This is an optimization exercise on Yosys and OpenROAD, whose aim is small area, a short achievable clock period and few clock cycles, not a production implementation.
RTL that was checked went through simulation tests only; none was proved equivalent to the original.
The series may have gaps, and a smaller design here may also do less where the tests do not look.
No functional check of the RTL was part of run 2.

==> run_1/clock_nets.png <==
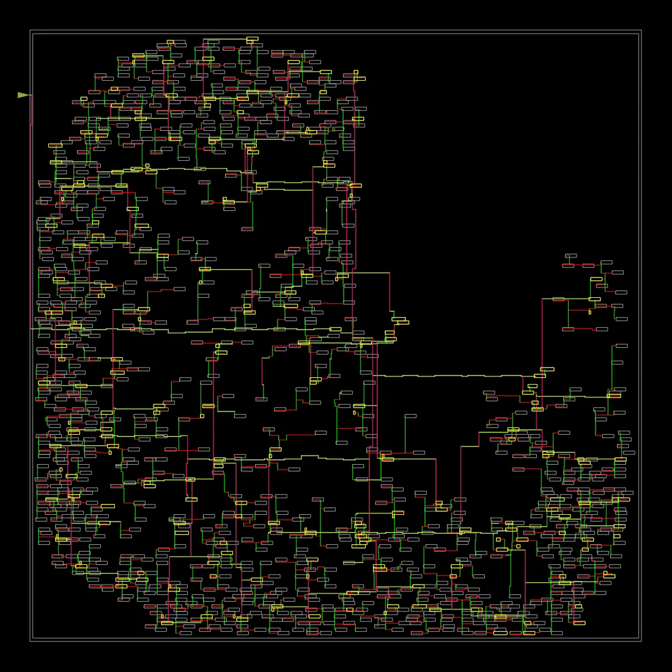
==> run_1/layers.png <==
Two of the layers only.
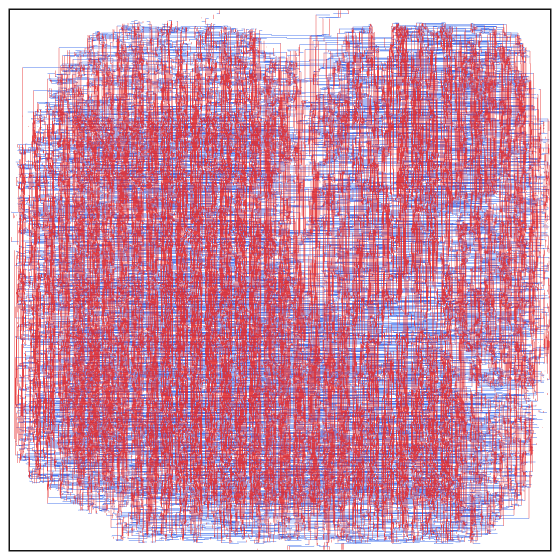
==> run_1/top_view.png <==
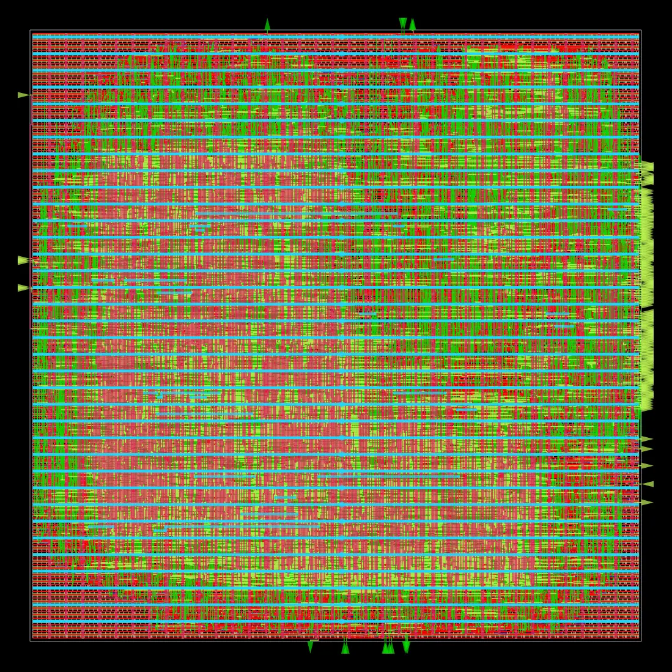
File: run.sh
#!/bin/bash
# synth_recipe.tcl (not shown) runs the flow's synth.tcl, then flattens the netlist and writes it again
# the make line also repeats each setting of config.mk as NAME=value (left out here)
make -C /OpenROAD-flow-scripts/flow DESIGN_CONFIG=/design/flow/config.mk WORK_HOME=/design/flow/orfs CLKGATE_MAP_FILE= SYNTH_SCRIPT=/design/flow/synth_recipe.tcl finish
File: design.v
package cpu_pkg;
parameter RESET_ADDR = 32'h00000000;
parameter OPC_LOAD   = 7'h03;
parameter OPC_IMM    = 7'h13;
parameter OPC_STORE  = 7'h23;
parameter OPC_ALSU   = 7'h33;
parameter OPC_BRANCH = 7'h63;
parameter OPC_SYSTEM = 7'h73;
parameter OPC_AUIPC  = 7'h17;
parameter OPC_LUI    = 7'h37;
parameter OPC_JALR   = 7'h67;
parameter OPC_JAL    = 7'h6F;
parameter F3_BEQ =  3'b000;
parameter F3_BNE =  3'b001;
parameter F3_BLT =  3'b100;
parameter F3_BGE =  3'b101;
parameter F3_ADD  = 3'b000;
parameter F3_SLL  = 3'b001;
parameter F3_SRL  = 3'b101;
parameter F3_OR   = 3'b110;
parameter F3_AND  = 3'b111;
parameter F3_XOR  = 3'b100;
parameter F3_LW   = 3'b010;
typedef enum logic [2:0] { IMM_I, IMM_U, IMM_UJ, IMM_SB, IMM_S } imm_t;
typedef enum logic [3:0] { ALU_ADD, ALU_SUB, ALU_XOR, ALU_OR,
                           ALU_AND, ALU_SRL, ALU_SRA, ALU_SLL,
                           ALU_EQ, ALU_NE, ALU_GES, ALU_LTS } alu_op_t;
endpackage
import cpu_pkg::*;
module alu(
  input logic [31:0]  alu_rs1_i,
  input logic [31:0]  alu_rs2_i,
  input cpu_pkg::alu_op_t alu_op_i,
  output logic        alu_branch_o,
  output logic [31:0] alu_result_o
);
  always_comb begin
    case(alu_op_i)
      default: alu_result_o = 32'b0;
      ALU_ADD: alu_result_o = alu_rs1_i + alu_rs2_i;             
      ALU_SUB: alu_result_o = alu_rs1_i - alu_rs2_i;             
      ALU_XOR: alu_result_o = alu_rs1_i ^ alu_rs2_i;             
      ALU_OR:  alu_result_o = alu_rs1_i | alu_rs2_i;             
      ALU_AND: alu_result_o = alu_rs1_i & alu_rs2_i;             
      ALU_SRL: alu_result_o = alu_rs1_i >> alu_rs2_i;            
      ALU_SRA: alu_result_o = $signed(alu_rs1_i) >>> alu_rs2_i;  
      ALU_SLL: alu_result_o = alu_rs1_i <<  alu_rs2_i;           
    endcase
  end
  logic is_equal, is_greater;
  assign is_equal = alu_rs1_i == alu_rs2_i;
  assign is_greater = $signed(alu_rs1_i) > $signed(alu_rs2_i);
  always_comb begin
    case(alu_op_i)
      default: alu_branch_o = 1'b0;
      ALU_EQ:  alu_branch_o = is_equal;
      ALU_NE:  alu_branch_o = ~is_equal;
      ALU_LTS: alu_branch_o = ~is_greater & ~is_equal;
      ALU_GES: alu_branch_o = is_greater | is_equal;
    endcase
  end
endmodule
module register_file (
  input  logic        clk_i,
  input  logic        reset_i,
  input  logic [4:0]  read_reg_1_i,
  output logic [31:0] read_data_1_o,
  input  logic [4:0]  read_reg_2_i,
  output logic [31:0] read_data_2_o,
  input  logic        write_i,
  input  logic [4:0]  write_reg_i,
  input  logic [31:0] write_data_i
);
  logic [31:0] regs [1:31];
  assign read_data_1_o = (read_reg_1_i == 5'd0) ? 32'd0 : regs[read_reg_1_i];
  assign read_data_2_o = (read_reg_2_i == 5'd0) ? 32'd0 : regs[read_reg_2_i];
  always_ff @(posedge clk_i or posedge reset_i) begin
    if (reset_i) begin
      for (int i = 1; i < 32; i++) regs[i] <= 32'd0;
    end else if (write_i && write_reg_i != 5'd0) begin
      regs[write_reg_i] <= write_data_i;
    end
  end
endmodule
import cpu_pkg::*;
module micro_riscv(
  input logic         clk_i,
  input logic         reset_i,
  output logic [31:0] cpu_data_addr_o,
  input  logic [31:0] cpu_data_rdata_i,
  output logic [31:0] cpu_data_wdata_o,
  output logic        cpu_data_re_o,
  output logic        cpu_data_we_o,
  output logic [31:0] cpu_instr_addr_o,
  input  logic [31:0] cpu_instr_rdata_i,
  output logic        cpu_finish_o
);
  logic illegal_insn, cpu_halt;
  assign cpu_finish_o = illegal_insn | cpu_halt;
  logic [31:0] PC_p, PC_n;  
  logic [31:0] PC_incr;
  logic [31:0] PC_alu;
  logic PC_src;
  assign PC_incr = PC_p + 4;
  always_comb begin
    PC_n = PC_p;
    casez({cpu_halt, PC_src})
      2'b1?: PC_n = PC_p;
      2'b01: PC_n = PC_alu;
      2'b00: PC_n = PC_incr;
    endcase
  end
  assign cpu_instr_addr_o = PC_p;
  always_ff @(posedge clk_i or posedge reset_i) begin
    if (reset_i) begin
      PC_p <= RESET_ADDR;
    end else begin
      PC_p <= PC_n;
    end
  end
  logic [6:0]  opcode;
  logic [2:0]  funct3;
  logic [6:0]  funct7;
  logic [11:0] funct12;
  logic [4:0]  rd;
  logic [4:0]  rs1;
  logic [4:0]  rs2;
  logic rs1_valid, rs2_valid;
  logic [31:0] Instruction;
  assign Instruction = cpu_instr_rdata_i;
  assign opcode  = Instruction[6:0];
  assign funct3  = Instruction[14:12];
  assign funct7  = Instruction[31:25];
  assign funct12 = Instruction[31:20];
  assign rd      = Instruction[11:7];
  assign rs1     = rs1_valid ? Instruction[19:15] : 5'b0;
  assign rs2     = rs2_valid ? Instruction[24:20] : 5'b0;
  logic signed [31:0] reg_data_1, reg_data_2, reg_write_data;
  logic alu_reg_write;
  register_file reg_file_i (
    .clk_i         (clk_i),
    .reset_i       (reset_i),
    .read_reg_1_i  (rs1),
    .read_data_1_o (reg_data_1),
    .read_reg_2_i  (rs2),
    .read_data_2_o (reg_data_2),
    .write_i       (alu_reg_write),
    .write_reg_i   (rd),
    .write_data_i  (reg_write_data)
  );
  logic alu_src, alu_is_branch, alu_is_jump, alu_mem_write, alu_mem_read,
        mem_to_reg, alu_pc_reg_src;
  cpu_pkg::imm_t imm_sel;
  cpu_pkg::alu_op_t alu_operator;
  always_comb begin
    alu_operator   = ALU_ADD;
    imm_sel        = IMM_I;
    alu_src        = 1'b0;
    alu_is_branch  = 1'b0;
    alu_is_jump    = 1'b0;
    alu_mem_read   = 1'b0;
    alu_mem_write  = 1'b0;
    alu_reg_write  = 1'b0;
    mem_to_reg     = 1'b0;
    alu_pc_reg_src = 1'b0;
    illegal_insn   = 1'b0;
    cpu_halt       = 1'b0;
    rs1_valid      = 1'b0;
    rs2_valid      = 1'b0;
    case(opcode)
      OPC_JAL: begin
        alu_operator  = ALU_ADD;
        imm_sel       = IMM_UJ;
        alu_is_jump   = 1'b1;
        alu_reg_write = 1'b1;
      end
      OPC_JALR: begin
        alu_operator   = ALU_ADD;
        imm_sel        = IMM_I;
        rs1_valid      = 1'b1;
        alu_is_jump    = 1'b1;
        alu_reg_write  = 1'b1;
        alu_pc_reg_src = 1'b1;
      end
      OPC_BRANCH: begin
        imm_sel       = IMM_SB;
        alu_is_branch = 1'b1;
        rs1_valid     = 1'b1;
        rs2_valid     = 1'b1;
        case (funct3)
          F3_BEQ:  alu_operator = ALU_EQ;
          F3_BNE:  alu_operator = ALU_NE;
          F3_BLT:  alu_operator = ALU_LTS;
          F3_BGE:  alu_operator = ALU_GES;
          default: illegal_insn = 1'b1;
        endcase
      end
      OPC_LOAD: begin
        alu_operator  = ALU_ADD;
        imm_sel       = IMM_I;
        rs1_valid     = 1'b1;
        alu_reg_write = 1'b1;
        alu_src       = 1'b1;
        alu_mem_read  = 1'b1;
        mem_to_reg    = 1'b1;
      end
      OPC_STORE: begin
        alu_operator  = ALU_ADD;
        imm_sel       = IMM_S;
        rs1_valid     = 1'b1;
        rs2_valid     = 1'b1;
        alu_src       = 1'b1;
        alu_mem_write = 1'b1;
      end
      OPC_LUI: begin
        alu_operator  = ALU_ADD;
        imm_sel       = IMM_U;
        alu_src       = 1'b1;
        alu_reg_write = 1'b1;
      end
      OPC_IMM: begin
        imm_sel       = IMM_I;
        rs1_valid     = 1'b1;
        alu_src       = 1'b1;
        alu_reg_write = 1'b1;
        case (funct3)
          default: illegal_insn = 1'b1;
          F3_ADD:  alu_operator = ALU_ADD;   
        endcase
      end
      OPC_ALSU: begin
        alu_reg_write = 1'b1;
        rs1_valid     = 1'b1;
        rs2_valid     = 1'b1;
        case ({funct7, funct3})
          {7'b000_0000, F3_ADD}: alu_operator = ALU_ADD;    
          {7'b010_0000, F3_ADD}: alu_operator = ALU_SUB;    
          {7'b000_0000, F3_XOR}: alu_operator = ALU_XOR;    
          {7'b000_0000, F3_OR }: alu_operator = ALU_OR;     
          {7'b000_0000, F3_AND}: alu_operator = ALU_AND;    
          {7'b000_0000, F3_SLL}: alu_operator = ALU_SLL;    
          {7'b000_0000, F3_SRL}: alu_operator = ALU_SRL;    
          {7'b010_0000, F3_SRL}: alu_operator = ALU_SRA;    
          default:               illegal_insn = 1'b1;
        endcase
      end
      OPC_SYSTEM: begin
        if({funct12, Instruction[19:15], funct3, rd } == 25'b0000000000010000000000000) begin
          cpu_halt = 1'b1;
        end else begin
          illegal_insn = 1'b1;
        end
      end
      default: begin
        illegal_insn = 1'b1;
      end
    endcase
    if(illegal_insn) begin
      alu_operator   = ALU_ADD;
      imm_sel        = IMM_I;
      alu_src        = 1'b0;
      alu_is_branch  = 1'b0;
      alu_is_jump    = 1'b0;
      alu_mem_write  = 1'b0;
      alu_mem_read   = 1'b0;
      alu_reg_write  = 1'b0;
      mem_to_reg     = 1'b0;
      alu_pc_reg_src = 1'b0;
      cpu_halt       = 1'b0;
      rs1_valid      = 1'b0;
      rs2_valid      = 1'b0;
    end
  end
  logic signed [31:0] i_imm;
  logic signed [31:0] s_imm;
  logic signed [31:0] sb_imm;
  logic signed [31:0] u_imm;
  logic signed [31:0] uj_imm;
  logic signed [31:0] alu_imm;
  assign i_imm = {{20{Instruction[31]}}, Instruction[31:20]};
  assign s_imm = {{20{Instruction[31]}}, Instruction[31:25], Instruction[11:7]};
  assign sb_imm = {{19{Instruction[31]}}, Instruction[31], Instruction[7], Instruction[30:25], Instruction[11:8], 1'b0};
  assign u_imm = {Instruction[31:12], 12'b0};
  assign uj_imm = {{12{Instruction[31]}}, Instruction[19:12], Instruction[20], Instruction[30:21], 1'b0};
  always_comb begin
    alu_imm = i_imm;  
    case(imm_sel)
      IMM_U:  alu_imm = u_imm;  
      IMM_UJ: alu_imm = uj_imm;  
      IMM_SB: alu_imm = sb_imm;  
      IMM_S:  alu_imm = s_imm;   
    endcase
  end
  logic signed [31:0] alu_data_2;
  logic signed [31:0] alu_result;
  logic alu_branch_o;
  assign alu_data_2 = alu_src? alu_imm : reg_data_2;
  alu alu_i (
    .alu_rs1_i    (reg_data_1),
    .alu_rs2_i    (alu_data_2),
    .alu_op_i     (alu_operator),
    .alu_branch_o (alu_branch_o),
    .alu_result_o (alu_result)
  );
  assign PC_alu = (alu_pc_reg_src? reg_data_1 : PC_p) + alu_imm;
  assign PC_src = (alu_branch_o & alu_is_branch) |   
                   alu_is_jump;                      
  assign cpu_data_addr_o  = alu_result;
  assign cpu_data_wdata_o = reg_data_2;
  assign cpu_data_re_o    = alu_mem_read;
  assign cpu_data_we_o    = alu_mem_write;
  always_comb begin
    reg_write_data = alu_result;
    priority casez ({mem_to_reg, alu_is_jump})
      2'b?1: reg_write_data = PC_incr;
      2'b0?: reg_write_data = alu_result;
      2'b1?: reg_write_data = cpu_data_rdata_i;
    endcase
  end
endmodule
File: config.mk
export PLATFORM = sky130hd
export DESIGN_NAME = micro_riscv
export DESIGN_NICKNAME = micro_riscv
export VERILOG_FILES = /design/flow/design.v
export SDC_FILE = /design/flow/constraint.sdc
export NUM_CORES = 8
export LEC_CHECK = 0
export CAP_MARGIN = 40
export CORE_MARGIN = 2
export CORE_UTILIZATION = 30
export PLACE_DENSITY = 0.5
export SLEW_MARGIN = 40
File: constraint.sdc
create_clock -name core_clock -period 16.0 [get_ports {clk_i}]
set_input_delay 3.2000 -clock core_clock [delete_from_list [all_inputs] [get_ports {clk_i}]]
set_output_delay 3.2000 -clock core_clock [all_outputs]
set_load 0.01 [all_outputs]
==> run_results.csv, run 1 <==
group,metric,value,unit
finish,n_sequential_cell,1024,
route,drt_iter0_markers,18800,
min_path,hold_path.class,"flip-flop to flip-flop",
clocking,cts_setup_buffers,0,
place,gp_congestion,1.19,
logic_synthesis,synth_xor_xnor_area_share,0.777,%
logic_synthesis,synth_top_family_by_area,"compound AO/OA/AOI/OAI gates",
timing,fin_crit_sh,97.5,%
finish,multi_input_area,45000,um^2
critical_path,critPathCaptureType,"primary output",
timing,fin_ws,0.402,ns
logic_synthesis,synth_most_common_cell,"dfrtp_1",
logic_synthesis,synthMuxAreaShare,8.09,%
global_routing,grt_overflow_total,0,
finish,drive_gt1_share,20.2,%
global_routing,grt_pass1_vias,81000,
finish,seq_area,25600,um^2
critical_path,timing.rr.start,"reg_file_i.regs[18][17]$_DFFE_PP0P_",
logic_synthesis,synth_nets,8818,
logic_synthesis,ys_warn_count,4,
logic_synthesis,yosys_register_bits,1024,
outcome,outcome,"timing/DRC/antenna clean",
timing,grt_setup_unrepaired,"no",
critical_path,cp_max_fo,32,
finish,clkbuf_count,189,
logic_synthesis,syn_area,73200,um^2
logic_synthesis,yosysUniqueCellTypes,116,
clocking,htreeDepth,4,
finish,stdcell_count,12200,
finish,nonClockBufferCount,873,
timing,slew_violations,0,
clocking,clock_latency,0.87,ns
die,coreArea,243000,um^2
logic_synthesis,syn_avg_cell_area,8.50,um^2
logic_synthesis,synth_common_cells,"dfrtp_1, nand2_1, nor2_1",
place,placedCellCount,11800,
finish,seq_share,29.1,%
finish,clk_share,5.23,%
logic_synthesis,synth_area_leaders,"dfrtp_1, mux2_2, o31ai_1, nand2_1, a21oi_1",
place,place_ws,0.715,ns
finish,multi_input_area_share,51.2,%
route,wl_met1,237000,um
route,dr_wl_met3,96100,um
finish,dominant_cells,"multi-input gates",
critical_path,critPathKind,"input port to primary output",
finish,fin_util,36.2,%
critical_path,crit_slowest_cell,"clkdlybuf4s50_1",
die,io_pins,165,
route,drtPass1Iterations,14,
timing,fin_skew,0.0797,ns
timing,tightest_slew,1.12,ns
finish,final_nets,8943,
die,fp-row-count,181,
global_routing,grtUsageMet3,27.7,%
run,cap_violations,0,
die,initial_utilization,30.1,%
logic_synthesis,synth_top_area_cell,"dfrtp_1",
min_path,whs_path_depth,2,
finish,areaGrowthSynthToFinish,20.1,%
clocking,cts_hold_buffers,0,
route,drt-vias-per-instance,7.56,
critical_path,worstPathArrival,12.40,ns
min_path,whs_endpoint,"reg_file_i.regs[14][29]$_DFFE_PP0P_",
place,place_hpwl,470000,um
critical_path,crit_path_start,"cpu_instr_rdata_i[5]",
timing,finalSetupTns,0,ns
global_routing,grt_busiest_layer,"met2",
Testbench counts for the RTL of run 1, summed over its fixed seeds: cycles 31,722.
-- clock_nets.png (at the start) --
Clock Sink Count: 1,024
total CTS buffers: 131

-- layers.png (at the start) --
layer	colour	wire length
M1	blue	237 mm
M2	red	243 mm
routed len/inst: 52.8 um
Routed WL: 644,000 um
Via Count: 92.2k
gr usage total: 50.0%

-- top_view.png (at the start) --
total die area: 248,000 um^2
Die Width: 498 um
Finished Cell Area: 87,900 um^2
Die Y: 498 um

## Run 2: files that changed since run 1, shown whole
==> design.v <==
package cpu_pkg;
parameter RESET_ADDR = 32'h00000000;
parameter OPC_LOAD   = 7'h03;
parameter OPC_IMM    = 7'h13;
parameter OPC_STORE  = 7'h23;
parameter OPC_ALSU   = 7'h33;
parameter OPC_BRANCH = 7'h63;
parameter OPC_SYSTEM = 7'h73;
parameter OPC_AUIPC  = 7'h17;
parameter OPC_LUI    = 7'h37;
parameter OPC_JALR   = 7'h67;
parameter OPC_JAL    = 7'h6F;
typedef enum logic [2:0] { RES_ADD, RES_XOR, RES_OR, RES_AND,
                           RES_SHIFT, RES_LUI, RES_LINK } res_sel_t;
endpackage
import cpu_pkg::*;
module alu(
  input  logic [31:0] alu_rs1_i,
  input  logic [31:0] alu_rs2_i,       
  input  logic [31:0] alu_imm_i,       
  input  logic        alu_use_imm_i,   
  input  logic        alu_sub_i,
  input  logic        alu_sra_i,       
  input  logic        alu_left_i,      
  input  cpu_pkg::res_sel_t alu_sel_i,
  input  logic [31:0] alu_link_i,
  input  logic [2:0]  alu_funct3_i,    
  output logic        alu_branch_o,
  output logic [31:0] alu_sum_o,
  output logic [31:0] alu_result_o
);
  logic [31:0] op2;
  assign op2 = alu_use_imm_i ? alu_imm_i : alu_rs2_i;
  assign alu_sum_o = alu_rs1_i + (alu_sub_i ? ~op2 : op2) + {31'd0, alu_sub_i};
  logic [31:0] sh_in, sh_out, sh_rev;
  logic        sh_big, sh_fill;
  always_comb begin
    for (int i = 0; i < 32; i++) sh_in[i] = alu_left_i ? alu_rs1_i[31-i] : alu_rs1_i[i];
  end
  assign sh_big  = |alu_rs2_i[31:5];
  assign sh_fill = alu_sra_i & alu_rs1_i[31];
  always_comb begin
    if (sh_big) sh_out = {32{sh_fill}};
    else        sh_out = 32'($signed({sh_fill, sh_in}) >>> alu_rs2_i[4:0]);
    for (int i = 0; i < 32; i++) sh_rev[i] = alu_left_i ? sh_out[31-i] : sh_out[i];
  end
  always_comb begin
    case (alu_sel_i)
      RES_XOR:   alu_result_o = alu_rs1_i ^ alu_rs2_i;
      RES_OR:    alu_result_o = alu_rs1_i | alu_rs2_i;
      RES_AND:   alu_result_o = alu_rs1_i & alu_rs2_i;
      RES_SHIFT: alu_result_o = sh_rev;
      RES_LUI:   alu_result_o = alu_imm_i;
      RES_LINK:  alu_result_o = alu_link_i;
      default:   alu_result_o = alu_sum_o;
    endcase
  end
  logic is_equal, is_less;
  assign is_equal = alu_rs1_i == alu_rs2_i;
  assign is_less  = $signed(alu_rs1_i) < $signed(alu_rs2_i);
  always_comb begin
    case (alu_funct3_i)
      3'b000:  alu_branch_o = is_equal;
      3'b001:  alu_branch_o = ~is_equal;
      3'b100:  alu_branch_o = is_less;
      default: alu_branch_o = ~is_less;    
    endcase
  end
endmodule
module register_file (
  input  logic        clk_i,
  input  logic        reset_i,
  input  logic [4:0]  read_reg_1_i,
  output logic [31:0] read_data_1_o,
  input  logic [4:0]  read_reg_2_i,
  output logic [31:0] read_data_2_o,
  input  logic        write_i,
  input  logic [4:0]  write_reg_i,
  input  logic [31:0] write_data_i
);
  logic [31:0] regs [1:31];
  logic [31:1] valid;
  always_comb begin
    read_data_1_o = 32'd0;
    read_data_2_o = 32'd0;
    for (int i = 1; i < 32; i++) begin
      if (read_reg_1_i == 5'(i) && valid[i]) read_data_1_o = regs[i];
      if (read_reg_2_i == 5'(i) && valid[i]) read_data_2_o = regs[i];
    end
  end
  always_ff @(posedge clk_i or posedge reset_i) begin
    if (reset_i) begin
      valid <= '0;
    end else if (write_i && write_reg_i != 5'd0) begin
      valid[write_reg_i] <= 1'b1;
    end
  end
  always_ff @(posedge clk_i) begin
    if (write_i && write_reg_i != 5'd0) begin
      regs[write_reg_i] <= write_data_i;
    end
  end
endmodule
import cpu_pkg::*;
module micro_riscv(
  input logic         clk_i,
  input logic         reset_i,
  output logic [31:0] cpu_data_addr_o,
  input  logic [31:0] cpu_data_rdata_i,
  output logic [31:0] cpu_data_wdata_o,
  output logic        cpu_data_re_o,
  output logic        cpu_data_we_o,
  output logic [31:0] cpu_instr_addr_o,
  input  logic [31:0] cpu_instr_rdata_i,
  output logic        cpu_finish_o
);
  logic [31:0] pc_f;                  
  logic        v_x;                   
  logic [31:0] ir_x;                  
  logic [31:0] res_m;                 
  logic [31:0] wd_m;                  
  logic [4:0]  rd_m;
  logic        we_m, ld_m, st_m, fin_m;
  assign cpu_instr_addr_o = pc_f;
  assign cpu_data_addr_o  = res_m;
  assign cpu_data_wdata_o = wd_m;
  assign cpu_data_re_o    = ld_m;
  assign cpu_data_we_o    = st_m;
  assign cpu_finish_o     = fin_m;
  logic [6:0] opcode;
  logic [2:0] funct3;
  logic [6:0] funct7;
  logic [4:0] rs1, rs2, rd;
  assign opcode = ir_x[6:0];
  assign funct3 = ir_x[14:12];
  assign funct7 = ir_x[31:25];
  assign rs1    = ir_x[19:15];
  assign rs2    = ir_x[24:20];
  assign rd     = ir_x[11:7];
  logic d_jal, d_jalr, d_br, d_ld, d_st, d_wr, d_use1, d_use2, d_fin;
  logic d_imm, d_sub, d_sra, d_left;
  cpu_pkg::res_sel_t d_sel;
  logic [31:0] d_immv;
  always_comb begin
    d_jal  = 1'b0; d_jalr = 1'b0; d_br = 1'b0; d_ld = 1'b0; d_st = 1'b0;
    d_wr   = 1'b0; d_use1 = 1'b0; d_use2 = 1'b0; d_fin = 1'b0;
    d_imm  = 1'b0; d_sub  = 1'b0; d_sra  = 1'b0; d_left = 1'b0;
    d_sel  = RES_ADD;
    d_immv = {{20{ir_x[31]}}, ir_x[31:20]};                           
    case (opcode)
      OPC_JAL:  begin d_jal = 1'b1; d_wr = 1'b1; d_sel = RES_LINK; end
      OPC_JALR: begin d_jalr = 1'b1; d_wr = 1'b1; d_use1 = 1'b1; d_imm = 1'b1; d_sel = RES_LINK; end
      OPC_BRANCH: begin
        d_use1 = 1'b1; d_use2 = 1'b1;
        if (funct3[1]) d_fin = 1'b1; else d_br = 1'b1;
      end
      OPC_LOAD: begin d_ld = 1'b1; d_wr = 1'b1; d_use1 = 1'b1; d_imm = 1'b1; end
      OPC_STORE: begin
        d_st = 1'b1; d_use1 = 1'b1; d_use2 = 1'b1; d_imm = 1'b1;
        d_immv = {{20{ir_x[31]}}, ir_x[31:25], ir_x[11:7]};             
      end
      OPC_LUI: begin
        d_wr = 1'b1; d_sel = RES_LUI;
        d_immv = {ir_x[31:12], 12'b0};                                   
      end
      OPC_IMM: begin
        if (funct3 == 3'b000) begin d_wr = 1'b1; d_use1 = 1'b1; d_imm = 1'b1; end
        else d_fin = 1'b1;
      end
      OPC_ALSU: begin
        d_use1 = 1'b1; d_use2 = 1'b1; d_wr = 1'b1;
        d_sub  = funct7[5];
        d_sra  = funct7[5];
        d_left = ~funct3[2];
        case (funct3)
          3'b000:  begin d_sel = RES_ADD;   if (funct7 != 7'h00 && funct7 != 7'h20) d_fin = 1'b1; end
          3'b101:  begin d_sel = RES_SHIFT; if (funct7 != 7'h00 && funct7 != 7'h20) d_fin = 1'b1; end
          3'b001:  begin d_sel = RES_SHIFT; if (funct7 != 7'h00) d_fin = 1'b1; end
          3'b100:  begin d_sel = RES_XOR;   if (funct7 != 7'h00) d_fin = 1'b1; end
          3'b110:  begin d_sel = RES_OR;    if (funct7 != 7'h00) d_fin = 1'b1; end
          3'b111:  begin d_sel = RES_AND;   if (funct7 != 7'h00) d_fin = 1'b1; end
          default: d_fin = 1'b1;
        endcase
      end
      default: d_fin = 1'b1;     
    endcase
    if (d_fin) begin
      d_jal = 1'b0; d_jalr = 1'b0; d_br = 1'b0; d_ld = 1'b0; d_st = 1'b0; d_wr = 1'b0;
      d_use1 = 1'b0; d_use2 = 1'b0;
    end
  end
  logic [31:0] rf_rd1, rf_rd2, rs1v, rs2v;
  logic        fwd1, fwd2, lu;
  logic        wb_we;
  logic [31:0] wb_data;
  register_file reg_file_i (
    .clk_i         (clk_i),
    .reset_i       (reset_i),
    .read_reg_1_i  (rs1),
    .read_data_1_o (rf_rd1),
    .read_reg_2_i  (rs2),
    .read_data_2_o (rf_rd2),
    .write_i       (wb_we),
    .write_reg_i   (rd_m),
    .write_data_i  (wb_data)
  );
  assign fwd1 = we_m & (rd_m == rs1);
  assign fwd2 = we_m & (rd_m == rs2);
  assign lu   = ld_m & ((fwd1 & d_use1) | (fwd2 & d_use2));    
  assign rs1v = fwd1 ? res_m : rf_rd1;
  assign rs2v = fwd2 ? res_m : rf_rd2;
  logic        br_cond;
  logic [31:0] sum, result;
  alu alu_i (
    .alu_rs1_i     (rs1v),
    .alu_rs2_i     (rs2v),
    .alu_imm_i     (d_immv),
    .alu_use_imm_i (d_imm),
    .alu_sub_i     (d_sub),
    .alu_sra_i     (d_sra),
    .alu_left_i    (d_left),
    .alu_sel_i     (d_sel),
    .alu_link_i    (pc_f),
    .alu_funct3_i  (funct3),
    .alu_branch_o  (br_cond),
    .alu_sum_o     (sum),
    .alu_result_o  (result)
  );
  logic [31:0] bj_imm, bj_imm_m4, bj_tgt;
  assign bj_imm    = opcode[3] ? {{12{ir_x[31]}}, ir_x[19:12], ir_x[20], ir_x[30:21], 1'b0}
                               : {{20{ir_x[31]}}, ir_x[7], ir_x[30:25], ir_x[11:8], 1'b0};
  assign bj_imm_m4 = bj_imm - 32'd4;
  assign bj_tgt    = pc_f + bj_imm_m4;
  logic fire, redirect;
  assign fire     = v_x & ~lu & ~fin_m;
  assign redirect = fire & (d_jal | d_jalr | (d_br & br_cond));
  assign wb_we   = we_m;
  assign wb_data = ld_m ? cpu_data_rdata_i : res_m;
  always_ff @(posedge clk_i or posedge reset_i) begin
    if (reset_i) begin
      pc_f  <= RESET_ADDR;
      v_x   <= 1'b0;
      we_m  <= 1'b0;
      ld_m  <= 1'b0;
      st_m  <= 1'b0;
      fin_m <= 1'b0;
    end else if (!fin_m) begin
      we_m  <= fire & d_wr & (rd != 5'd0);
      ld_m  <= fire & d_ld;
      st_m  <= fire & d_st;
      fin_m <= fire & d_fin;
      if (!(v_x & lu)) begin
        v_x  <= ~redirect;
        pc_f <= redirect ? (d_jalr ? sum : bj_tgt) : pc_f + 32'd4;
      end
    end
  end
  always_ff @(posedge clk_i) begin
    if (!(v_x & lu) && !fin_m) ir_x <= cpu_instr_rdata_i;
    res_m <= result;
    wd_m  <= rs2v;
    rd_m  <= rd;
  end
endmodule
==> run_2/clock_nets.png <==
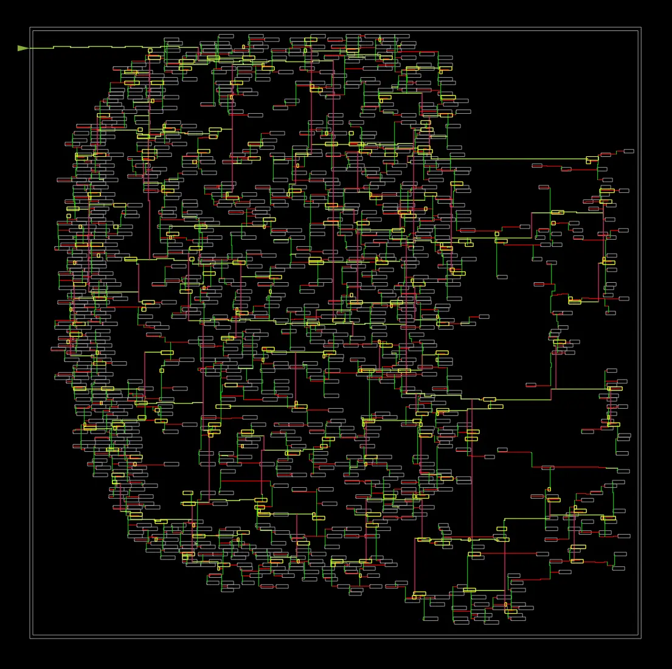
Clock Sink Count: 1,161
total CTS buffers: 142
num sequential: 1,161
Skew-Pair Late Insertion Delay: 0.87 ns

==> run 2 against run 1 <==
First-iteration DRC count down 33%. Still clean on timing, DRC and antenna. Core utilization down 0.73 points. Global-route usage down 13 points. Non-clock buffer count down 416. Sequential cell count up 137.
==> run_results.csv, run 2 <==
group,metric,value,unit
route,vias,60500,
logic_synthesis,synth_top_area_cell,"edfxtp_1",
min_path,whs_path_depth,0,
logic_synthesis,synth_area_leaders,"edfxtp_1, a22oi_1, ha_1, nand3_1, dfrtp_1",
logic_synthesis,yosysUniqueCellTypes,114,
logic_synthesis,yosys_register_bits,1161,
finish,dominant_cells,"registers",
logic_synthesis,ys_warn_count,3,
logic_synthesis,synthMuxAreaShare,1.68,%
logic_synthesis,synth-simple-area-share,17.0,%
clocking,cts_setup_buffers,0,
timing,fin_ws,6.25,ns
timing,maxSlewHeadroom,34.2,%
finish,stdcell_count,8878,
global_routing,grt_busiest_layer,"met2",
timing,grt_setup_unrepaired,"no",
timing,setup-violations-final,0,
finish,seq_share,45.6,%
finish,multi_input_area_share,37.4,%
finish,stdcell_area,74200,um^2
timing,slew_violations,0,
finish,nonClockBufferCount,457,
place,post_dp_cell_area,69200,um^2
clocking,cts_hold_buffers,0,
logic_synthesis,synth_nets,6014,
timing,fin_crit_sh,60.9,%
critical_path,crit_slowest_cell,"a21oi_1",
critical_path,crit_path_start,"ir_x[17]$_DFFE_PP_",
finish,areaGrowthSynthToFinish,17.7,%
finish,multi_input_area,27700,um^2
place,place_hpwl,291000,um
finish,drive_gt1_share,12.7,%
route,wl,410000,um
global_routing,grt_pass1_vias,55400,
finish,clkbuf_count,171,
logic_synthesis,synth_most_common_cell,"edfxtp_1",
critical_path,critPathCaptureType,"flip-flop",
die,coreArea,209000,um^2
global_routing,grtUsageMet3,14.9,%
clocking,htreeDepth,4,
outcome,outcome,"timing/DRC/antenna clean",
critical_path,critPathKind,"flip-flop to flip-flop",
logic_synthesis,synth_common_cells,"edfxtp_1, nand2_1, a22oi_1",
min_path,hold_path.class,"flip-flop to flip-flop",
critical_path,cp_max_fo,69,
finish,final_nets,6184,
global_routing,grt_overflow_total,0,
place,gp_congestion,1.05,
die,io_pins,165,
route,drtPass1Iterations,8,
route,wl_met1,155000,um
critical_path,timing.rr.start,"ir_x[17]$_DFFE_PP_",
route,drt-vias-per-instance,6.81,
finish,seq_area,33800,um^2
timing,finalSetupTns,0,ns
min_path,whs_endpoint,"rd_m[3]$_DFF_P_",
global_routing,track_usage,36.8,%
run,cap_violations,0,
route,dr_wl_met3,57100,um
logic_synthesis,syn_area,63000,um^2
route,drt_iter0_markers,12600,
die,initial_utilization,30.1,%
logic_synthesis,synth_xor_xnor_area_share,1.60,%
timing,tightest_slew,0.985,ns
route,wire_per_inst,46.2,um
logic_synthesis,syn_avg_cell_area,10.9,um^2
==> run_2/top_view.png <==
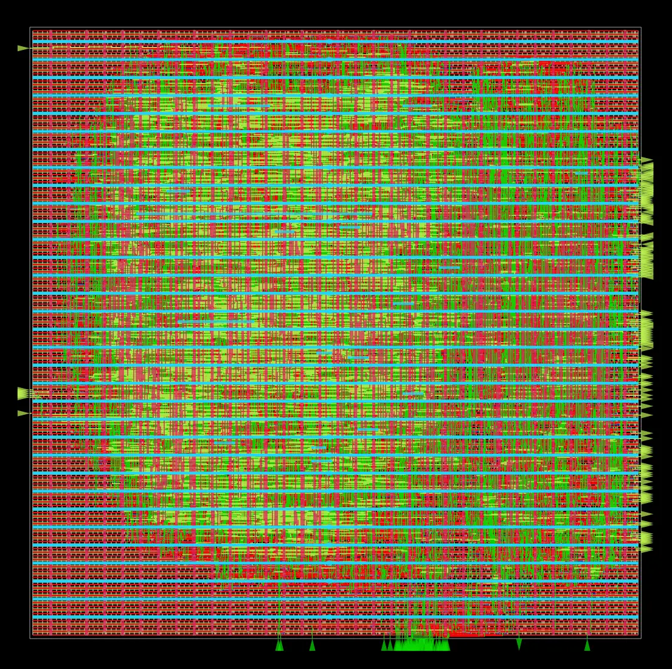
# rows: 168
total die area: 214,000 um^2
Die Width: 462 um
final core utilization: 35.5%

==> run 3: a larger rewrite; changed files in full <==
removed: run.sh
==> design.v <==
package cpu_pkg;
parameter RESET_ADDR = 32'h00000000;
parameter OPC_LOAD   = 7'h03;
parameter OPC_IMM    = 7'h13;
parameter OPC_STORE  = 7'h23;
parameter OPC_ALSU   = 7'h33;
parameter OPC_BRANCH = 7'h63;
parameter OPC_SYSTEM = 7'h73;
parameter OPC_AUIPC  = 7'h17;
parameter OPC_LUI    = 7'h37;
parameter OPC_JALR   = 7'h67;
parameter OPC_JAL    = 7'h6F;
typedef enum logic [2:0] { RES_ADD, RES_XOR, RES_OR, RES_AND,
                           RES_SHIFT, RES_LUI, RES_LINK } res_sel_t;
endpackage
import cpu_pkg::*;
module alu(
  input  logic [31:0] alu_rs1_i,
  input  logic [31:0] alu_rs2_i,       
  input  logic [31:0] alu_imm_i,       
  input  logic        alu_use_imm_i,   
  input  logic        alu_sub_i,
  input  logic        alu_sra_i,       
  input  logic        alu_left_i,      
  input  cpu_pkg::res_sel_t alu_sel_i,
  input  logic [31:0] alu_link_i,
  input  logic [2:0]  alu_funct3_i,    
  output logic        alu_branch_o,
  output logic [31:0] alu_sum_o,
  output logic [31:0] alu_result_o
);
  logic [31:0] op2;
  assign op2 = alu_use_imm_i ? alu_imm_i : alu_rs2_i;
  assign alu_sum_o = alu_rs1_i + (alu_sub_i ? ~op2 : op2) + {31'd0, alu_sub_i};
  logic [31:0] sh_in, sh_out, sh_rev;
  logic        sh_big, sh_fill;
  always_comb begin
    for (int i = 0; i < 32; i++) sh_in[i] = alu_left_i ? alu_rs1_i[31-i] : alu_rs1_i[i];
  end
  assign sh_big  = |alu_rs2_i[31:5];
  assign sh_fill = alu_sra_i & alu_rs1_i[31];
  always_comb begin
    if (sh_big) sh_out = {32{sh_fill}};
    else        sh_out = 32'($signed({sh_fill, sh_in}) >>> alu_rs2_i[4:0]);
    for (int i = 0; i < 32; i++) sh_rev[i] = alu_left_i ? sh_out[31-i] : sh_out[i];
  end
  always_comb begin
    case (alu_sel_i)
      RES_XOR:   alu_result_o = alu_rs1_i ^ alu_rs2_i;
      RES_OR:    alu_result_o = alu_rs1_i | alu_rs2_i;
      RES_AND:   alu_result_o = alu_rs1_i & alu_rs2_i;
      RES_SHIFT: alu_result_o = sh_rev;
      RES_LUI:   alu_result_o = alu_imm_i;
      RES_LINK:  alu_result_o = alu_link_i;
      default:   alu_result_o = alu_sum_o;
    endcase
  end
  logic is_equal, is_less;
  assign is_equal = alu_rs1_i == alu_rs2_i;
  assign is_less  = $signed(alu_rs1_i) < $signed(alu_rs2_i);
  always_comb begin
    case (alu_funct3_i)
      3'b000:  alu_branch_o = is_equal;
      3'b001:  alu_branch_o = ~is_equal;
      3'b100:  alu_branch_o = is_less;
      default: alu_branch_o = ~is_less;    
    endcase
  end
endmodule
module register_file (
  input  logic        clk_i,
  input  logic        reset_i,
  input  logic [31:1] read_sel_1_i,
  output logic [31:0] read_data_1_o,
  input  logic [31:1] read_sel_2_i,
  output logic [31:0] read_data_2_o,
  input  logic        write_i,
  input  logic [4:0]  write_reg_i,
  input  logic [31:0] write_data_i,
  output logic [31:1] write_en_o,      
  output logic [31:1] valid_next_o     
);
  logic [31:0] regs [1:31];
  logic [31:1] valid;
  always_comb begin
    for (int i = 1; i < 32; i++) write_en_o[i] = write_i & (write_reg_i == 5'(i));
  end
  assign valid_next_o = valid | write_en_o;
  always_comb begin
    read_data_1_o = 32'd0;
    read_data_2_o = 32'd0;
    for (int i = 1; i < 32; i++) begin
      read_data_1_o = read_data_1_o | ({32{read_sel_1_i[i]}} & regs[i]);
      read_data_2_o = read_data_2_o | ({32{read_sel_2_i[i]}} & regs[i]);
    end
  end
  always_ff @(posedge clk_i or posedge reset_i) begin
    if (reset_i) valid <= '0;
    else         valid <= valid_next_o;
  end
  genvar g;
  for (g = 1; g < 32; g++) begin : r
    always_ff @(posedge clk_i) if (write_en_o[g]) regs[g] <= write_data_i;
  end
endmodule
import cpu_pkg::*;
module micro_riscv(
  input logic         clk_i,
  input logic         reset_i,
  output logic [31:0] cpu_data_addr_o,
  input  logic [31:0] cpu_data_rdata_i,
  output logic [31:0] cpu_data_wdata_o,
  output logic        cpu_data_re_o,
  output logic        cpu_data_we_o,
  output logic [31:0] cpu_instr_addr_o,
  input  logic [31:0] cpu_instr_rdata_i,
  output logic        cpu_finish_o
);
  logic [31:0] pc_f;                  
  logic        v_x;                   
  logic [31:0] ir_x;                  
  logic        x_jal, x_jalr, x_br, x_ld, x_st, x_wr, x_fin, x_imm, x_sub, x_sra, x_left;
  cpu_pkg::res_sel_t x_sel;
  logic [31:1] sel1_x, sel2_x;        
  logic        fwd1_x, fwd2_x;        
  logic        lu_x;                  
  logic [31:0] res_m;                 
  logic [31:0] wd_m;                  
  logic [4:0]  rd_m;
  logic        we_m, ld_m, st_m, fin_m;
  assign cpu_instr_addr_o = pc_f;
  assign cpu_data_addr_o  = res_m;
  assign cpu_data_wdata_o = wd_m;
  assign cpu_data_re_o    = ld_m;
  assign cpu_data_we_o    = st_m;
  assign cpu_finish_o     = fin_m;
  logic [31:0] instr;
  logic [6:0]  opcode;
  logic [2:0]  funct3;
  logic [6:0]  funct7;
  logic [4:0]  rs1, rs2, rd;
  assign instr  = cpu_instr_rdata_i;
  assign opcode = instr[6:0];
  assign funct3 = instr[14:12];
  assign funct7 = instr[31:25];
  assign rs1    = instr[19:15];
  assign rs2    = instr[24:20];
  assign rd     = instr[11:7];
  logic d_jal, d_jalr, d_br, d_ld, d_st, d_wr, d_use1, d_use2, d_fin;
  logic d_imm, d_sub, d_sra, d_left;
  cpu_pkg::res_sel_t d_sel;
  always_comb begin
    d_jal  = 1'b0; d_jalr = 1'b0; d_br = 1'b0; d_ld = 1'b0; d_st = 1'b0;
    d_wr   = 1'b0; d_use1 = 1'b0; d_use2 = 1'b0; d_fin = 1'b0;
    d_imm  = 1'b0; d_sub  = 1'b0; d_sra  = 1'b0; d_left = 1'b0;
    d_sel  = RES_ADD;
    case (opcode)
      OPC_JAL:  begin d_jal = 1'b1; d_wr = 1'b1; d_sel = RES_LINK; end
      OPC_JALR: begin d_jalr = 1'b1; d_wr = 1'b1; d_use1 = 1'b1; d_imm = 1'b1; d_sel = RES_LINK; end
      OPC_BRANCH: begin
        d_use1 = 1'b1; d_use2 = 1'b1;
        if (funct3[1]) d_fin = 1'b1; else d_br = 1'b1;
      end
      OPC_LOAD:  begin d_ld = 1'b1; d_wr = 1'b1; d_use1 = 1'b1; d_imm = 1'b1; end
      OPC_STORE: begin d_st = 1'b1; d_use1 = 1'b1; d_use2 = 1'b1; d_imm = 1'b1; end
      OPC_LUI:   begin d_wr = 1'b1; d_sel = RES_LUI; end
      OPC_IMM: begin
        if (funct3 == 3'b000) begin d_wr = 1'b1; d_use1 = 1'b1; d_imm = 1'b1; end
        else d_fin = 1'b1;
      end
      OPC_ALSU: begin
        d_use1 = 1'b1; d_use2 = 1'b1; d_wr = 1'b1;
        d_sub  = funct7[5];
        d_sra  = funct7[5];
        d_left = ~funct3[2];
        case (funct3)
          3'b000:  begin d_sel = RES_ADD;   if (funct7 != 7'h00 && funct7 != 7'h20) d_fin = 1'b1; end
          3'b101:  begin d_sel = RES_SHIFT; if (funct7 != 7'h00 && funct7 != 7'h20) d_fin = 1'b1; end
          3'b001:  begin d_sel = RES_SHIFT; if (funct7 != 7'h00) d_fin = 1'b1; end
          3'b100:  begin d_sel = RES_XOR;   if (funct7 != 7'h00) d_fin = 1'b1; end
          3'b110:  begin d_sel = RES_OR;    if (funct7 != 7'h00) d_fin = 1'b1; end
          3'b111:  begin d_sel = RES_AND;   if (funct7 != 7'h00) d_fin = 1'b1; end
          default: d_fin = 1'b1;
        endcase
      end
      default: d_fin = 1'b1;     
    endcase
    if (d_fin) begin
      d_jal = 1'b0; d_jalr = 1'b0; d_br = 1'b0; d_ld = 1'b0; d_st = 1'b0; d_wr = 1'b0;
      d_use1 = 1'b0; d_use2 = 1'b0;
    end
    if (rd == 5'd0) d_wr = 1'b0;
  end
  logic [31:1] wen, valid_next, dec1, dec2;
  logic        f_fwd1, f_fwd2, f_lu;
  logic [4:0]  rd_x;
  assign rd_x   = ir_x[11:7];
  assign f_fwd1 = v_x & x_wr & (rd_x == rs1);
  assign f_fwd2 = v_x & x_wr & (rd_x == rs2);
  assign f_lu   = x_ld & ((f_fwd1 & d_use1) | (f_fwd2 & d_use2));
  logic [31:1] rd_sel_ok;
  always_comb begin
    for (int i = 1; i < 32; i++) begin
      rd_sel_ok[i] = valid_next[i] & ~(v_x & x_wr & (rd_x == 5'(i)));
      dec1[i] = (rs1 == 5'(i)) & rd_sel_ok[i];
      dec2[i] = (rs2 == 5'(i)) & rd_sel_ok[i];
    end
  end
  logic [31:0] rf_rd1, rf_rd2, rs1v, rs2v;
  logic [31:0] wb_data;
  register_file reg_file_i (
    .clk_i         (clk_i),
    .reset_i       (reset_i),
    .read_sel_1_i  (sel1_x),
    .read_data_1_o (rf_rd1),
    .read_sel_2_i  (sel2_x),
    .read_data_2_o (rf_rd2),
    .write_i       (we_m),
    .write_reg_i   (rd_m),
    .write_data_i  (wb_data),
    .write_en_o    (wen),
    .valid_next_o  (valid_next)
  );
  assign rs1v = rf_rd1 | ({32{fwd1_x}} & res_m);
  assign rs2v = rf_rd2 | ({32{fwd2_x}} & res_m);
  logic [31:0] x_immv;
  always_comb begin
    if (x_st)                 x_immv = {{20{ir_x[31]}}, ir_x[31:25], ir_x[11:7]};    
    else if (x_sel == RES_LUI) x_immv = {ir_x[31:12], 12'b0};                        
    else                      x_immv = {{20{ir_x[31]}}, ir_x[31:20]};                
  end
  logic        br_cond;
  logic [31:0] sum, result;
  alu alu_i (
    .alu_rs1_i     (rs1v),
    .alu_rs2_i     (rs2v),
    .alu_imm_i     (x_immv),
    .alu_use_imm_i (x_imm),
    .alu_sub_i     (x_sub),
    .alu_sra_i     (x_sra),
    .alu_left_i    (x_left),
    .alu_sel_i     (x_sel),
    .alu_link_i    (pc_f),
    .alu_funct3_i  (ir_x[14:12]),
    .alu_branch_o  (br_cond),
    .alu_sum_o     (sum),
    .alu_result_o  (result)
  );
  logic [31:0] bj_imm, bj_imm_m4, bj_tgt;
  assign bj_imm    = lu_x  ? 32'd0 :
                     x_jal ? {{12{ir_x[31]}}, ir_x[19:12], ir_x[20], ir_x[30:21], 1'b0}
                           : {{20{ir_x[31]}}, ir_x[7], ir_x[30:25], ir_x[11:8], 1'b0};
  assign bj_imm_m4 = bj_imm - 32'd4;
  assign bj_tgt    = pc_f + bj_imm_m4;
  logic fire, redirect;
  assign fire     = v_x & ~lu_x & ~fin_m;
  assign redirect = fire & (x_jal | x_jalr | (x_br & br_cond)) | (v_x & lu_x);
  assign wb_data = ld_m ? cpu_data_rdata_i : res_m;
  always_ff @(posedge clk_i or posedge reset_i) begin
    if (reset_i) begin
      pc_f  <= RESET_ADDR;
      v_x   <= 1'b0;
      we_m  <= 1'b0;
      ld_m  <= 1'b0;
      st_m  <= 1'b0;
      fin_m <= 1'b0;
    end else begin
      we_m  <= fire & x_wr;
      ld_m  <= fire & x_ld;
      st_m  <= fire & x_st;
      fin_m <= fin_m | (fire & x_fin);
      v_x   <= ~redirect;
      pc_f  <= redirect ? (x_jalr & ~lu_x ? sum : bj_tgt) : pc_f + 32'd4;
    end
  end
  always_ff @(posedge clk_i) begin
    ir_x   <= instr;
    x_jal  <= d_jal;  x_jalr <= d_jalr; x_br  <= d_br;  x_ld  <= d_ld;  x_st   <= d_st;
    x_wr   <= d_wr;   x_fin  <= d_fin;  x_imm <= d_imm; x_sub <= d_sub; x_sra  <= d_sra;
    x_left <= d_left; x_sel  <= d_sel;
    sel1_x <= dec1;
    sel2_x <= dec2;
    fwd1_x <= f_fwd1;
    fwd2_x <= f_fwd2;
    lu_x   <= f_lu;
    res_m  <= result;
    wd_m   <= rs2v;
    rd_m   <= rd_x;
  end
endmodule
==> flow/run.sh <==
#!/bin/bash
set -euo pipefail
export SETUP_SLACK_MARGIN=11.5
export BUFFER_PORTS_ARGS="-buffer_cell sky130_fd_sc_hd__buf_4"
bash standard.sh > standard_flow.log 2>&1
==> standard.sh <==
#!/bin/bash
# synth_recipe.tcl (not shown) runs the flow's synth.tcl, then flattens the netlist and writes it again
# the make line also repeats each setting of config.mk as NAME=value (left out here)
make -C /OpenROAD-flow-scripts/flow DESIGN_CONFIG=/design/flow/config.mk WORK_HOME=/design/flow/orfs CLKGATE_MAP_FILE= SYNTH_SCRIPT=/design/flow/synth_recipe.tcl "${@:-finish}"
==> config.mk <==
export PLATFORM = sky130hd
export DESIGN_NAME = micro_riscv
export DESIGN_NICKNAME = micro_riscv
export VERILOG_FILES = /design/flow/design.v
export SDC_FILE = /design/flow/constraint.sdc
export NUM_CORES = 8
export LEC_CHECK = 0
export CAP_MARGIN = 40
export CORE_MARGIN = 2
export CORE_UTILIZATION = 30
export PLACE_DENSITY = 0.5
export SLEW_MARGIN = 40
export TNS_END_PERCENT = 0
==> run_3/clock_nets.png <==
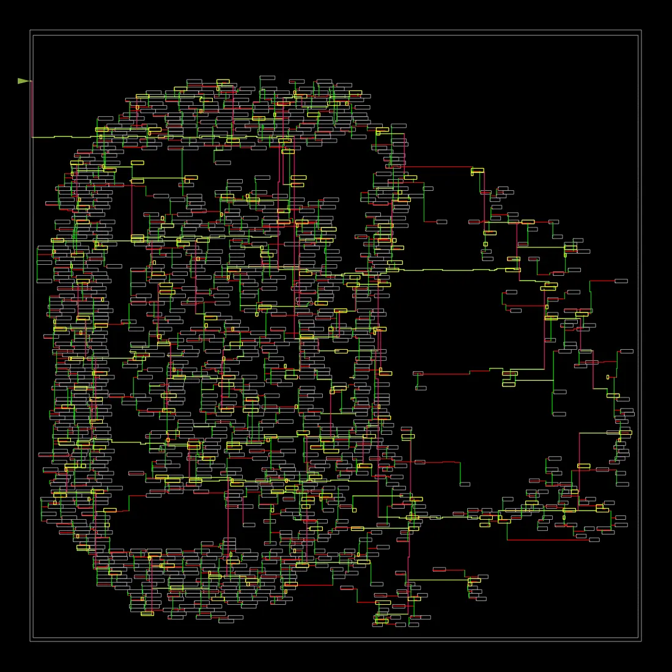
total CTS buffers: 136
Clock Sink Count: 1,232
CLK BUF: 173

==> run 3 against run 2 <==
Sequential share of layout area rose by 1.1 points. Synthesized cell count fell by 16%. Register-to-register slack improved by 4.7 ns. Maximum frequency rose by 92%. Still clean on timing, DRC and antenna.
==> run_results.csv, run 3 <==
group,metric,value,unit
logic_synthesis,syn_area,59700,um^2
place,post_dp_cell_area,64600,um^2
run,cap_violations,0,
finish,seq_share,46.8,%
min_path,hold_path.class,"flip-flop to flip-flop",
global_routing,grt_pass1_vias,52200,
route,dr_wl_met3,55300,um
critical_path,reg2reg_depth,14,
route,dr_wl_met2,142000,um
die,fp-row-count,163,
finish,fillerInstances,19000,
logic_synthesis,synth_nets,5103,
finish,clk_share,6.04,%
clocking,cts_setup_buffers,272,
finish,drive_gt1_share,24.4,%
place,place_hpwl,202000,um
logic_synthesis,yosysUniqueCellTypes,94,
timing,fin_crit_sh,31.8,%
finish,n_sequential_cell,1232,
route,drt-vias-per-instance,6.85,
finish,multi_input_area_share,31.6,%
logic_synthesis,syn_avg_cell_area,12.3,um^2
finish,stdcell_area,75200,um^2
critical_path,cp_max_fo,32,
critical_path,critPathCaptureType,"flip-flop",
finish,stdcell_count,8115,
outcome,outcome,"timing/DRC/antenna clean",
global_routing,grt_overflow_total,0,
route,drt_iter0_markers,12700,
die,die_area,202000,um^2
min_path,whs_path_depth,1,
critical_path,worstPathArrival,5.75,ns
die,die_w,450,um
logic_synthesis,ys_warn_count,4,
logic_synthesis,synth_common_cells,"edfxtp_1, a22oi_1, nand4_1",
place,gp_congestion,1.02,
logic_synthesis,synth-edff-count,992,
logic_synthesis,synth_xor_xnor_area_share,1.86,%
global_routing,grtUsageMet3,15.1,%
logic_synthesis,synth_top_family_by_area,"compound AO/OA/AOI/OAI gates",
die,initial_utilization,30.2,%
logic_synthesis,yosys_register_bits,1232,
clocking,clock_latency,0.83,ns
critical_path,crit_slowest_cell,"or4_4",
timing,fin_skew,0.0713,ns
route,wl_met1,126000,um
logic_synthesis,synth_most_common_cell,"edfxtp_1",
finish,fin_util,38.1,%
timing,finalSetupTns,0,ns
logic_synthesis,synth_top_area_cell,"edfxtp_1",
logic_synthesis,synth_area_leaders,"edfxtp_1, a22oi_1, dfxtp_1, ha_1, dfrtp_1",
critical_path,worstSetupStartpointType,"flip-flop",
finish,final_nets,5600,
timing,maxSlewHeadroom,29.8,%
place,placedCellCount,7524,
critical_path,critPathKind,"flip-flop to flip-flop",
global_routing,use_met1,41.1,%
die,die_y,450,um
finish,multi_input_area,23700,um^2
logic_synthesis,synthMuxAreaShare,2.48,%
timing,slew_violations,0,
timing,setup-violations-final,0,
timing,fin_ws,10.91,ns
global_routing,grt_busiest_layer,"met2",
finish,nonClockBufferCount,675,
finish,seq_area,35200,um^2
clocking,cts_hold_buffers,0,
die,io_pins,165,
clocking,htreeDepth,4,
finish,areaGrowthSynthToFinish,26.0,%
die,coreArea,197000,um^2
place,place_ws,9.58,ns
timing,grt_setup_unrepaired,"yes",
min_path,whs_endpoint,"fin_m$_DFF_PP0_",
critical_path,crit_path_start,"sel2_x[15]$_DFF_P_",
finish,dominant_cells,"registers",
logic_synthesis,synth-simple-area-share,9.83,%
critical_path,timing.rr.start,"sel2_x[15]$_DFF_P_",
route,drtPass1Iterations,12,
critical_path,critPathTopFamily,"simple AND/OR/NAND/NOR gates",
timing,tightest_slew,1.05,ns
Testbench counts for the RTL of run 3, summed over its fixed seeds: cycles 35,011.
==> run_3/layers.png <==
Two of the layers only.
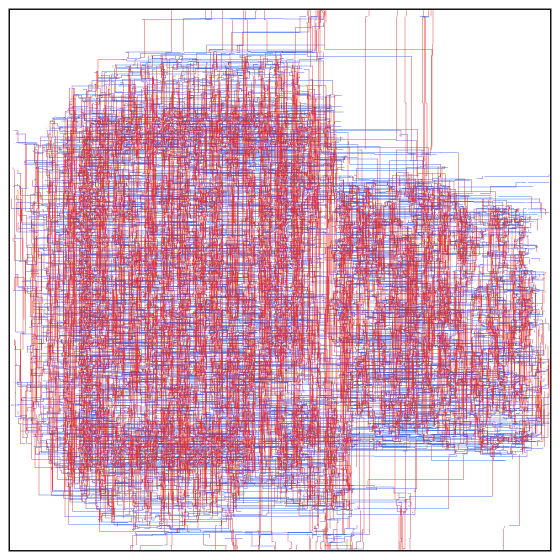
layer	colour	wire length
M1	blue	126 mm
M2	red	142 mm
Via Count: 55.6k
gr usage total: 34.0%
Routed WL: 359,000 um
routed len/inst: 44.2 um

--- run 4 (diff from run 3) ---
--- a/design.v
+++ b/design.v
@@ -32,5 +32,30 @@
   logic [31:0] op2;
   assign op2 = alu_use_imm_i ? alu_imm_i : alu_rs2_i;
-  assign alu_sum_o = alu_rs1_i + (alu_sub_i ? ~op2 : op2) + {31'd0, alu_sub_i};
+  logic [31:0] add_b, add_p, add_g, add_c;
+  logic [31:0] pg_g [0:5];
+  logic [31:0] pg_p [0:5];
+  assign add_b = alu_sub_i ? ~op2 : op2;
+  assign add_p = alu_rs1_i ^ add_b;
+  assign add_g = alu_rs1_i & add_b;
+  always_comb begin
+    for (int i = 0; i < 32; i++) begin
+      pg_g[0][i] = (i == 0) ? (add_g[0] | (add_p[0] & alu_sub_i)) : add_g[i];
+      pg_p[0][i] = (i == 0) ? 1'b0 : add_p[i];
+    end
+    for (int l = 0; l < 5; l++) begin
+      for (int i = 0; i < 32; i++) begin
+        if ((i >> l) & 1) begin
+          pg_g[l+1][i] = pg_g[l][i] | (pg_p[l][i] & pg_g[l][((i >> l) << l) - 1]);
+          pg_p[l+1][i] = pg_p[l][i] & pg_p[l][((i >> l) << l) - 1];
+        end else begin
+          pg_g[l+1][i] = pg_g[l][i];
+          pg_p[l+1][i] = pg_p[l][i];
+        end
+      end
+    end
+    add_c[0] = alu_sub_i;
+    for (int i = 1; i < 32; i++) add_c[i] = pg_g[5][i-1];
+  end
+  assign alu_sum_o = add_p ^ add_c;
   logic [31:0] sh_in, sh_out, sh_rev;
   logic        sh_big, sh_fill;
@@ -57,6 +82,33 @@
   end
   logic is_equal, is_less;
-  assign is_equal = alu_rs1_i == alu_rs2_i;
-  assign is_less  = $signed(alu_rs1_i) < $signed(alu_rs2_i);
+  logic [31:0] lt_l0, eq_l0;
+  logic [15:0] lt_l1, eq_l1;
+  logic [7:0]  lt_l2, eq_l2;
+  logic [3:0]  lt_l3, eq_l3;
+  logic [1:0]  lt_l4, eq_l4;
+  always_comb begin
+    for (int i = 0; i < 32; i++) begin
+      eq_l0[i] = ~(alu_rs1_i[i] ^ alu_rs2_i[i]);
+      lt_l0[i] = (i == 31) ? (alu_rs1_i[i] & ~alu_rs2_i[i]) : (~alu_rs1_i[i] & alu_rs2_i[i]);
+    end
+    for (int i = 0; i < 16; i++) begin
+      lt_l1[i] = lt_l0[2*i+1] | (eq_l0[2*i+1] & lt_l0[2*i]);
+      eq_l1[i] = eq_l0[2*i+1] & eq_l0[2*i];
+    end
+    for (int i = 0; i < 8; i++) begin
+      lt_l2[i] = lt_l1[2*i+1] | (eq_l1[2*i+1] & lt_l1[2*i]);
+      eq_l2[i] = eq_l1[2*i+1] & eq_l1[2*i];
+    end
+    for (int i = 0; i < 4; i++) begin
+      lt_l3[i] = lt_l2[2*i+1] | (eq_l2[2*i+1] & lt_l2[2*i]);
+      eq_l3[i] = eq_l2[2*i+1] & eq_l2[2*i];
+    end
+    for (int i = 0; i < 2; i++) begin
+      lt_l4[i] = lt_l3[2*i+1] | (eq_l3[2*i+1] & lt_l3[2*i]);
+      eq_l4[i] = eq_l3[2*i+1] & eq_l3[2*i];
+    end
+    is_less  = lt_l4[1] | (eq_l4[1] & lt_l4[0]);
+    is_equal = eq_l4[1] & eq_l4[0];
+  end
   always_comb begin
     case (alu_funct3_i)
--- a/config.mk
+++ b/config.mk
@@ -6,8 +6,10 @@
 export NUM_CORES = 8
 export LEC_CHECK = 0
-export CAP_MARGIN = 40
+export CAP_MARGIN = 20
 export CORE_MARGIN = 2
-export CORE_UTILIZATION = 30
-export PLACE_DENSITY = 0.5
-export SLEW_MARGIN = 40
+export CORE_UTILIZATION = 45
+export CTS_CLUSTER_DIAMETER = 100
+export CTS_CLUSTER_SIZE = 20
+export PLACE_DENSITY = 0.65
+export SLEW_MARGIN = 20
 export TNS_END_PERCENT = 0
==> run_4/port_trees.png <==
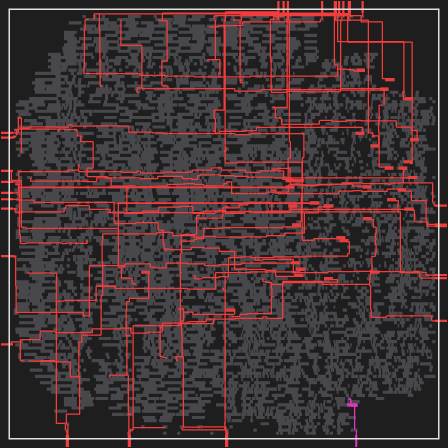
port	colour	bits	direction	edge	end cells	buffers	wire
cpu_data_addr_o	red	32	output	11 north, 9 west, 6 south, 6 east	32	36	10,800 um
cpu_finish_o	magenta	1	output	south	1	1	41.1 um
IO buf count: 164
I/O pins: 165

==> run 4 against run 3 <==
Sequential cell count is the same. Cell area is 8.7% lower. Critical endpoint is now res_m[31]$_DFF_P_. Via count is 3.9% lower. Area after synthesis grew 0.31%. Still clean. Highest routed layer unchanged. Routed wire length down 11%.
==> run_results.csv, run 4 <==
group,metric,value,unit
timing,tightest_slew,1.21,ns
finish,seq_share,51.2,%
route,wl_met1,104000,um
finish,final_nets,5335,
route,dr_wl_met3,52700,um
die,die_y,369,um
logic_synthesis,yosysUniqueCellTypes,86,
critical_path,critPathTopFamily,"compound AO/OA/AOI/OAI gates",
logic_synthesis,synth-edff-count,992,
logic_synthesis,synth_nets,5076,
min_path,whs_path_depth,2,
finish,multi_input_area,23400,um^2
run,cap_violations,0,
route,drtPass1Iterations,17,
die,fp-row-count,133,
timing,maxSlewHeadroom,19.2,%
die,initial_utilization,45.4,%
critical_path,critPathCaptureType,"flip-flop",
min_path,hold_path.class,"flip-flop to flip-flop",
finish,fillerInstances,11300,
clocking,cts_hold_buffers,0,
global_routing,grt_pass1_vias,49600,
critical_path,worstSetupStartpointType,"flip-flop",
finish,clk_share,3.24,%
timing,fin_crit_sh,30.8,%
finish,multi_input_area_share,34.0,%
timing,finalSetupTns,0,ns
clocking,cts_buffers,74,
critical_path,crit_slowest_cell,"nor4_4",
route,wire_per_inst,46.3,um
logic_synthesis,yosys_register_bits,1232,
critical_path,critPathKind,"flip-flop to flip-flop",
route,wl,319000,um
global_routing,grt_overflow_total,0,
place,place_hpwl,180000,um
die,die_w,369,um
timing,grt_setup_unrepaired,"yes",
route,vias,53400,
critical_path,cp_max_fo,25,
finish,fin_util,52.1,%
route,drt-vias-per-instance,7.74,
logic_synthesis,synth_area_leaders,"edfxtp_1, a22oi_1, dfxtp_1, ha_1, dfrtp_1",
critical_path,crit_path_start,"sel1_x[19]$_DFF_P_",
finish,stdcell_count,6898,
timing,setup-violations-final,0,
timing,fin_skew,0.0690,ns
finish,nonClockBufferCount,492,
place,placedCellCount,6603,
finish,seq_area,35100,um^2
finish,drive_gt1_share,19.0,%
logic_synthesis,synth_common_cells,"a22oi_1, edfxtp_1, nand4_1",
global_routing,track_usage,45.3,%
finish,clkbuf_count,103,
critical_path,worstPathArrival,5.48,ns
place,place_ws,9.95,ns
clocking,clock_latency,0.76,ns
outcome,outcome,"timing/DRC/antenna clean",
clocking,cts.sinks,1232,
critical_path,timing.rr.start,"sel1_x[19]$_DFF_P_",
die,coreArea,132000,um^2
clocking,htreeDepth,3,
timing,fin_ws,11.07,ns
global_routing,grtUsageMet3,22.6,%
logic_synthesis,synth-simple-area-share,10.1,%
finish,dominant_cells,"registers",
critical_path,reg2reg_depth,17,
Testbench counts for the RTL of run 4, summed over its fixed seeds: cycles 35,011.
==> run_4/layers.png <==
Two of the layers only.
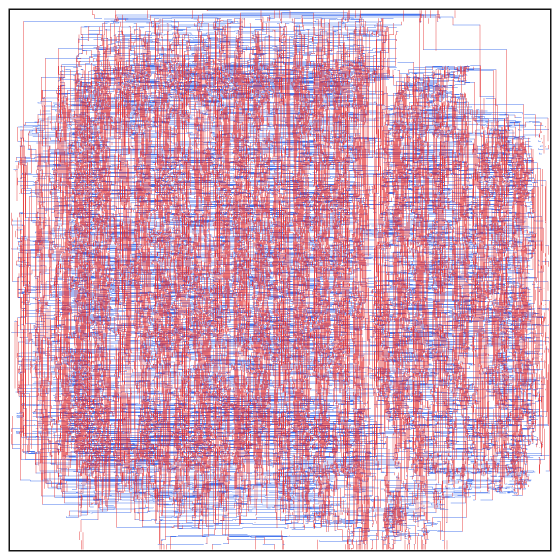
layer	colour	wire length
M1	blue	104 mm
M2	red	129 mm

--- run 5 (diff from run 4) ---
--- a/config.mk
+++ b/config.mk
@@ -10,5 +10,5 @@
 export CORE_UTILIZATION = 45
 export CTS_CLUSTER_DIAMETER = 100
-export CTS_CLUSTER_SIZE = 20
+export CTS_CLUSTER_SIZE = 16
 export PLACE_DENSITY = 0.65
 export SLEW_MARGIN = 20
==> run_5/closeup.png <==
Region (169, 243) to (199, 273) um. Cells in grey, sequential cells in the stronger grey; small squares are vias.
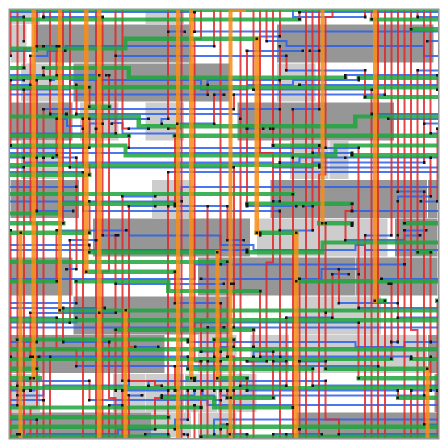
layer	colour
M4	orange
M3	green
M2	red
M1	blue
sequential cells in the window	12
most frequent	a22oi_1 (12), edfxtp_1 (12), nand4_1 (3)
cells with their middle in the window	33
netlist names of flops here include	reg_file_i.regs (12)

==> run 5 against run 4 <==
Via count decreased by 0.32%. Synthesized cell count unchanged. Clock skew decreased by 0.034 ns. Maximum frequency increased by 0.53%. Cell area about the same. Critical endpoint is now pc_f[31]$_DFF_PP0_. Critical path depth increased by 1. Routed wire length decreased by 0.55%. Cell count decreased by 0.20%. Register-to-register slack improved by 0.03 ns. Largest cell class unchanged.
==> run_results.csv, run 5 <==
group,metric,value,unit
outcome,outcome,"timing/DRC/antenna clean",
die,fp-row-count,133,
global_routing,use_met1,52.4,%
critical_path,reg2reg_depth,18,
timing,setup-violations-final,0,
die,initial_utilization,45.4,%
critical_path,crit_slowest_cell,"nor4_2",
finish,areaGrowthSynthToFinish,14.6,%
finish,fin_util,52.0,%
logic_synthesis,synth_top_area_cell,"edfxtp_1",
logic_synthesis,synthMuxAreaShare,3.34,%
critical_path,critPathKind,"flip-flop to flip-flop",
clocking,clock_latency,0.74,ns
logic_synthesis,ys_warn_count,6,
run,cap_violations,0,
min_path,hold_path.class,"flip-flop to flip-flop",
clocking,cts.sinks,1232,
logic_synthesis,synth_nets,5076,
timing,slew_violations,0,
route,vias,53300,
timing,tightest_slew,1.32,ns
finish,dominant_cells,"registers",
logic_synthesis,synth_xor_xnor_area_share,1.79,%
critical_path,crit_path_start,"sel1_x[30]$_DFF_P_",
timing,grt_setup_unrepaired,"yes",
timing,fin_crit_sh,30.6,%
global_routing,grt_pass1_vias,49900,
min_path,whs_endpoint,"lu_x$_DFF_P_",
global_routing,grt_overflow_total,0,
finish,seq_share,51.3,%
critical_path,worstSetupStartpointType,"flip-flop",
clocking,cts_buffers,89,
logic_synthesis,yosysUniqueCellTypes,86,
finish,clk_share,3.67,%
place,placedCellCount,6603,
logic_synthesis,synth_top_family_by_area,"compound AO/OA/AOI/OAI gates",
route,wire_per_inst,46.1,um
finish,drive_gt1_share,18.9,%
finish,n_sequential_cell,1232,
==> run_5/layers.png <==
Two of the layers only.
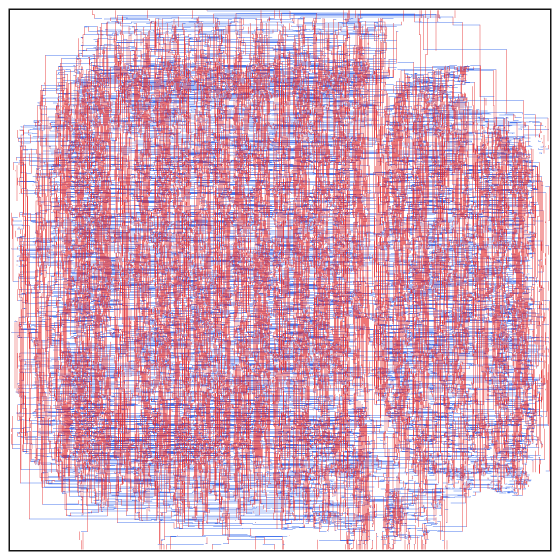
layer	colour	wire length
M1	blue	103 mm
M2	red	127 mm

--- run 6 (diff from run 5) ---
==> flow/run.sh (replaced) <==
#!/bin/bash
set -euo pipefail
export SETUP_SLACK_MARGIN=11.5
export BUFFER_PORTS_ARGS="-buffer_cell sky130_fd_sc_hd__buf_4"
DONT_USE="sky130_fd_sc_hd__probe_p_8 sky130_fd_sc_hd__probec_p_8 sky130_fd_sc_hd__lpflow_bleeder_1 sky130_fd_sc_hd__lpflow_clkbufkapwr_1 sky130_fd_sc_hd__lpflow_clkbufkapwr_16 sky130_fd_sc_hd__lpflow_clkbufkapwr_2 sky130_fd_sc_hd__lpflow_clkbufkapwr_4 sky130_fd_sc_hd__lpflow_clkbufkapwr_8 sky130_fd_sc_hd__lpflow_clkinvkapwr_1 sky130_fd_sc_hd__lpflow_clkinvkapwr_16 sky130_fd_sc_hd__lpflow_clkinvkapwr_2 sky130_fd_sc_hd__lpflow_clkinvkapwr_4 sky130_fd_sc_hd__lpflow_clkinvkapwr_8 sky130_fd_sc_hd__lpflow_decapkapwr_12 sky130_fd_sc_hd__lpflow_decapkapwr_3 sky130_fd_sc_hd__lpflow_decapkapwr_4 sky130_fd_sc_hd__lpflow_decapkapwr_6 sky130_fd_sc_hd__lpflow_decapkapwr_8 sky130_fd_sc_hd__lpflow_inputiso0n_1 sky130_fd_sc_hd__lpflow_inputiso0p_1 sky130_fd_sc_hd__lpflow_inputiso1n_1 sky130_fd_sc_hd__lpflow_inputiso1p_1 sky130_fd_sc_hd__lpflow_inputisolatch_1 sky130_fd_sc_hd__lpflow_isobufsrc_1 sky130_fd_sc_hd__lpflow_isobufsrc_16 sky130_fd_sc_hd__lpflow_isobufsrc_2 sky130_fd_sc_hd__lpflow_isobufsrc_4 sky130_fd_sc_hd__lpflow_isobufsrc_8 sky130_fd_sc_hd__lpflow_isobufsrckapwr_16 sky130_fd_sc_hd__lpflow_lsbuf_lh_hl_isowell_tap_1 sky130_fd_sc_hd__lpflow_lsbuf_lh_hl_isowell_tap_2 sky130_fd_sc_hd__lpflow_lsbuf_lh_hl_isowell_tap_4 sky130_fd_sc_hd__lpflow_lsbuf_lh_isowell_4 sky130_fd_sc_hd__lpflow_lsbuf_lh_isowell_tap_1 sky130_fd_sc_hd__lpflow_lsbuf_lh_isowell_tap_2 sky130_fd_sc_hd__lpflow_lsbuf_lh_isowell_tap_4 sky130_fd_sc_hd__a2111o_1 sky130_fd_sc_hd__a2111o_2 sky130_fd_sc_hd__a2111o_4 sky130_fd_sc_hd__a2111oi_0 sky130_fd_sc_hd__a2111oi_1 sky130_fd_sc_hd__a2111oi_2 sky130_fd_sc_hd__a2111oi_4 sky130_fd_sc_hd__a222oi_1 sky130_fd_sc_hd__a311o_1 sky130_fd_sc_hd__a311o_2 sky130_fd_sc_hd__a311o_4 sky130_fd_sc_hd__a311oi_1 sky130_fd_sc_hd__a311oi_2 sky130_fd_sc_hd__a311oi_4 sky130_fd_sc_hd__a32o_1 sky130_fd_sc_hd__a32o_2 sky130_fd_sc_hd__a32o_4 sky130_fd_sc_hd__a32oi_1 sky130_fd_sc_hd__a32oi_2 sky130_fd_sc_hd__a32oi_4 sky130_fd_sc_hd__a41o_1 sky130_fd_sc_hd__a41o_2 sky130_fd_sc_hd__a41o_4 sky130_fd_sc_hd__a41oi_1 sky130_fd_sc_hd__a41oi_2 sky130_fd_sc_hd__a41oi_4 sky130_fd_sc_hd__nor4_1 sky130_fd_sc_hd__nor4_2 sky130_fd_sc_hd__nor4_4 sky130_fd_sc_hd__nor4b_1 sky130_fd_sc_hd__nor4b_2 sky130_fd_sc_hd__nor4b_4 sky130_fd_sc_hd__nor4bb_1 sky130_fd_sc_hd__nor4bb_2 sky130_fd_sc_hd__nor4bb_4 sky130_fd_sc_hd__o2111a_1 sky130_fd_sc_hd__o2111a_2 sky130_fd_sc_hd__o2111a_4 sky130_fd_sc_hd__o2111ai_1 sky130_fd_sc_hd__o2111ai_2 sky130_fd_sc_hd__o2111ai_4 sky130_fd_sc_hd__o311a_1 sky130_fd_sc_hd__o311a_2 sky130_fd_sc_hd__o311a_4 sky130_fd_sc_hd__o311ai_0 sky130_fd_sc_hd__o311ai_1 sky130_fd_sc_hd__o311ai_2 sky130_fd_sc_hd__o311ai_4 sky130_fd_sc_hd__o32a_1 sky130_fd_sc_hd__o32a_2 sky130_fd_sc_hd__o32a_4 sky130_fd_sc_hd__o32ai_1 sky130_fd_sc_hd__o32ai_2 sky130_fd_sc_hd__o32ai_4 sky130_fd_sc_hd__o41a_1 sky130_fd_sc_hd__o41a_2 sky130_fd_sc_hd__o41a_4 sky130_fd_sc_hd__o41ai_1 sky130_fd_sc_hd__o41ai_2 sky130_fd_sc_hd__o41ai_4 sky130_fd_sc_hd__or4_1 sky130_fd_sc_hd__or4_2 sky130_fd_sc_hd__or4_4 sky130_fd_sc_hd__or4b_1 sky130_fd_sc_hd__or4b_2 sky130_fd_sc_hd__or4b_4 sky130_fd_sc_hd__or4bb_1 sky130_fd_sc_hd__or4bb_2 sky130_fd_sc_hd__or4bb_4"
bash standard.sh "DONT_USE_CELLS=$DONT_USE" finish > standard_flow.log 2>&1
--- a/config.mk
+++ b/config.mk
@@ -10,5 +10,5 @@
 export CORE_UTILIZATION = 45
 export CTS_CLUSTER_DIAMETER = 100
-export CTS_CLUSTER_SIZE = 16
+export CTS_CLUSTER_SIZE = 20
 export PLACE_DENSITY = 0.65
 export SLEW_MARGIN = 20
==> run_6/layers.png <==
Two of the layers only.
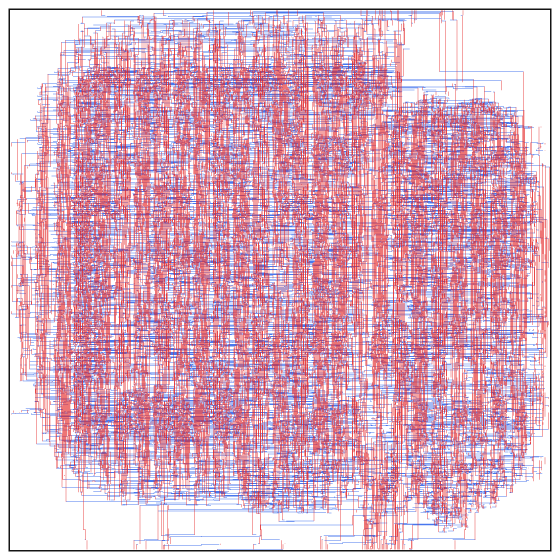
layer	colour	wire length
M1	blue	100 mm
M2	red	125 mm

==> run 6 against run 5 <==
Still clean on timing, DRC and antenna. Non-clock buffer count fell by 42. Sequential cell count did not move. Global-route usage fell by 2.0 points. Via count rose by 0.37%. Cell area fell by 0.19%. Highest routed layer unchanged.
==> run_results.csv, run 6 <==
group,metric,value,unit
outcome,outcome,"timing/DRC/antenna clean",
logic_synthesis,synth_most_common_cell,"a22oi_1",
route,wire_per_inst,44.8,um
logic_synthesis,synth-simple-area-share,10.9,%
place,post_dp_cell_area,63700,um^2
critical_path,reg2reg_depth,13,
route,wl,309000,um
timing,maxSlewHeadroom,23.7,%
die,io_pins,165,
timing,finalSetupTns,0,ns
critical_path,crit_slowest_cell,"a21oi_1",
finish,multi_input_area_share,34.9,%
logic_synthesis,synth_common_cells,"a22oi_1, edfxtp_1, and4_1",
route,wl_met1,100000,um
finish,fin_util,51.4,%
logic_synthesis,synth_area_leaders,"edfxtp_1, a22oi_1, dfxtp_1, ha_1, and4_1",
die,initial_utilization,45.2,%
finish,fillerInstances,11500,
route,drt-vias-per-instance,7.75,
critical_path,worstPathArrival,5.35,ns
logic_synthesis,yosysUniqueCellTypes,71,
timing,slew_violations,0,
finish,drive_gt1_share,17.6,%
logic_synthesis,synth_top_area_cell,"edfxtp_1",
timing,grt_setup_unrepaired,"yes",
finish,seq_area,35200,um^2
place,portBuffers,164,
finish,nonClockBufferCount,433,
place,place_ws,10.14,ns
timing,fin_crit_sh,29.7,%
timing,fin_skew,0.0552,ns
run,cap_violations,0,
route,dr_wl_met2,125000,um
timing,fin_ws,11.25,ns
clocking,htreeDepth,3,
die,coreArea,133000,um^2
timing,setup-violations-final,0,
clocking,cts_buffers,73,
critical_path,critPathKind,"flip-flop to flip-flop",
finish,clkbuf_count,106,
finish,dominant_cells,"registers",
critical_path,crit_path_start,"sel2_x[31]$_DFF_P_",
critical_path,timing.rr.start,"sel2_x[31]$_DFF_P_",
finish,multi_input_area,23900,um^2
place,placedCellCount,6640,
clocking,cts_hold_buffers,0,
global_routing,track_usage,43.4,%
logic_synthesis,syn_area,60200,um^2
place,gp_congestion,1.06,
logic_synthesis,synth-edff-count,992,
place,place_hpwl,176000,um
logic_synthesis,ys_warn_count,6,
finish,final_nets,5328,
logic_synthesis,synthMuxAreaShare,3.56,%
route,dr_wl_met3,51900,um
logic_synthesis,synth_xor_xnor_area_share,1.82,%
route,vias,53500,
route,drtPass1Iterations,17,
logic_synthesis,yosys_register_bits,1232,
global_routing,grt_busiest_layer,"met2",
timing,tightest_slew,1.14,ns
clocking,clock_latency,0.75,ns
==> run_6/top_view.png <==
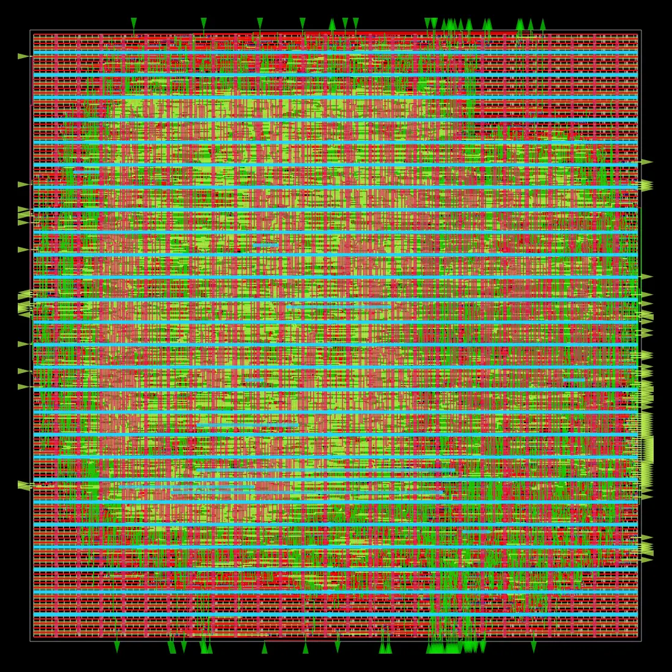
non-filler cells, final: 6,895
Finished Cell Area: 68,500 um^2
Die Y: 370 um

--- run 7 (diff from run 6) ---
--- a/config.mk
+++ b/config.mk
@@ -10,5 +10,5 @@
 export CORE_UTILIZATION = 45
 export CTS_CLUSTER_DIAMETER = 100
-export CTS_CLUSTER_SIZE = 20
+export CTS_CLUSTER_SIZE = 24
 export PLACE_DENSITY = 0.65
 export SLEW_MARGIN = 20
==> run_7/closeup.png <==
Region (170, 244) to (200, 274) um. Cells in grey, sequential cells in the stronger grey; small squares are vias.
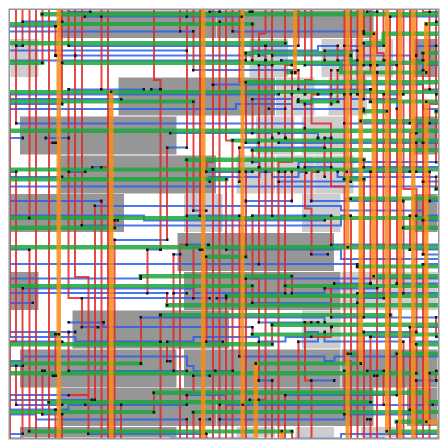
layer	colour
M3	green
M2	red
M4	orange
M1	blue
netlist names of flops here include	reg_file_i.regs (14)
most frequent	edfxtp_1 (14), a22oi_1 (9), buf_4 (2)
sequential cells in the window	14
cells with their middle in the window	28

==> run 7 against run 6 <==
Largest cell class unchanged. Clock skew decreased by 0.016 ns. Critical path depth decreased by 1. Highest routed layer unchanged.
==> run_results.csv, run 7 <==
group,metric,value,unit
global_routing,grtUsageMet3,19.9,%
clocking,htreeDepth,2,
finish,fin_util,51.2,%
finish,stdcell_area,68200,um^2
logic_synthesis,synth_area_leaders,"edfxtp_1, a22oi_1, dfxtp_1, ha_1, and4_1",
finish,stdcell_count,6893,
logic_synthesis,synth-edff-count,992,
clocking,cts_buffers,59,
global_routing,grt_pass1_vias,49000,
critical_path,timing.rr.start,"sel2_x[6]$_DFF_P_",
die,io_pins,165,
finish,seq_area,35200,um^2
finish,nonClockBufferCount,450,
run,cap_violations,0,
place,place_ws,10.14,ns
logic_synthesis,syn_avg_cell_area,12.4,um^2
global_routing,track_usage,43.4,%
finish,final_nets,5331,
route,drt-vias-per-instance,7.74,
critical_path,crit_path_start,"sel2_x[6]$_DFF_P_",
logic_synthesis,synth-simple-area-share,10.9,%
critical_path,critPathCaptureType,"flip-flop",
logic_synthesis,synth_top_area_cell,"edfxtp_1",
timing,finalSetupTns,0,ns
outcome,outcome,"timing/DRC/antenna clean",
clocking,cts.sinks,1232,
logic_synthesis,synth_nets,5125,
global_routing,grt_overflow_total,0,
timing,fin_ws,11.28,ns
critical_path,critPathKind,"flip-flop to flip-flop",
route,drt_iter0_markers,13300,
timing,tightest_slew,1.12,ns
timing,maxSlewHeadroom,25.5,%
critical_path,worstSetupStartpointType,"flip-flop",
route,vias,53300,
timing,slew_violations,0,
finish,seq_share,51.6,%
timing,fin_crit_sh,29.5,%
route,drtPass1Iterations,15,
place,placedCellCount,6640,
logic_synthesis,synth_common_cells,"a22oi_1, edfxtp_1, and4_1",
finish,multi_input_area_share,35.1,%
logic_synthesis,synthMuxAreaShare,3.56,%
finish,fillerInstances,11500,
finish,drive_gt1_share,17.6,%
logic_synthesis,ys_warn_count,6,
place,place_hpwl,176000,um
global_routing,use_met1,51.2,%
timing,setup-violations-final,0,
finish,clk_share,2.52,%
finish,dominant_cells,"registers",
logic_synthesis,synth_most_common_cell,"a22oi_1",
place,gp_congestion,1.06,
route,dr_wl_met2,124000,um
route,wire_per_inst,44.7,um
min_path,whs_endpoint,"fin_m$_DFF_PP0_",
global_routing,grt_busiest_layer,"met2",
critical_path,worstPathArrival,5.28,ns
clocking,cts_hold_buffers,0,
==> run_7/clock_wires.png <==
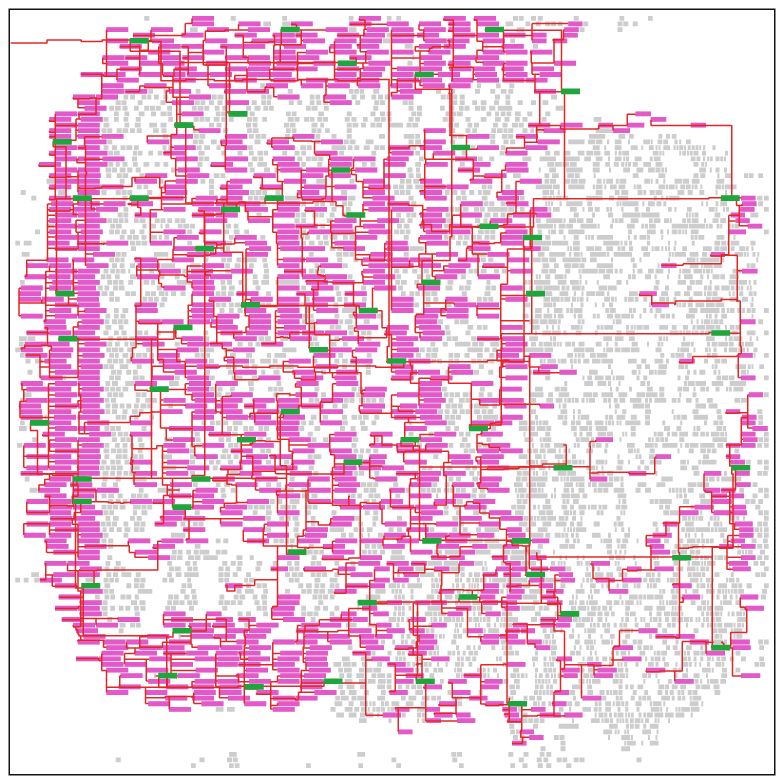
[clock-net drivers] green | count: 59
[clock wires] red | length: 13,400 um
[flip-flops] magenta | count: 1,232
routed clock nets	60
Skew-Pair Late Insertion Delay: 0.78 ns
clk_skew: 0.0388 ns

--- run 8 (diff from run 7) ---
--- a/config.mk
+++ b/config.mk
@@ -13,3 +13,3 @@
 export PLACE_DENSITY = 0.65
 export SLEW_MARGIN = 20
-export TNS_END_PERCENT = 0
+export TNS_END_PERCENT = 2
==> run_8/closeup.png <==
Region (170, 244) to (200, 274) um. Cells in grey, sequential cells in the stronger grey; small squares are vias.
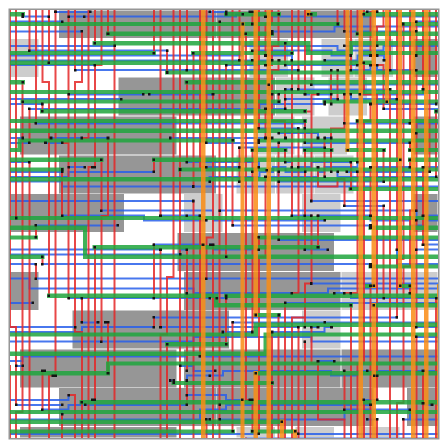
layer	colour
M3	green
M2	red
M1	blue
M4	orange
netlist names of flops here include	reg_file_i.regs (14)
cells with their middle in the window	28
sequential cells in the window	14
most frequent	edfxtp_1 (14), a22oi_1 (9), buf_4 (2)

==> run 8 against run 7 <==
Cell area about the same. Via count down 0.10%. Non-clock buffer count down 1. Clock skew up 0.0034 ns. Highest routed layer unchanged.
==> run_results.csv, run 8 <==
group,metric,value,unit
run,cap_violations,0,
place,portBuffers,164,
timing,finalSetupTns,0,ns
global_routing,grtUsageMet3,19.8,%
die,die_area,137000,um^2
finish,stdcell_count,6893,
logic_synthesis,ys_warn_count,6,
place,place_hpwl,176000,um
die,die_w,370,um
finish,multi_input_area,23900,um^2
finish,seq_area,35200,um^2
min_path,whs_path_depth,2,
logic_synthesis,synth_xor_xnor_area_share,1.82,%
critical_path,critPathTopFamily,"compound AO/OA/AOI/OAI gates",
critical_path,worstSetupStartpointType,"flip-flop",
die,coreArea,133000,um^2
outcome,outcome,"timing/DRC/antenna clean",
logic_synthesis,yosysUniqueCellTypes,71,
logic_synthesis,syn_area,60200,um^2
die,io_pins,165,
place,place_ws,10.14,ns
timing,tightest_slew,1.17,ns
clocking,clock_latency,0.77,ns
global_routing,track_usage,43.4,%
clocking,cts_hold_buffers,0,
clocking,cts_buffers,59,
logic_synthesis,synth_top_area_cell,"edfxtp_1",
finish,nonClockBufferCount,449,
min_path,whs_endpoint,"fin_m$_DFF_PP0_",
route,dr_wl_met3,51100,um
finish,clkbuf_count,89,
finish,fin_util,51.2,%
global_routing,grt_overflow_total,0,
critical_path,worstPathArrival,5.25,ns
route,wire_per_inst,44.8,um
timing,grt_setup_unrepaired,"yes",
timing,slew_violations,0,
route,drt-vias-per-instance,7.73,
logic_synthesis,synth_most_common_cell,"a22oi_1",
finish,drive_gt1_share,17.7,%
timing,maxSlewHeadroom,21.9,%
critical_path,timing.rr.start,"sel2_x[31]$_DFF_P_",
critical_path,reg2reg_depth,12,
place,post_dp_cell_area,63700,um^2
route,drt_iter0_markers,13100,
place,gp_congestion,1.06,
finish,seq_share,51.6,%
route,wl_met1,101000,um
logic_synthesis,synth_common_cells,"a22oi_1, edfxtp_1, and4_1",
global_routing,grt_pass1_vias,49000,
critical_path,crit_slowest_cell,"mux4_2",
global_routing,use_met1,51.1,%
finish,fillerInstances,11500,
clocking,cts_setup_buffers,76,
logic_synthesis,synth_area_leaders,"edfxtp_1, a22oi_1, dfxtp_1, ha_1, and4_1",
min_path,hold_path.class,"flip-flop to flip-flop",
timing,setup-violations-final,0,
critical_path,critPathKind,"flip-flop to flip-flop",
route,vias,53300,
logic_synthesis,synth-edff-count,992,
timing,fin_skew,0.0422,ns
logic_synthesis,yosys_register_bits,1232,
logic_synthesis,synthMuxAreaShare,3.56,%
timing,fin_ws,11.31,ns
==> run_8/top_view.png <==
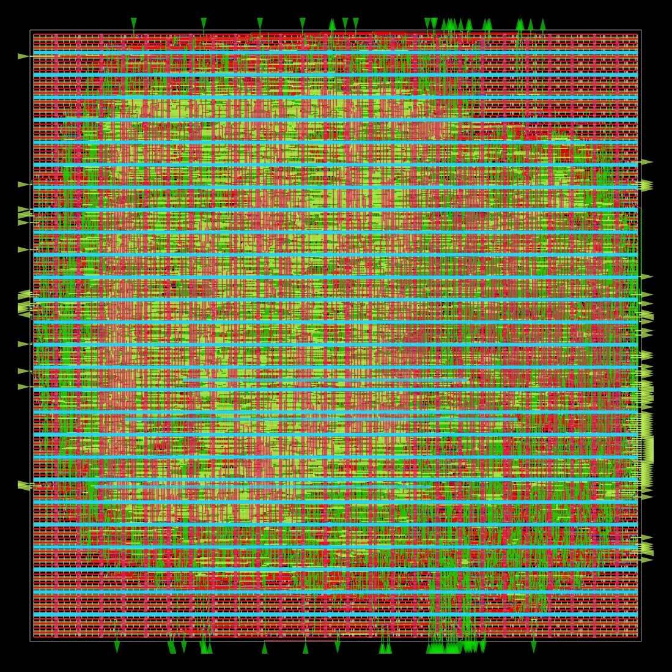
Routed WL: 309,000 um
Finished Cell Area: 68,200 um^2


==> gallery <==
Clock wires, drivers and flops.
picture 1
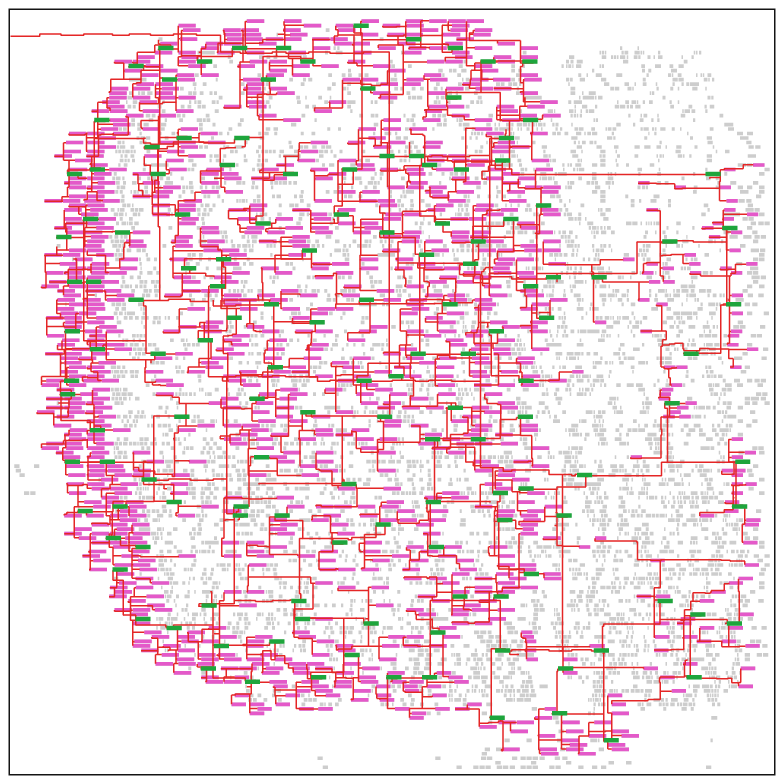
picture 2
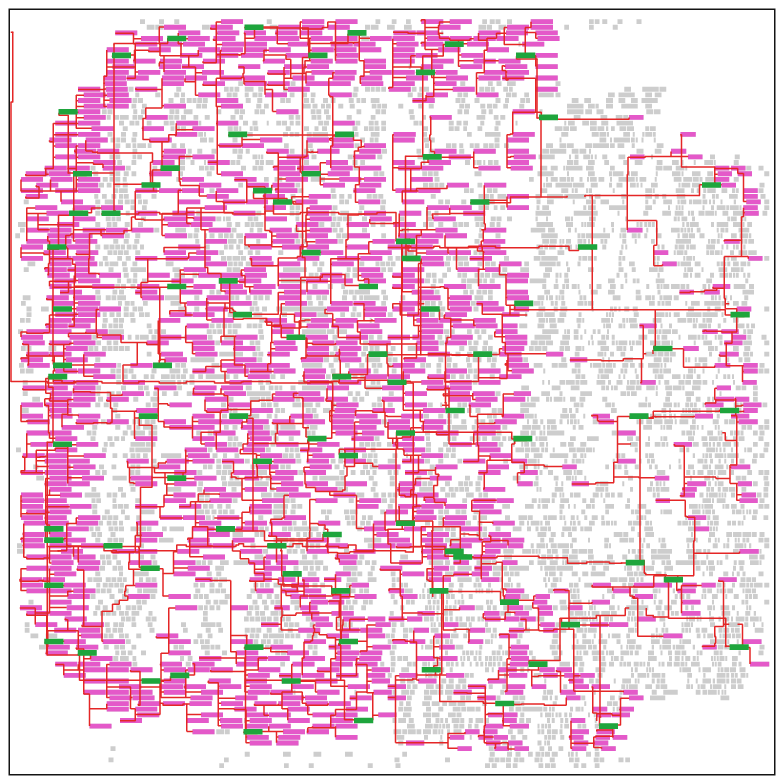
picture 3
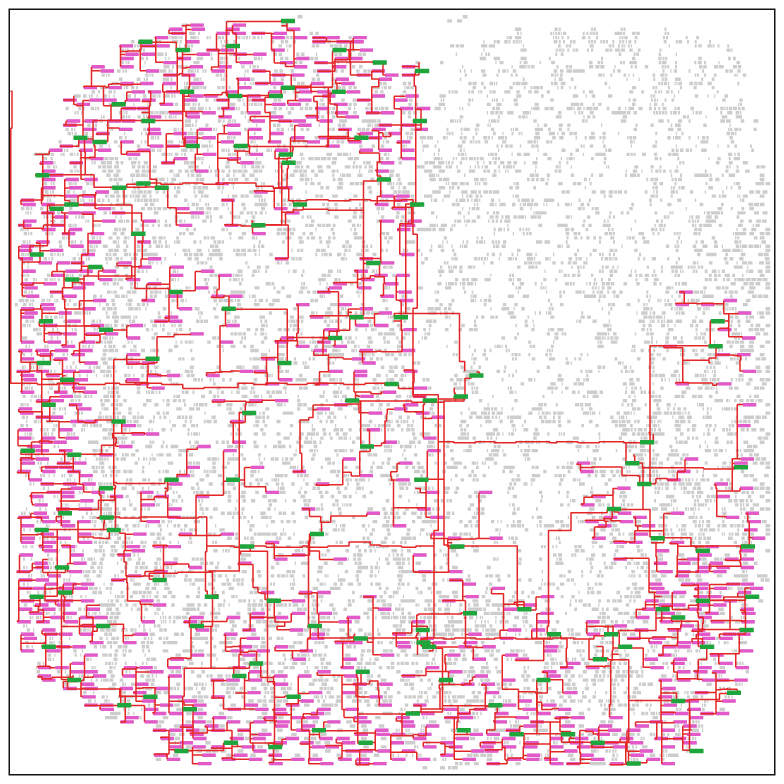
picture 4
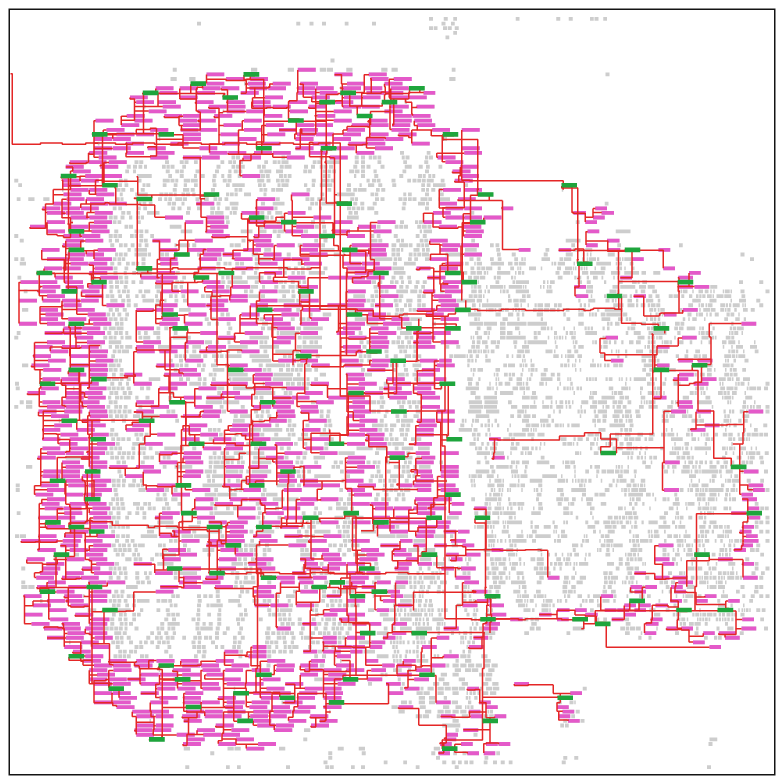
picture 5
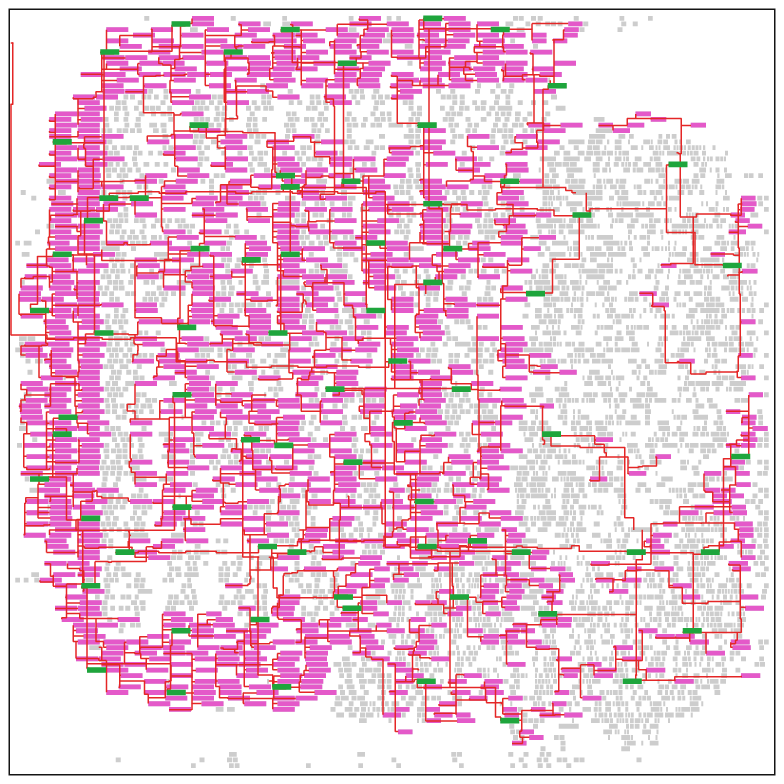
- picture 2 = run 5
- picture 1 = run 2
- picture 3 = run 1
- picture 5 = run 6
- picture 4 = run 3

==> afterwards: timing with drivers on the ports <==
Ports are ideal in the flow. The routed layouts listed here were re-timed in OpenROAD.
Step 1 assumes that a clkbuf_16 drives the clock port and a buf_2 every other input.
Step 2 moves the port delays by t, midway between the first and last clock arrival at a register: inputs arrive t later, outputs are due t later. That takes back most of the time a late clock gives input paths.
Slacks: ideal / step 1 / step 2; pairs: ideal / step 1.
run | t (ns) | setup WS [ns] | hold WS [ns] | worst data-port slew with drivers (ns) | pins driven straight from the clock port
run 1 | 0.929 | 0.402 / 0.332 / 0.332 | 0.490 / 0.490 / 0.490 | 0.10 | 1
run 2 | 0.935 | 6.255 / 6.255 / 6.255 | 0.532 / 0.532 / 0.532 | 0.08 | 1
run 3 | 0.889 | 10.911 / 10.911 / 10.435 | 0.433 / 0.433 / 0.433 | 0.11 | 1
run 4 | 0.802 | 11.073 / 11.073 / 10.857 | 0.434 / 0.434 / 0.434 | 0.05 | 1
run 5 | 0.801 | 11.099 / 11.099 / 10.921 | 0.435 / 0.435 / 0.435 | 0.05 | 1
run 6 | 0.801 | 11.253 / 11.253 / 10.891 | 0.452 / 0.452 / 0.452 | 0.06 | 1
run 7 | 0.839 | 11.283 / 11.240 / 10.843 | 0.453 / 0.453 / 0.453 | 0.05 | 1
run 8 | 0.834 | 11.307 / 11.251 / 10.804 | 0.452 / 0.452 / 0.452 | 0.05 | 1
After both steps every run listed still meets setup and hold. The setup slack of run 8, which loses most, moves by -0.056 ns with the drivers and by -0.503 ns with both steps.
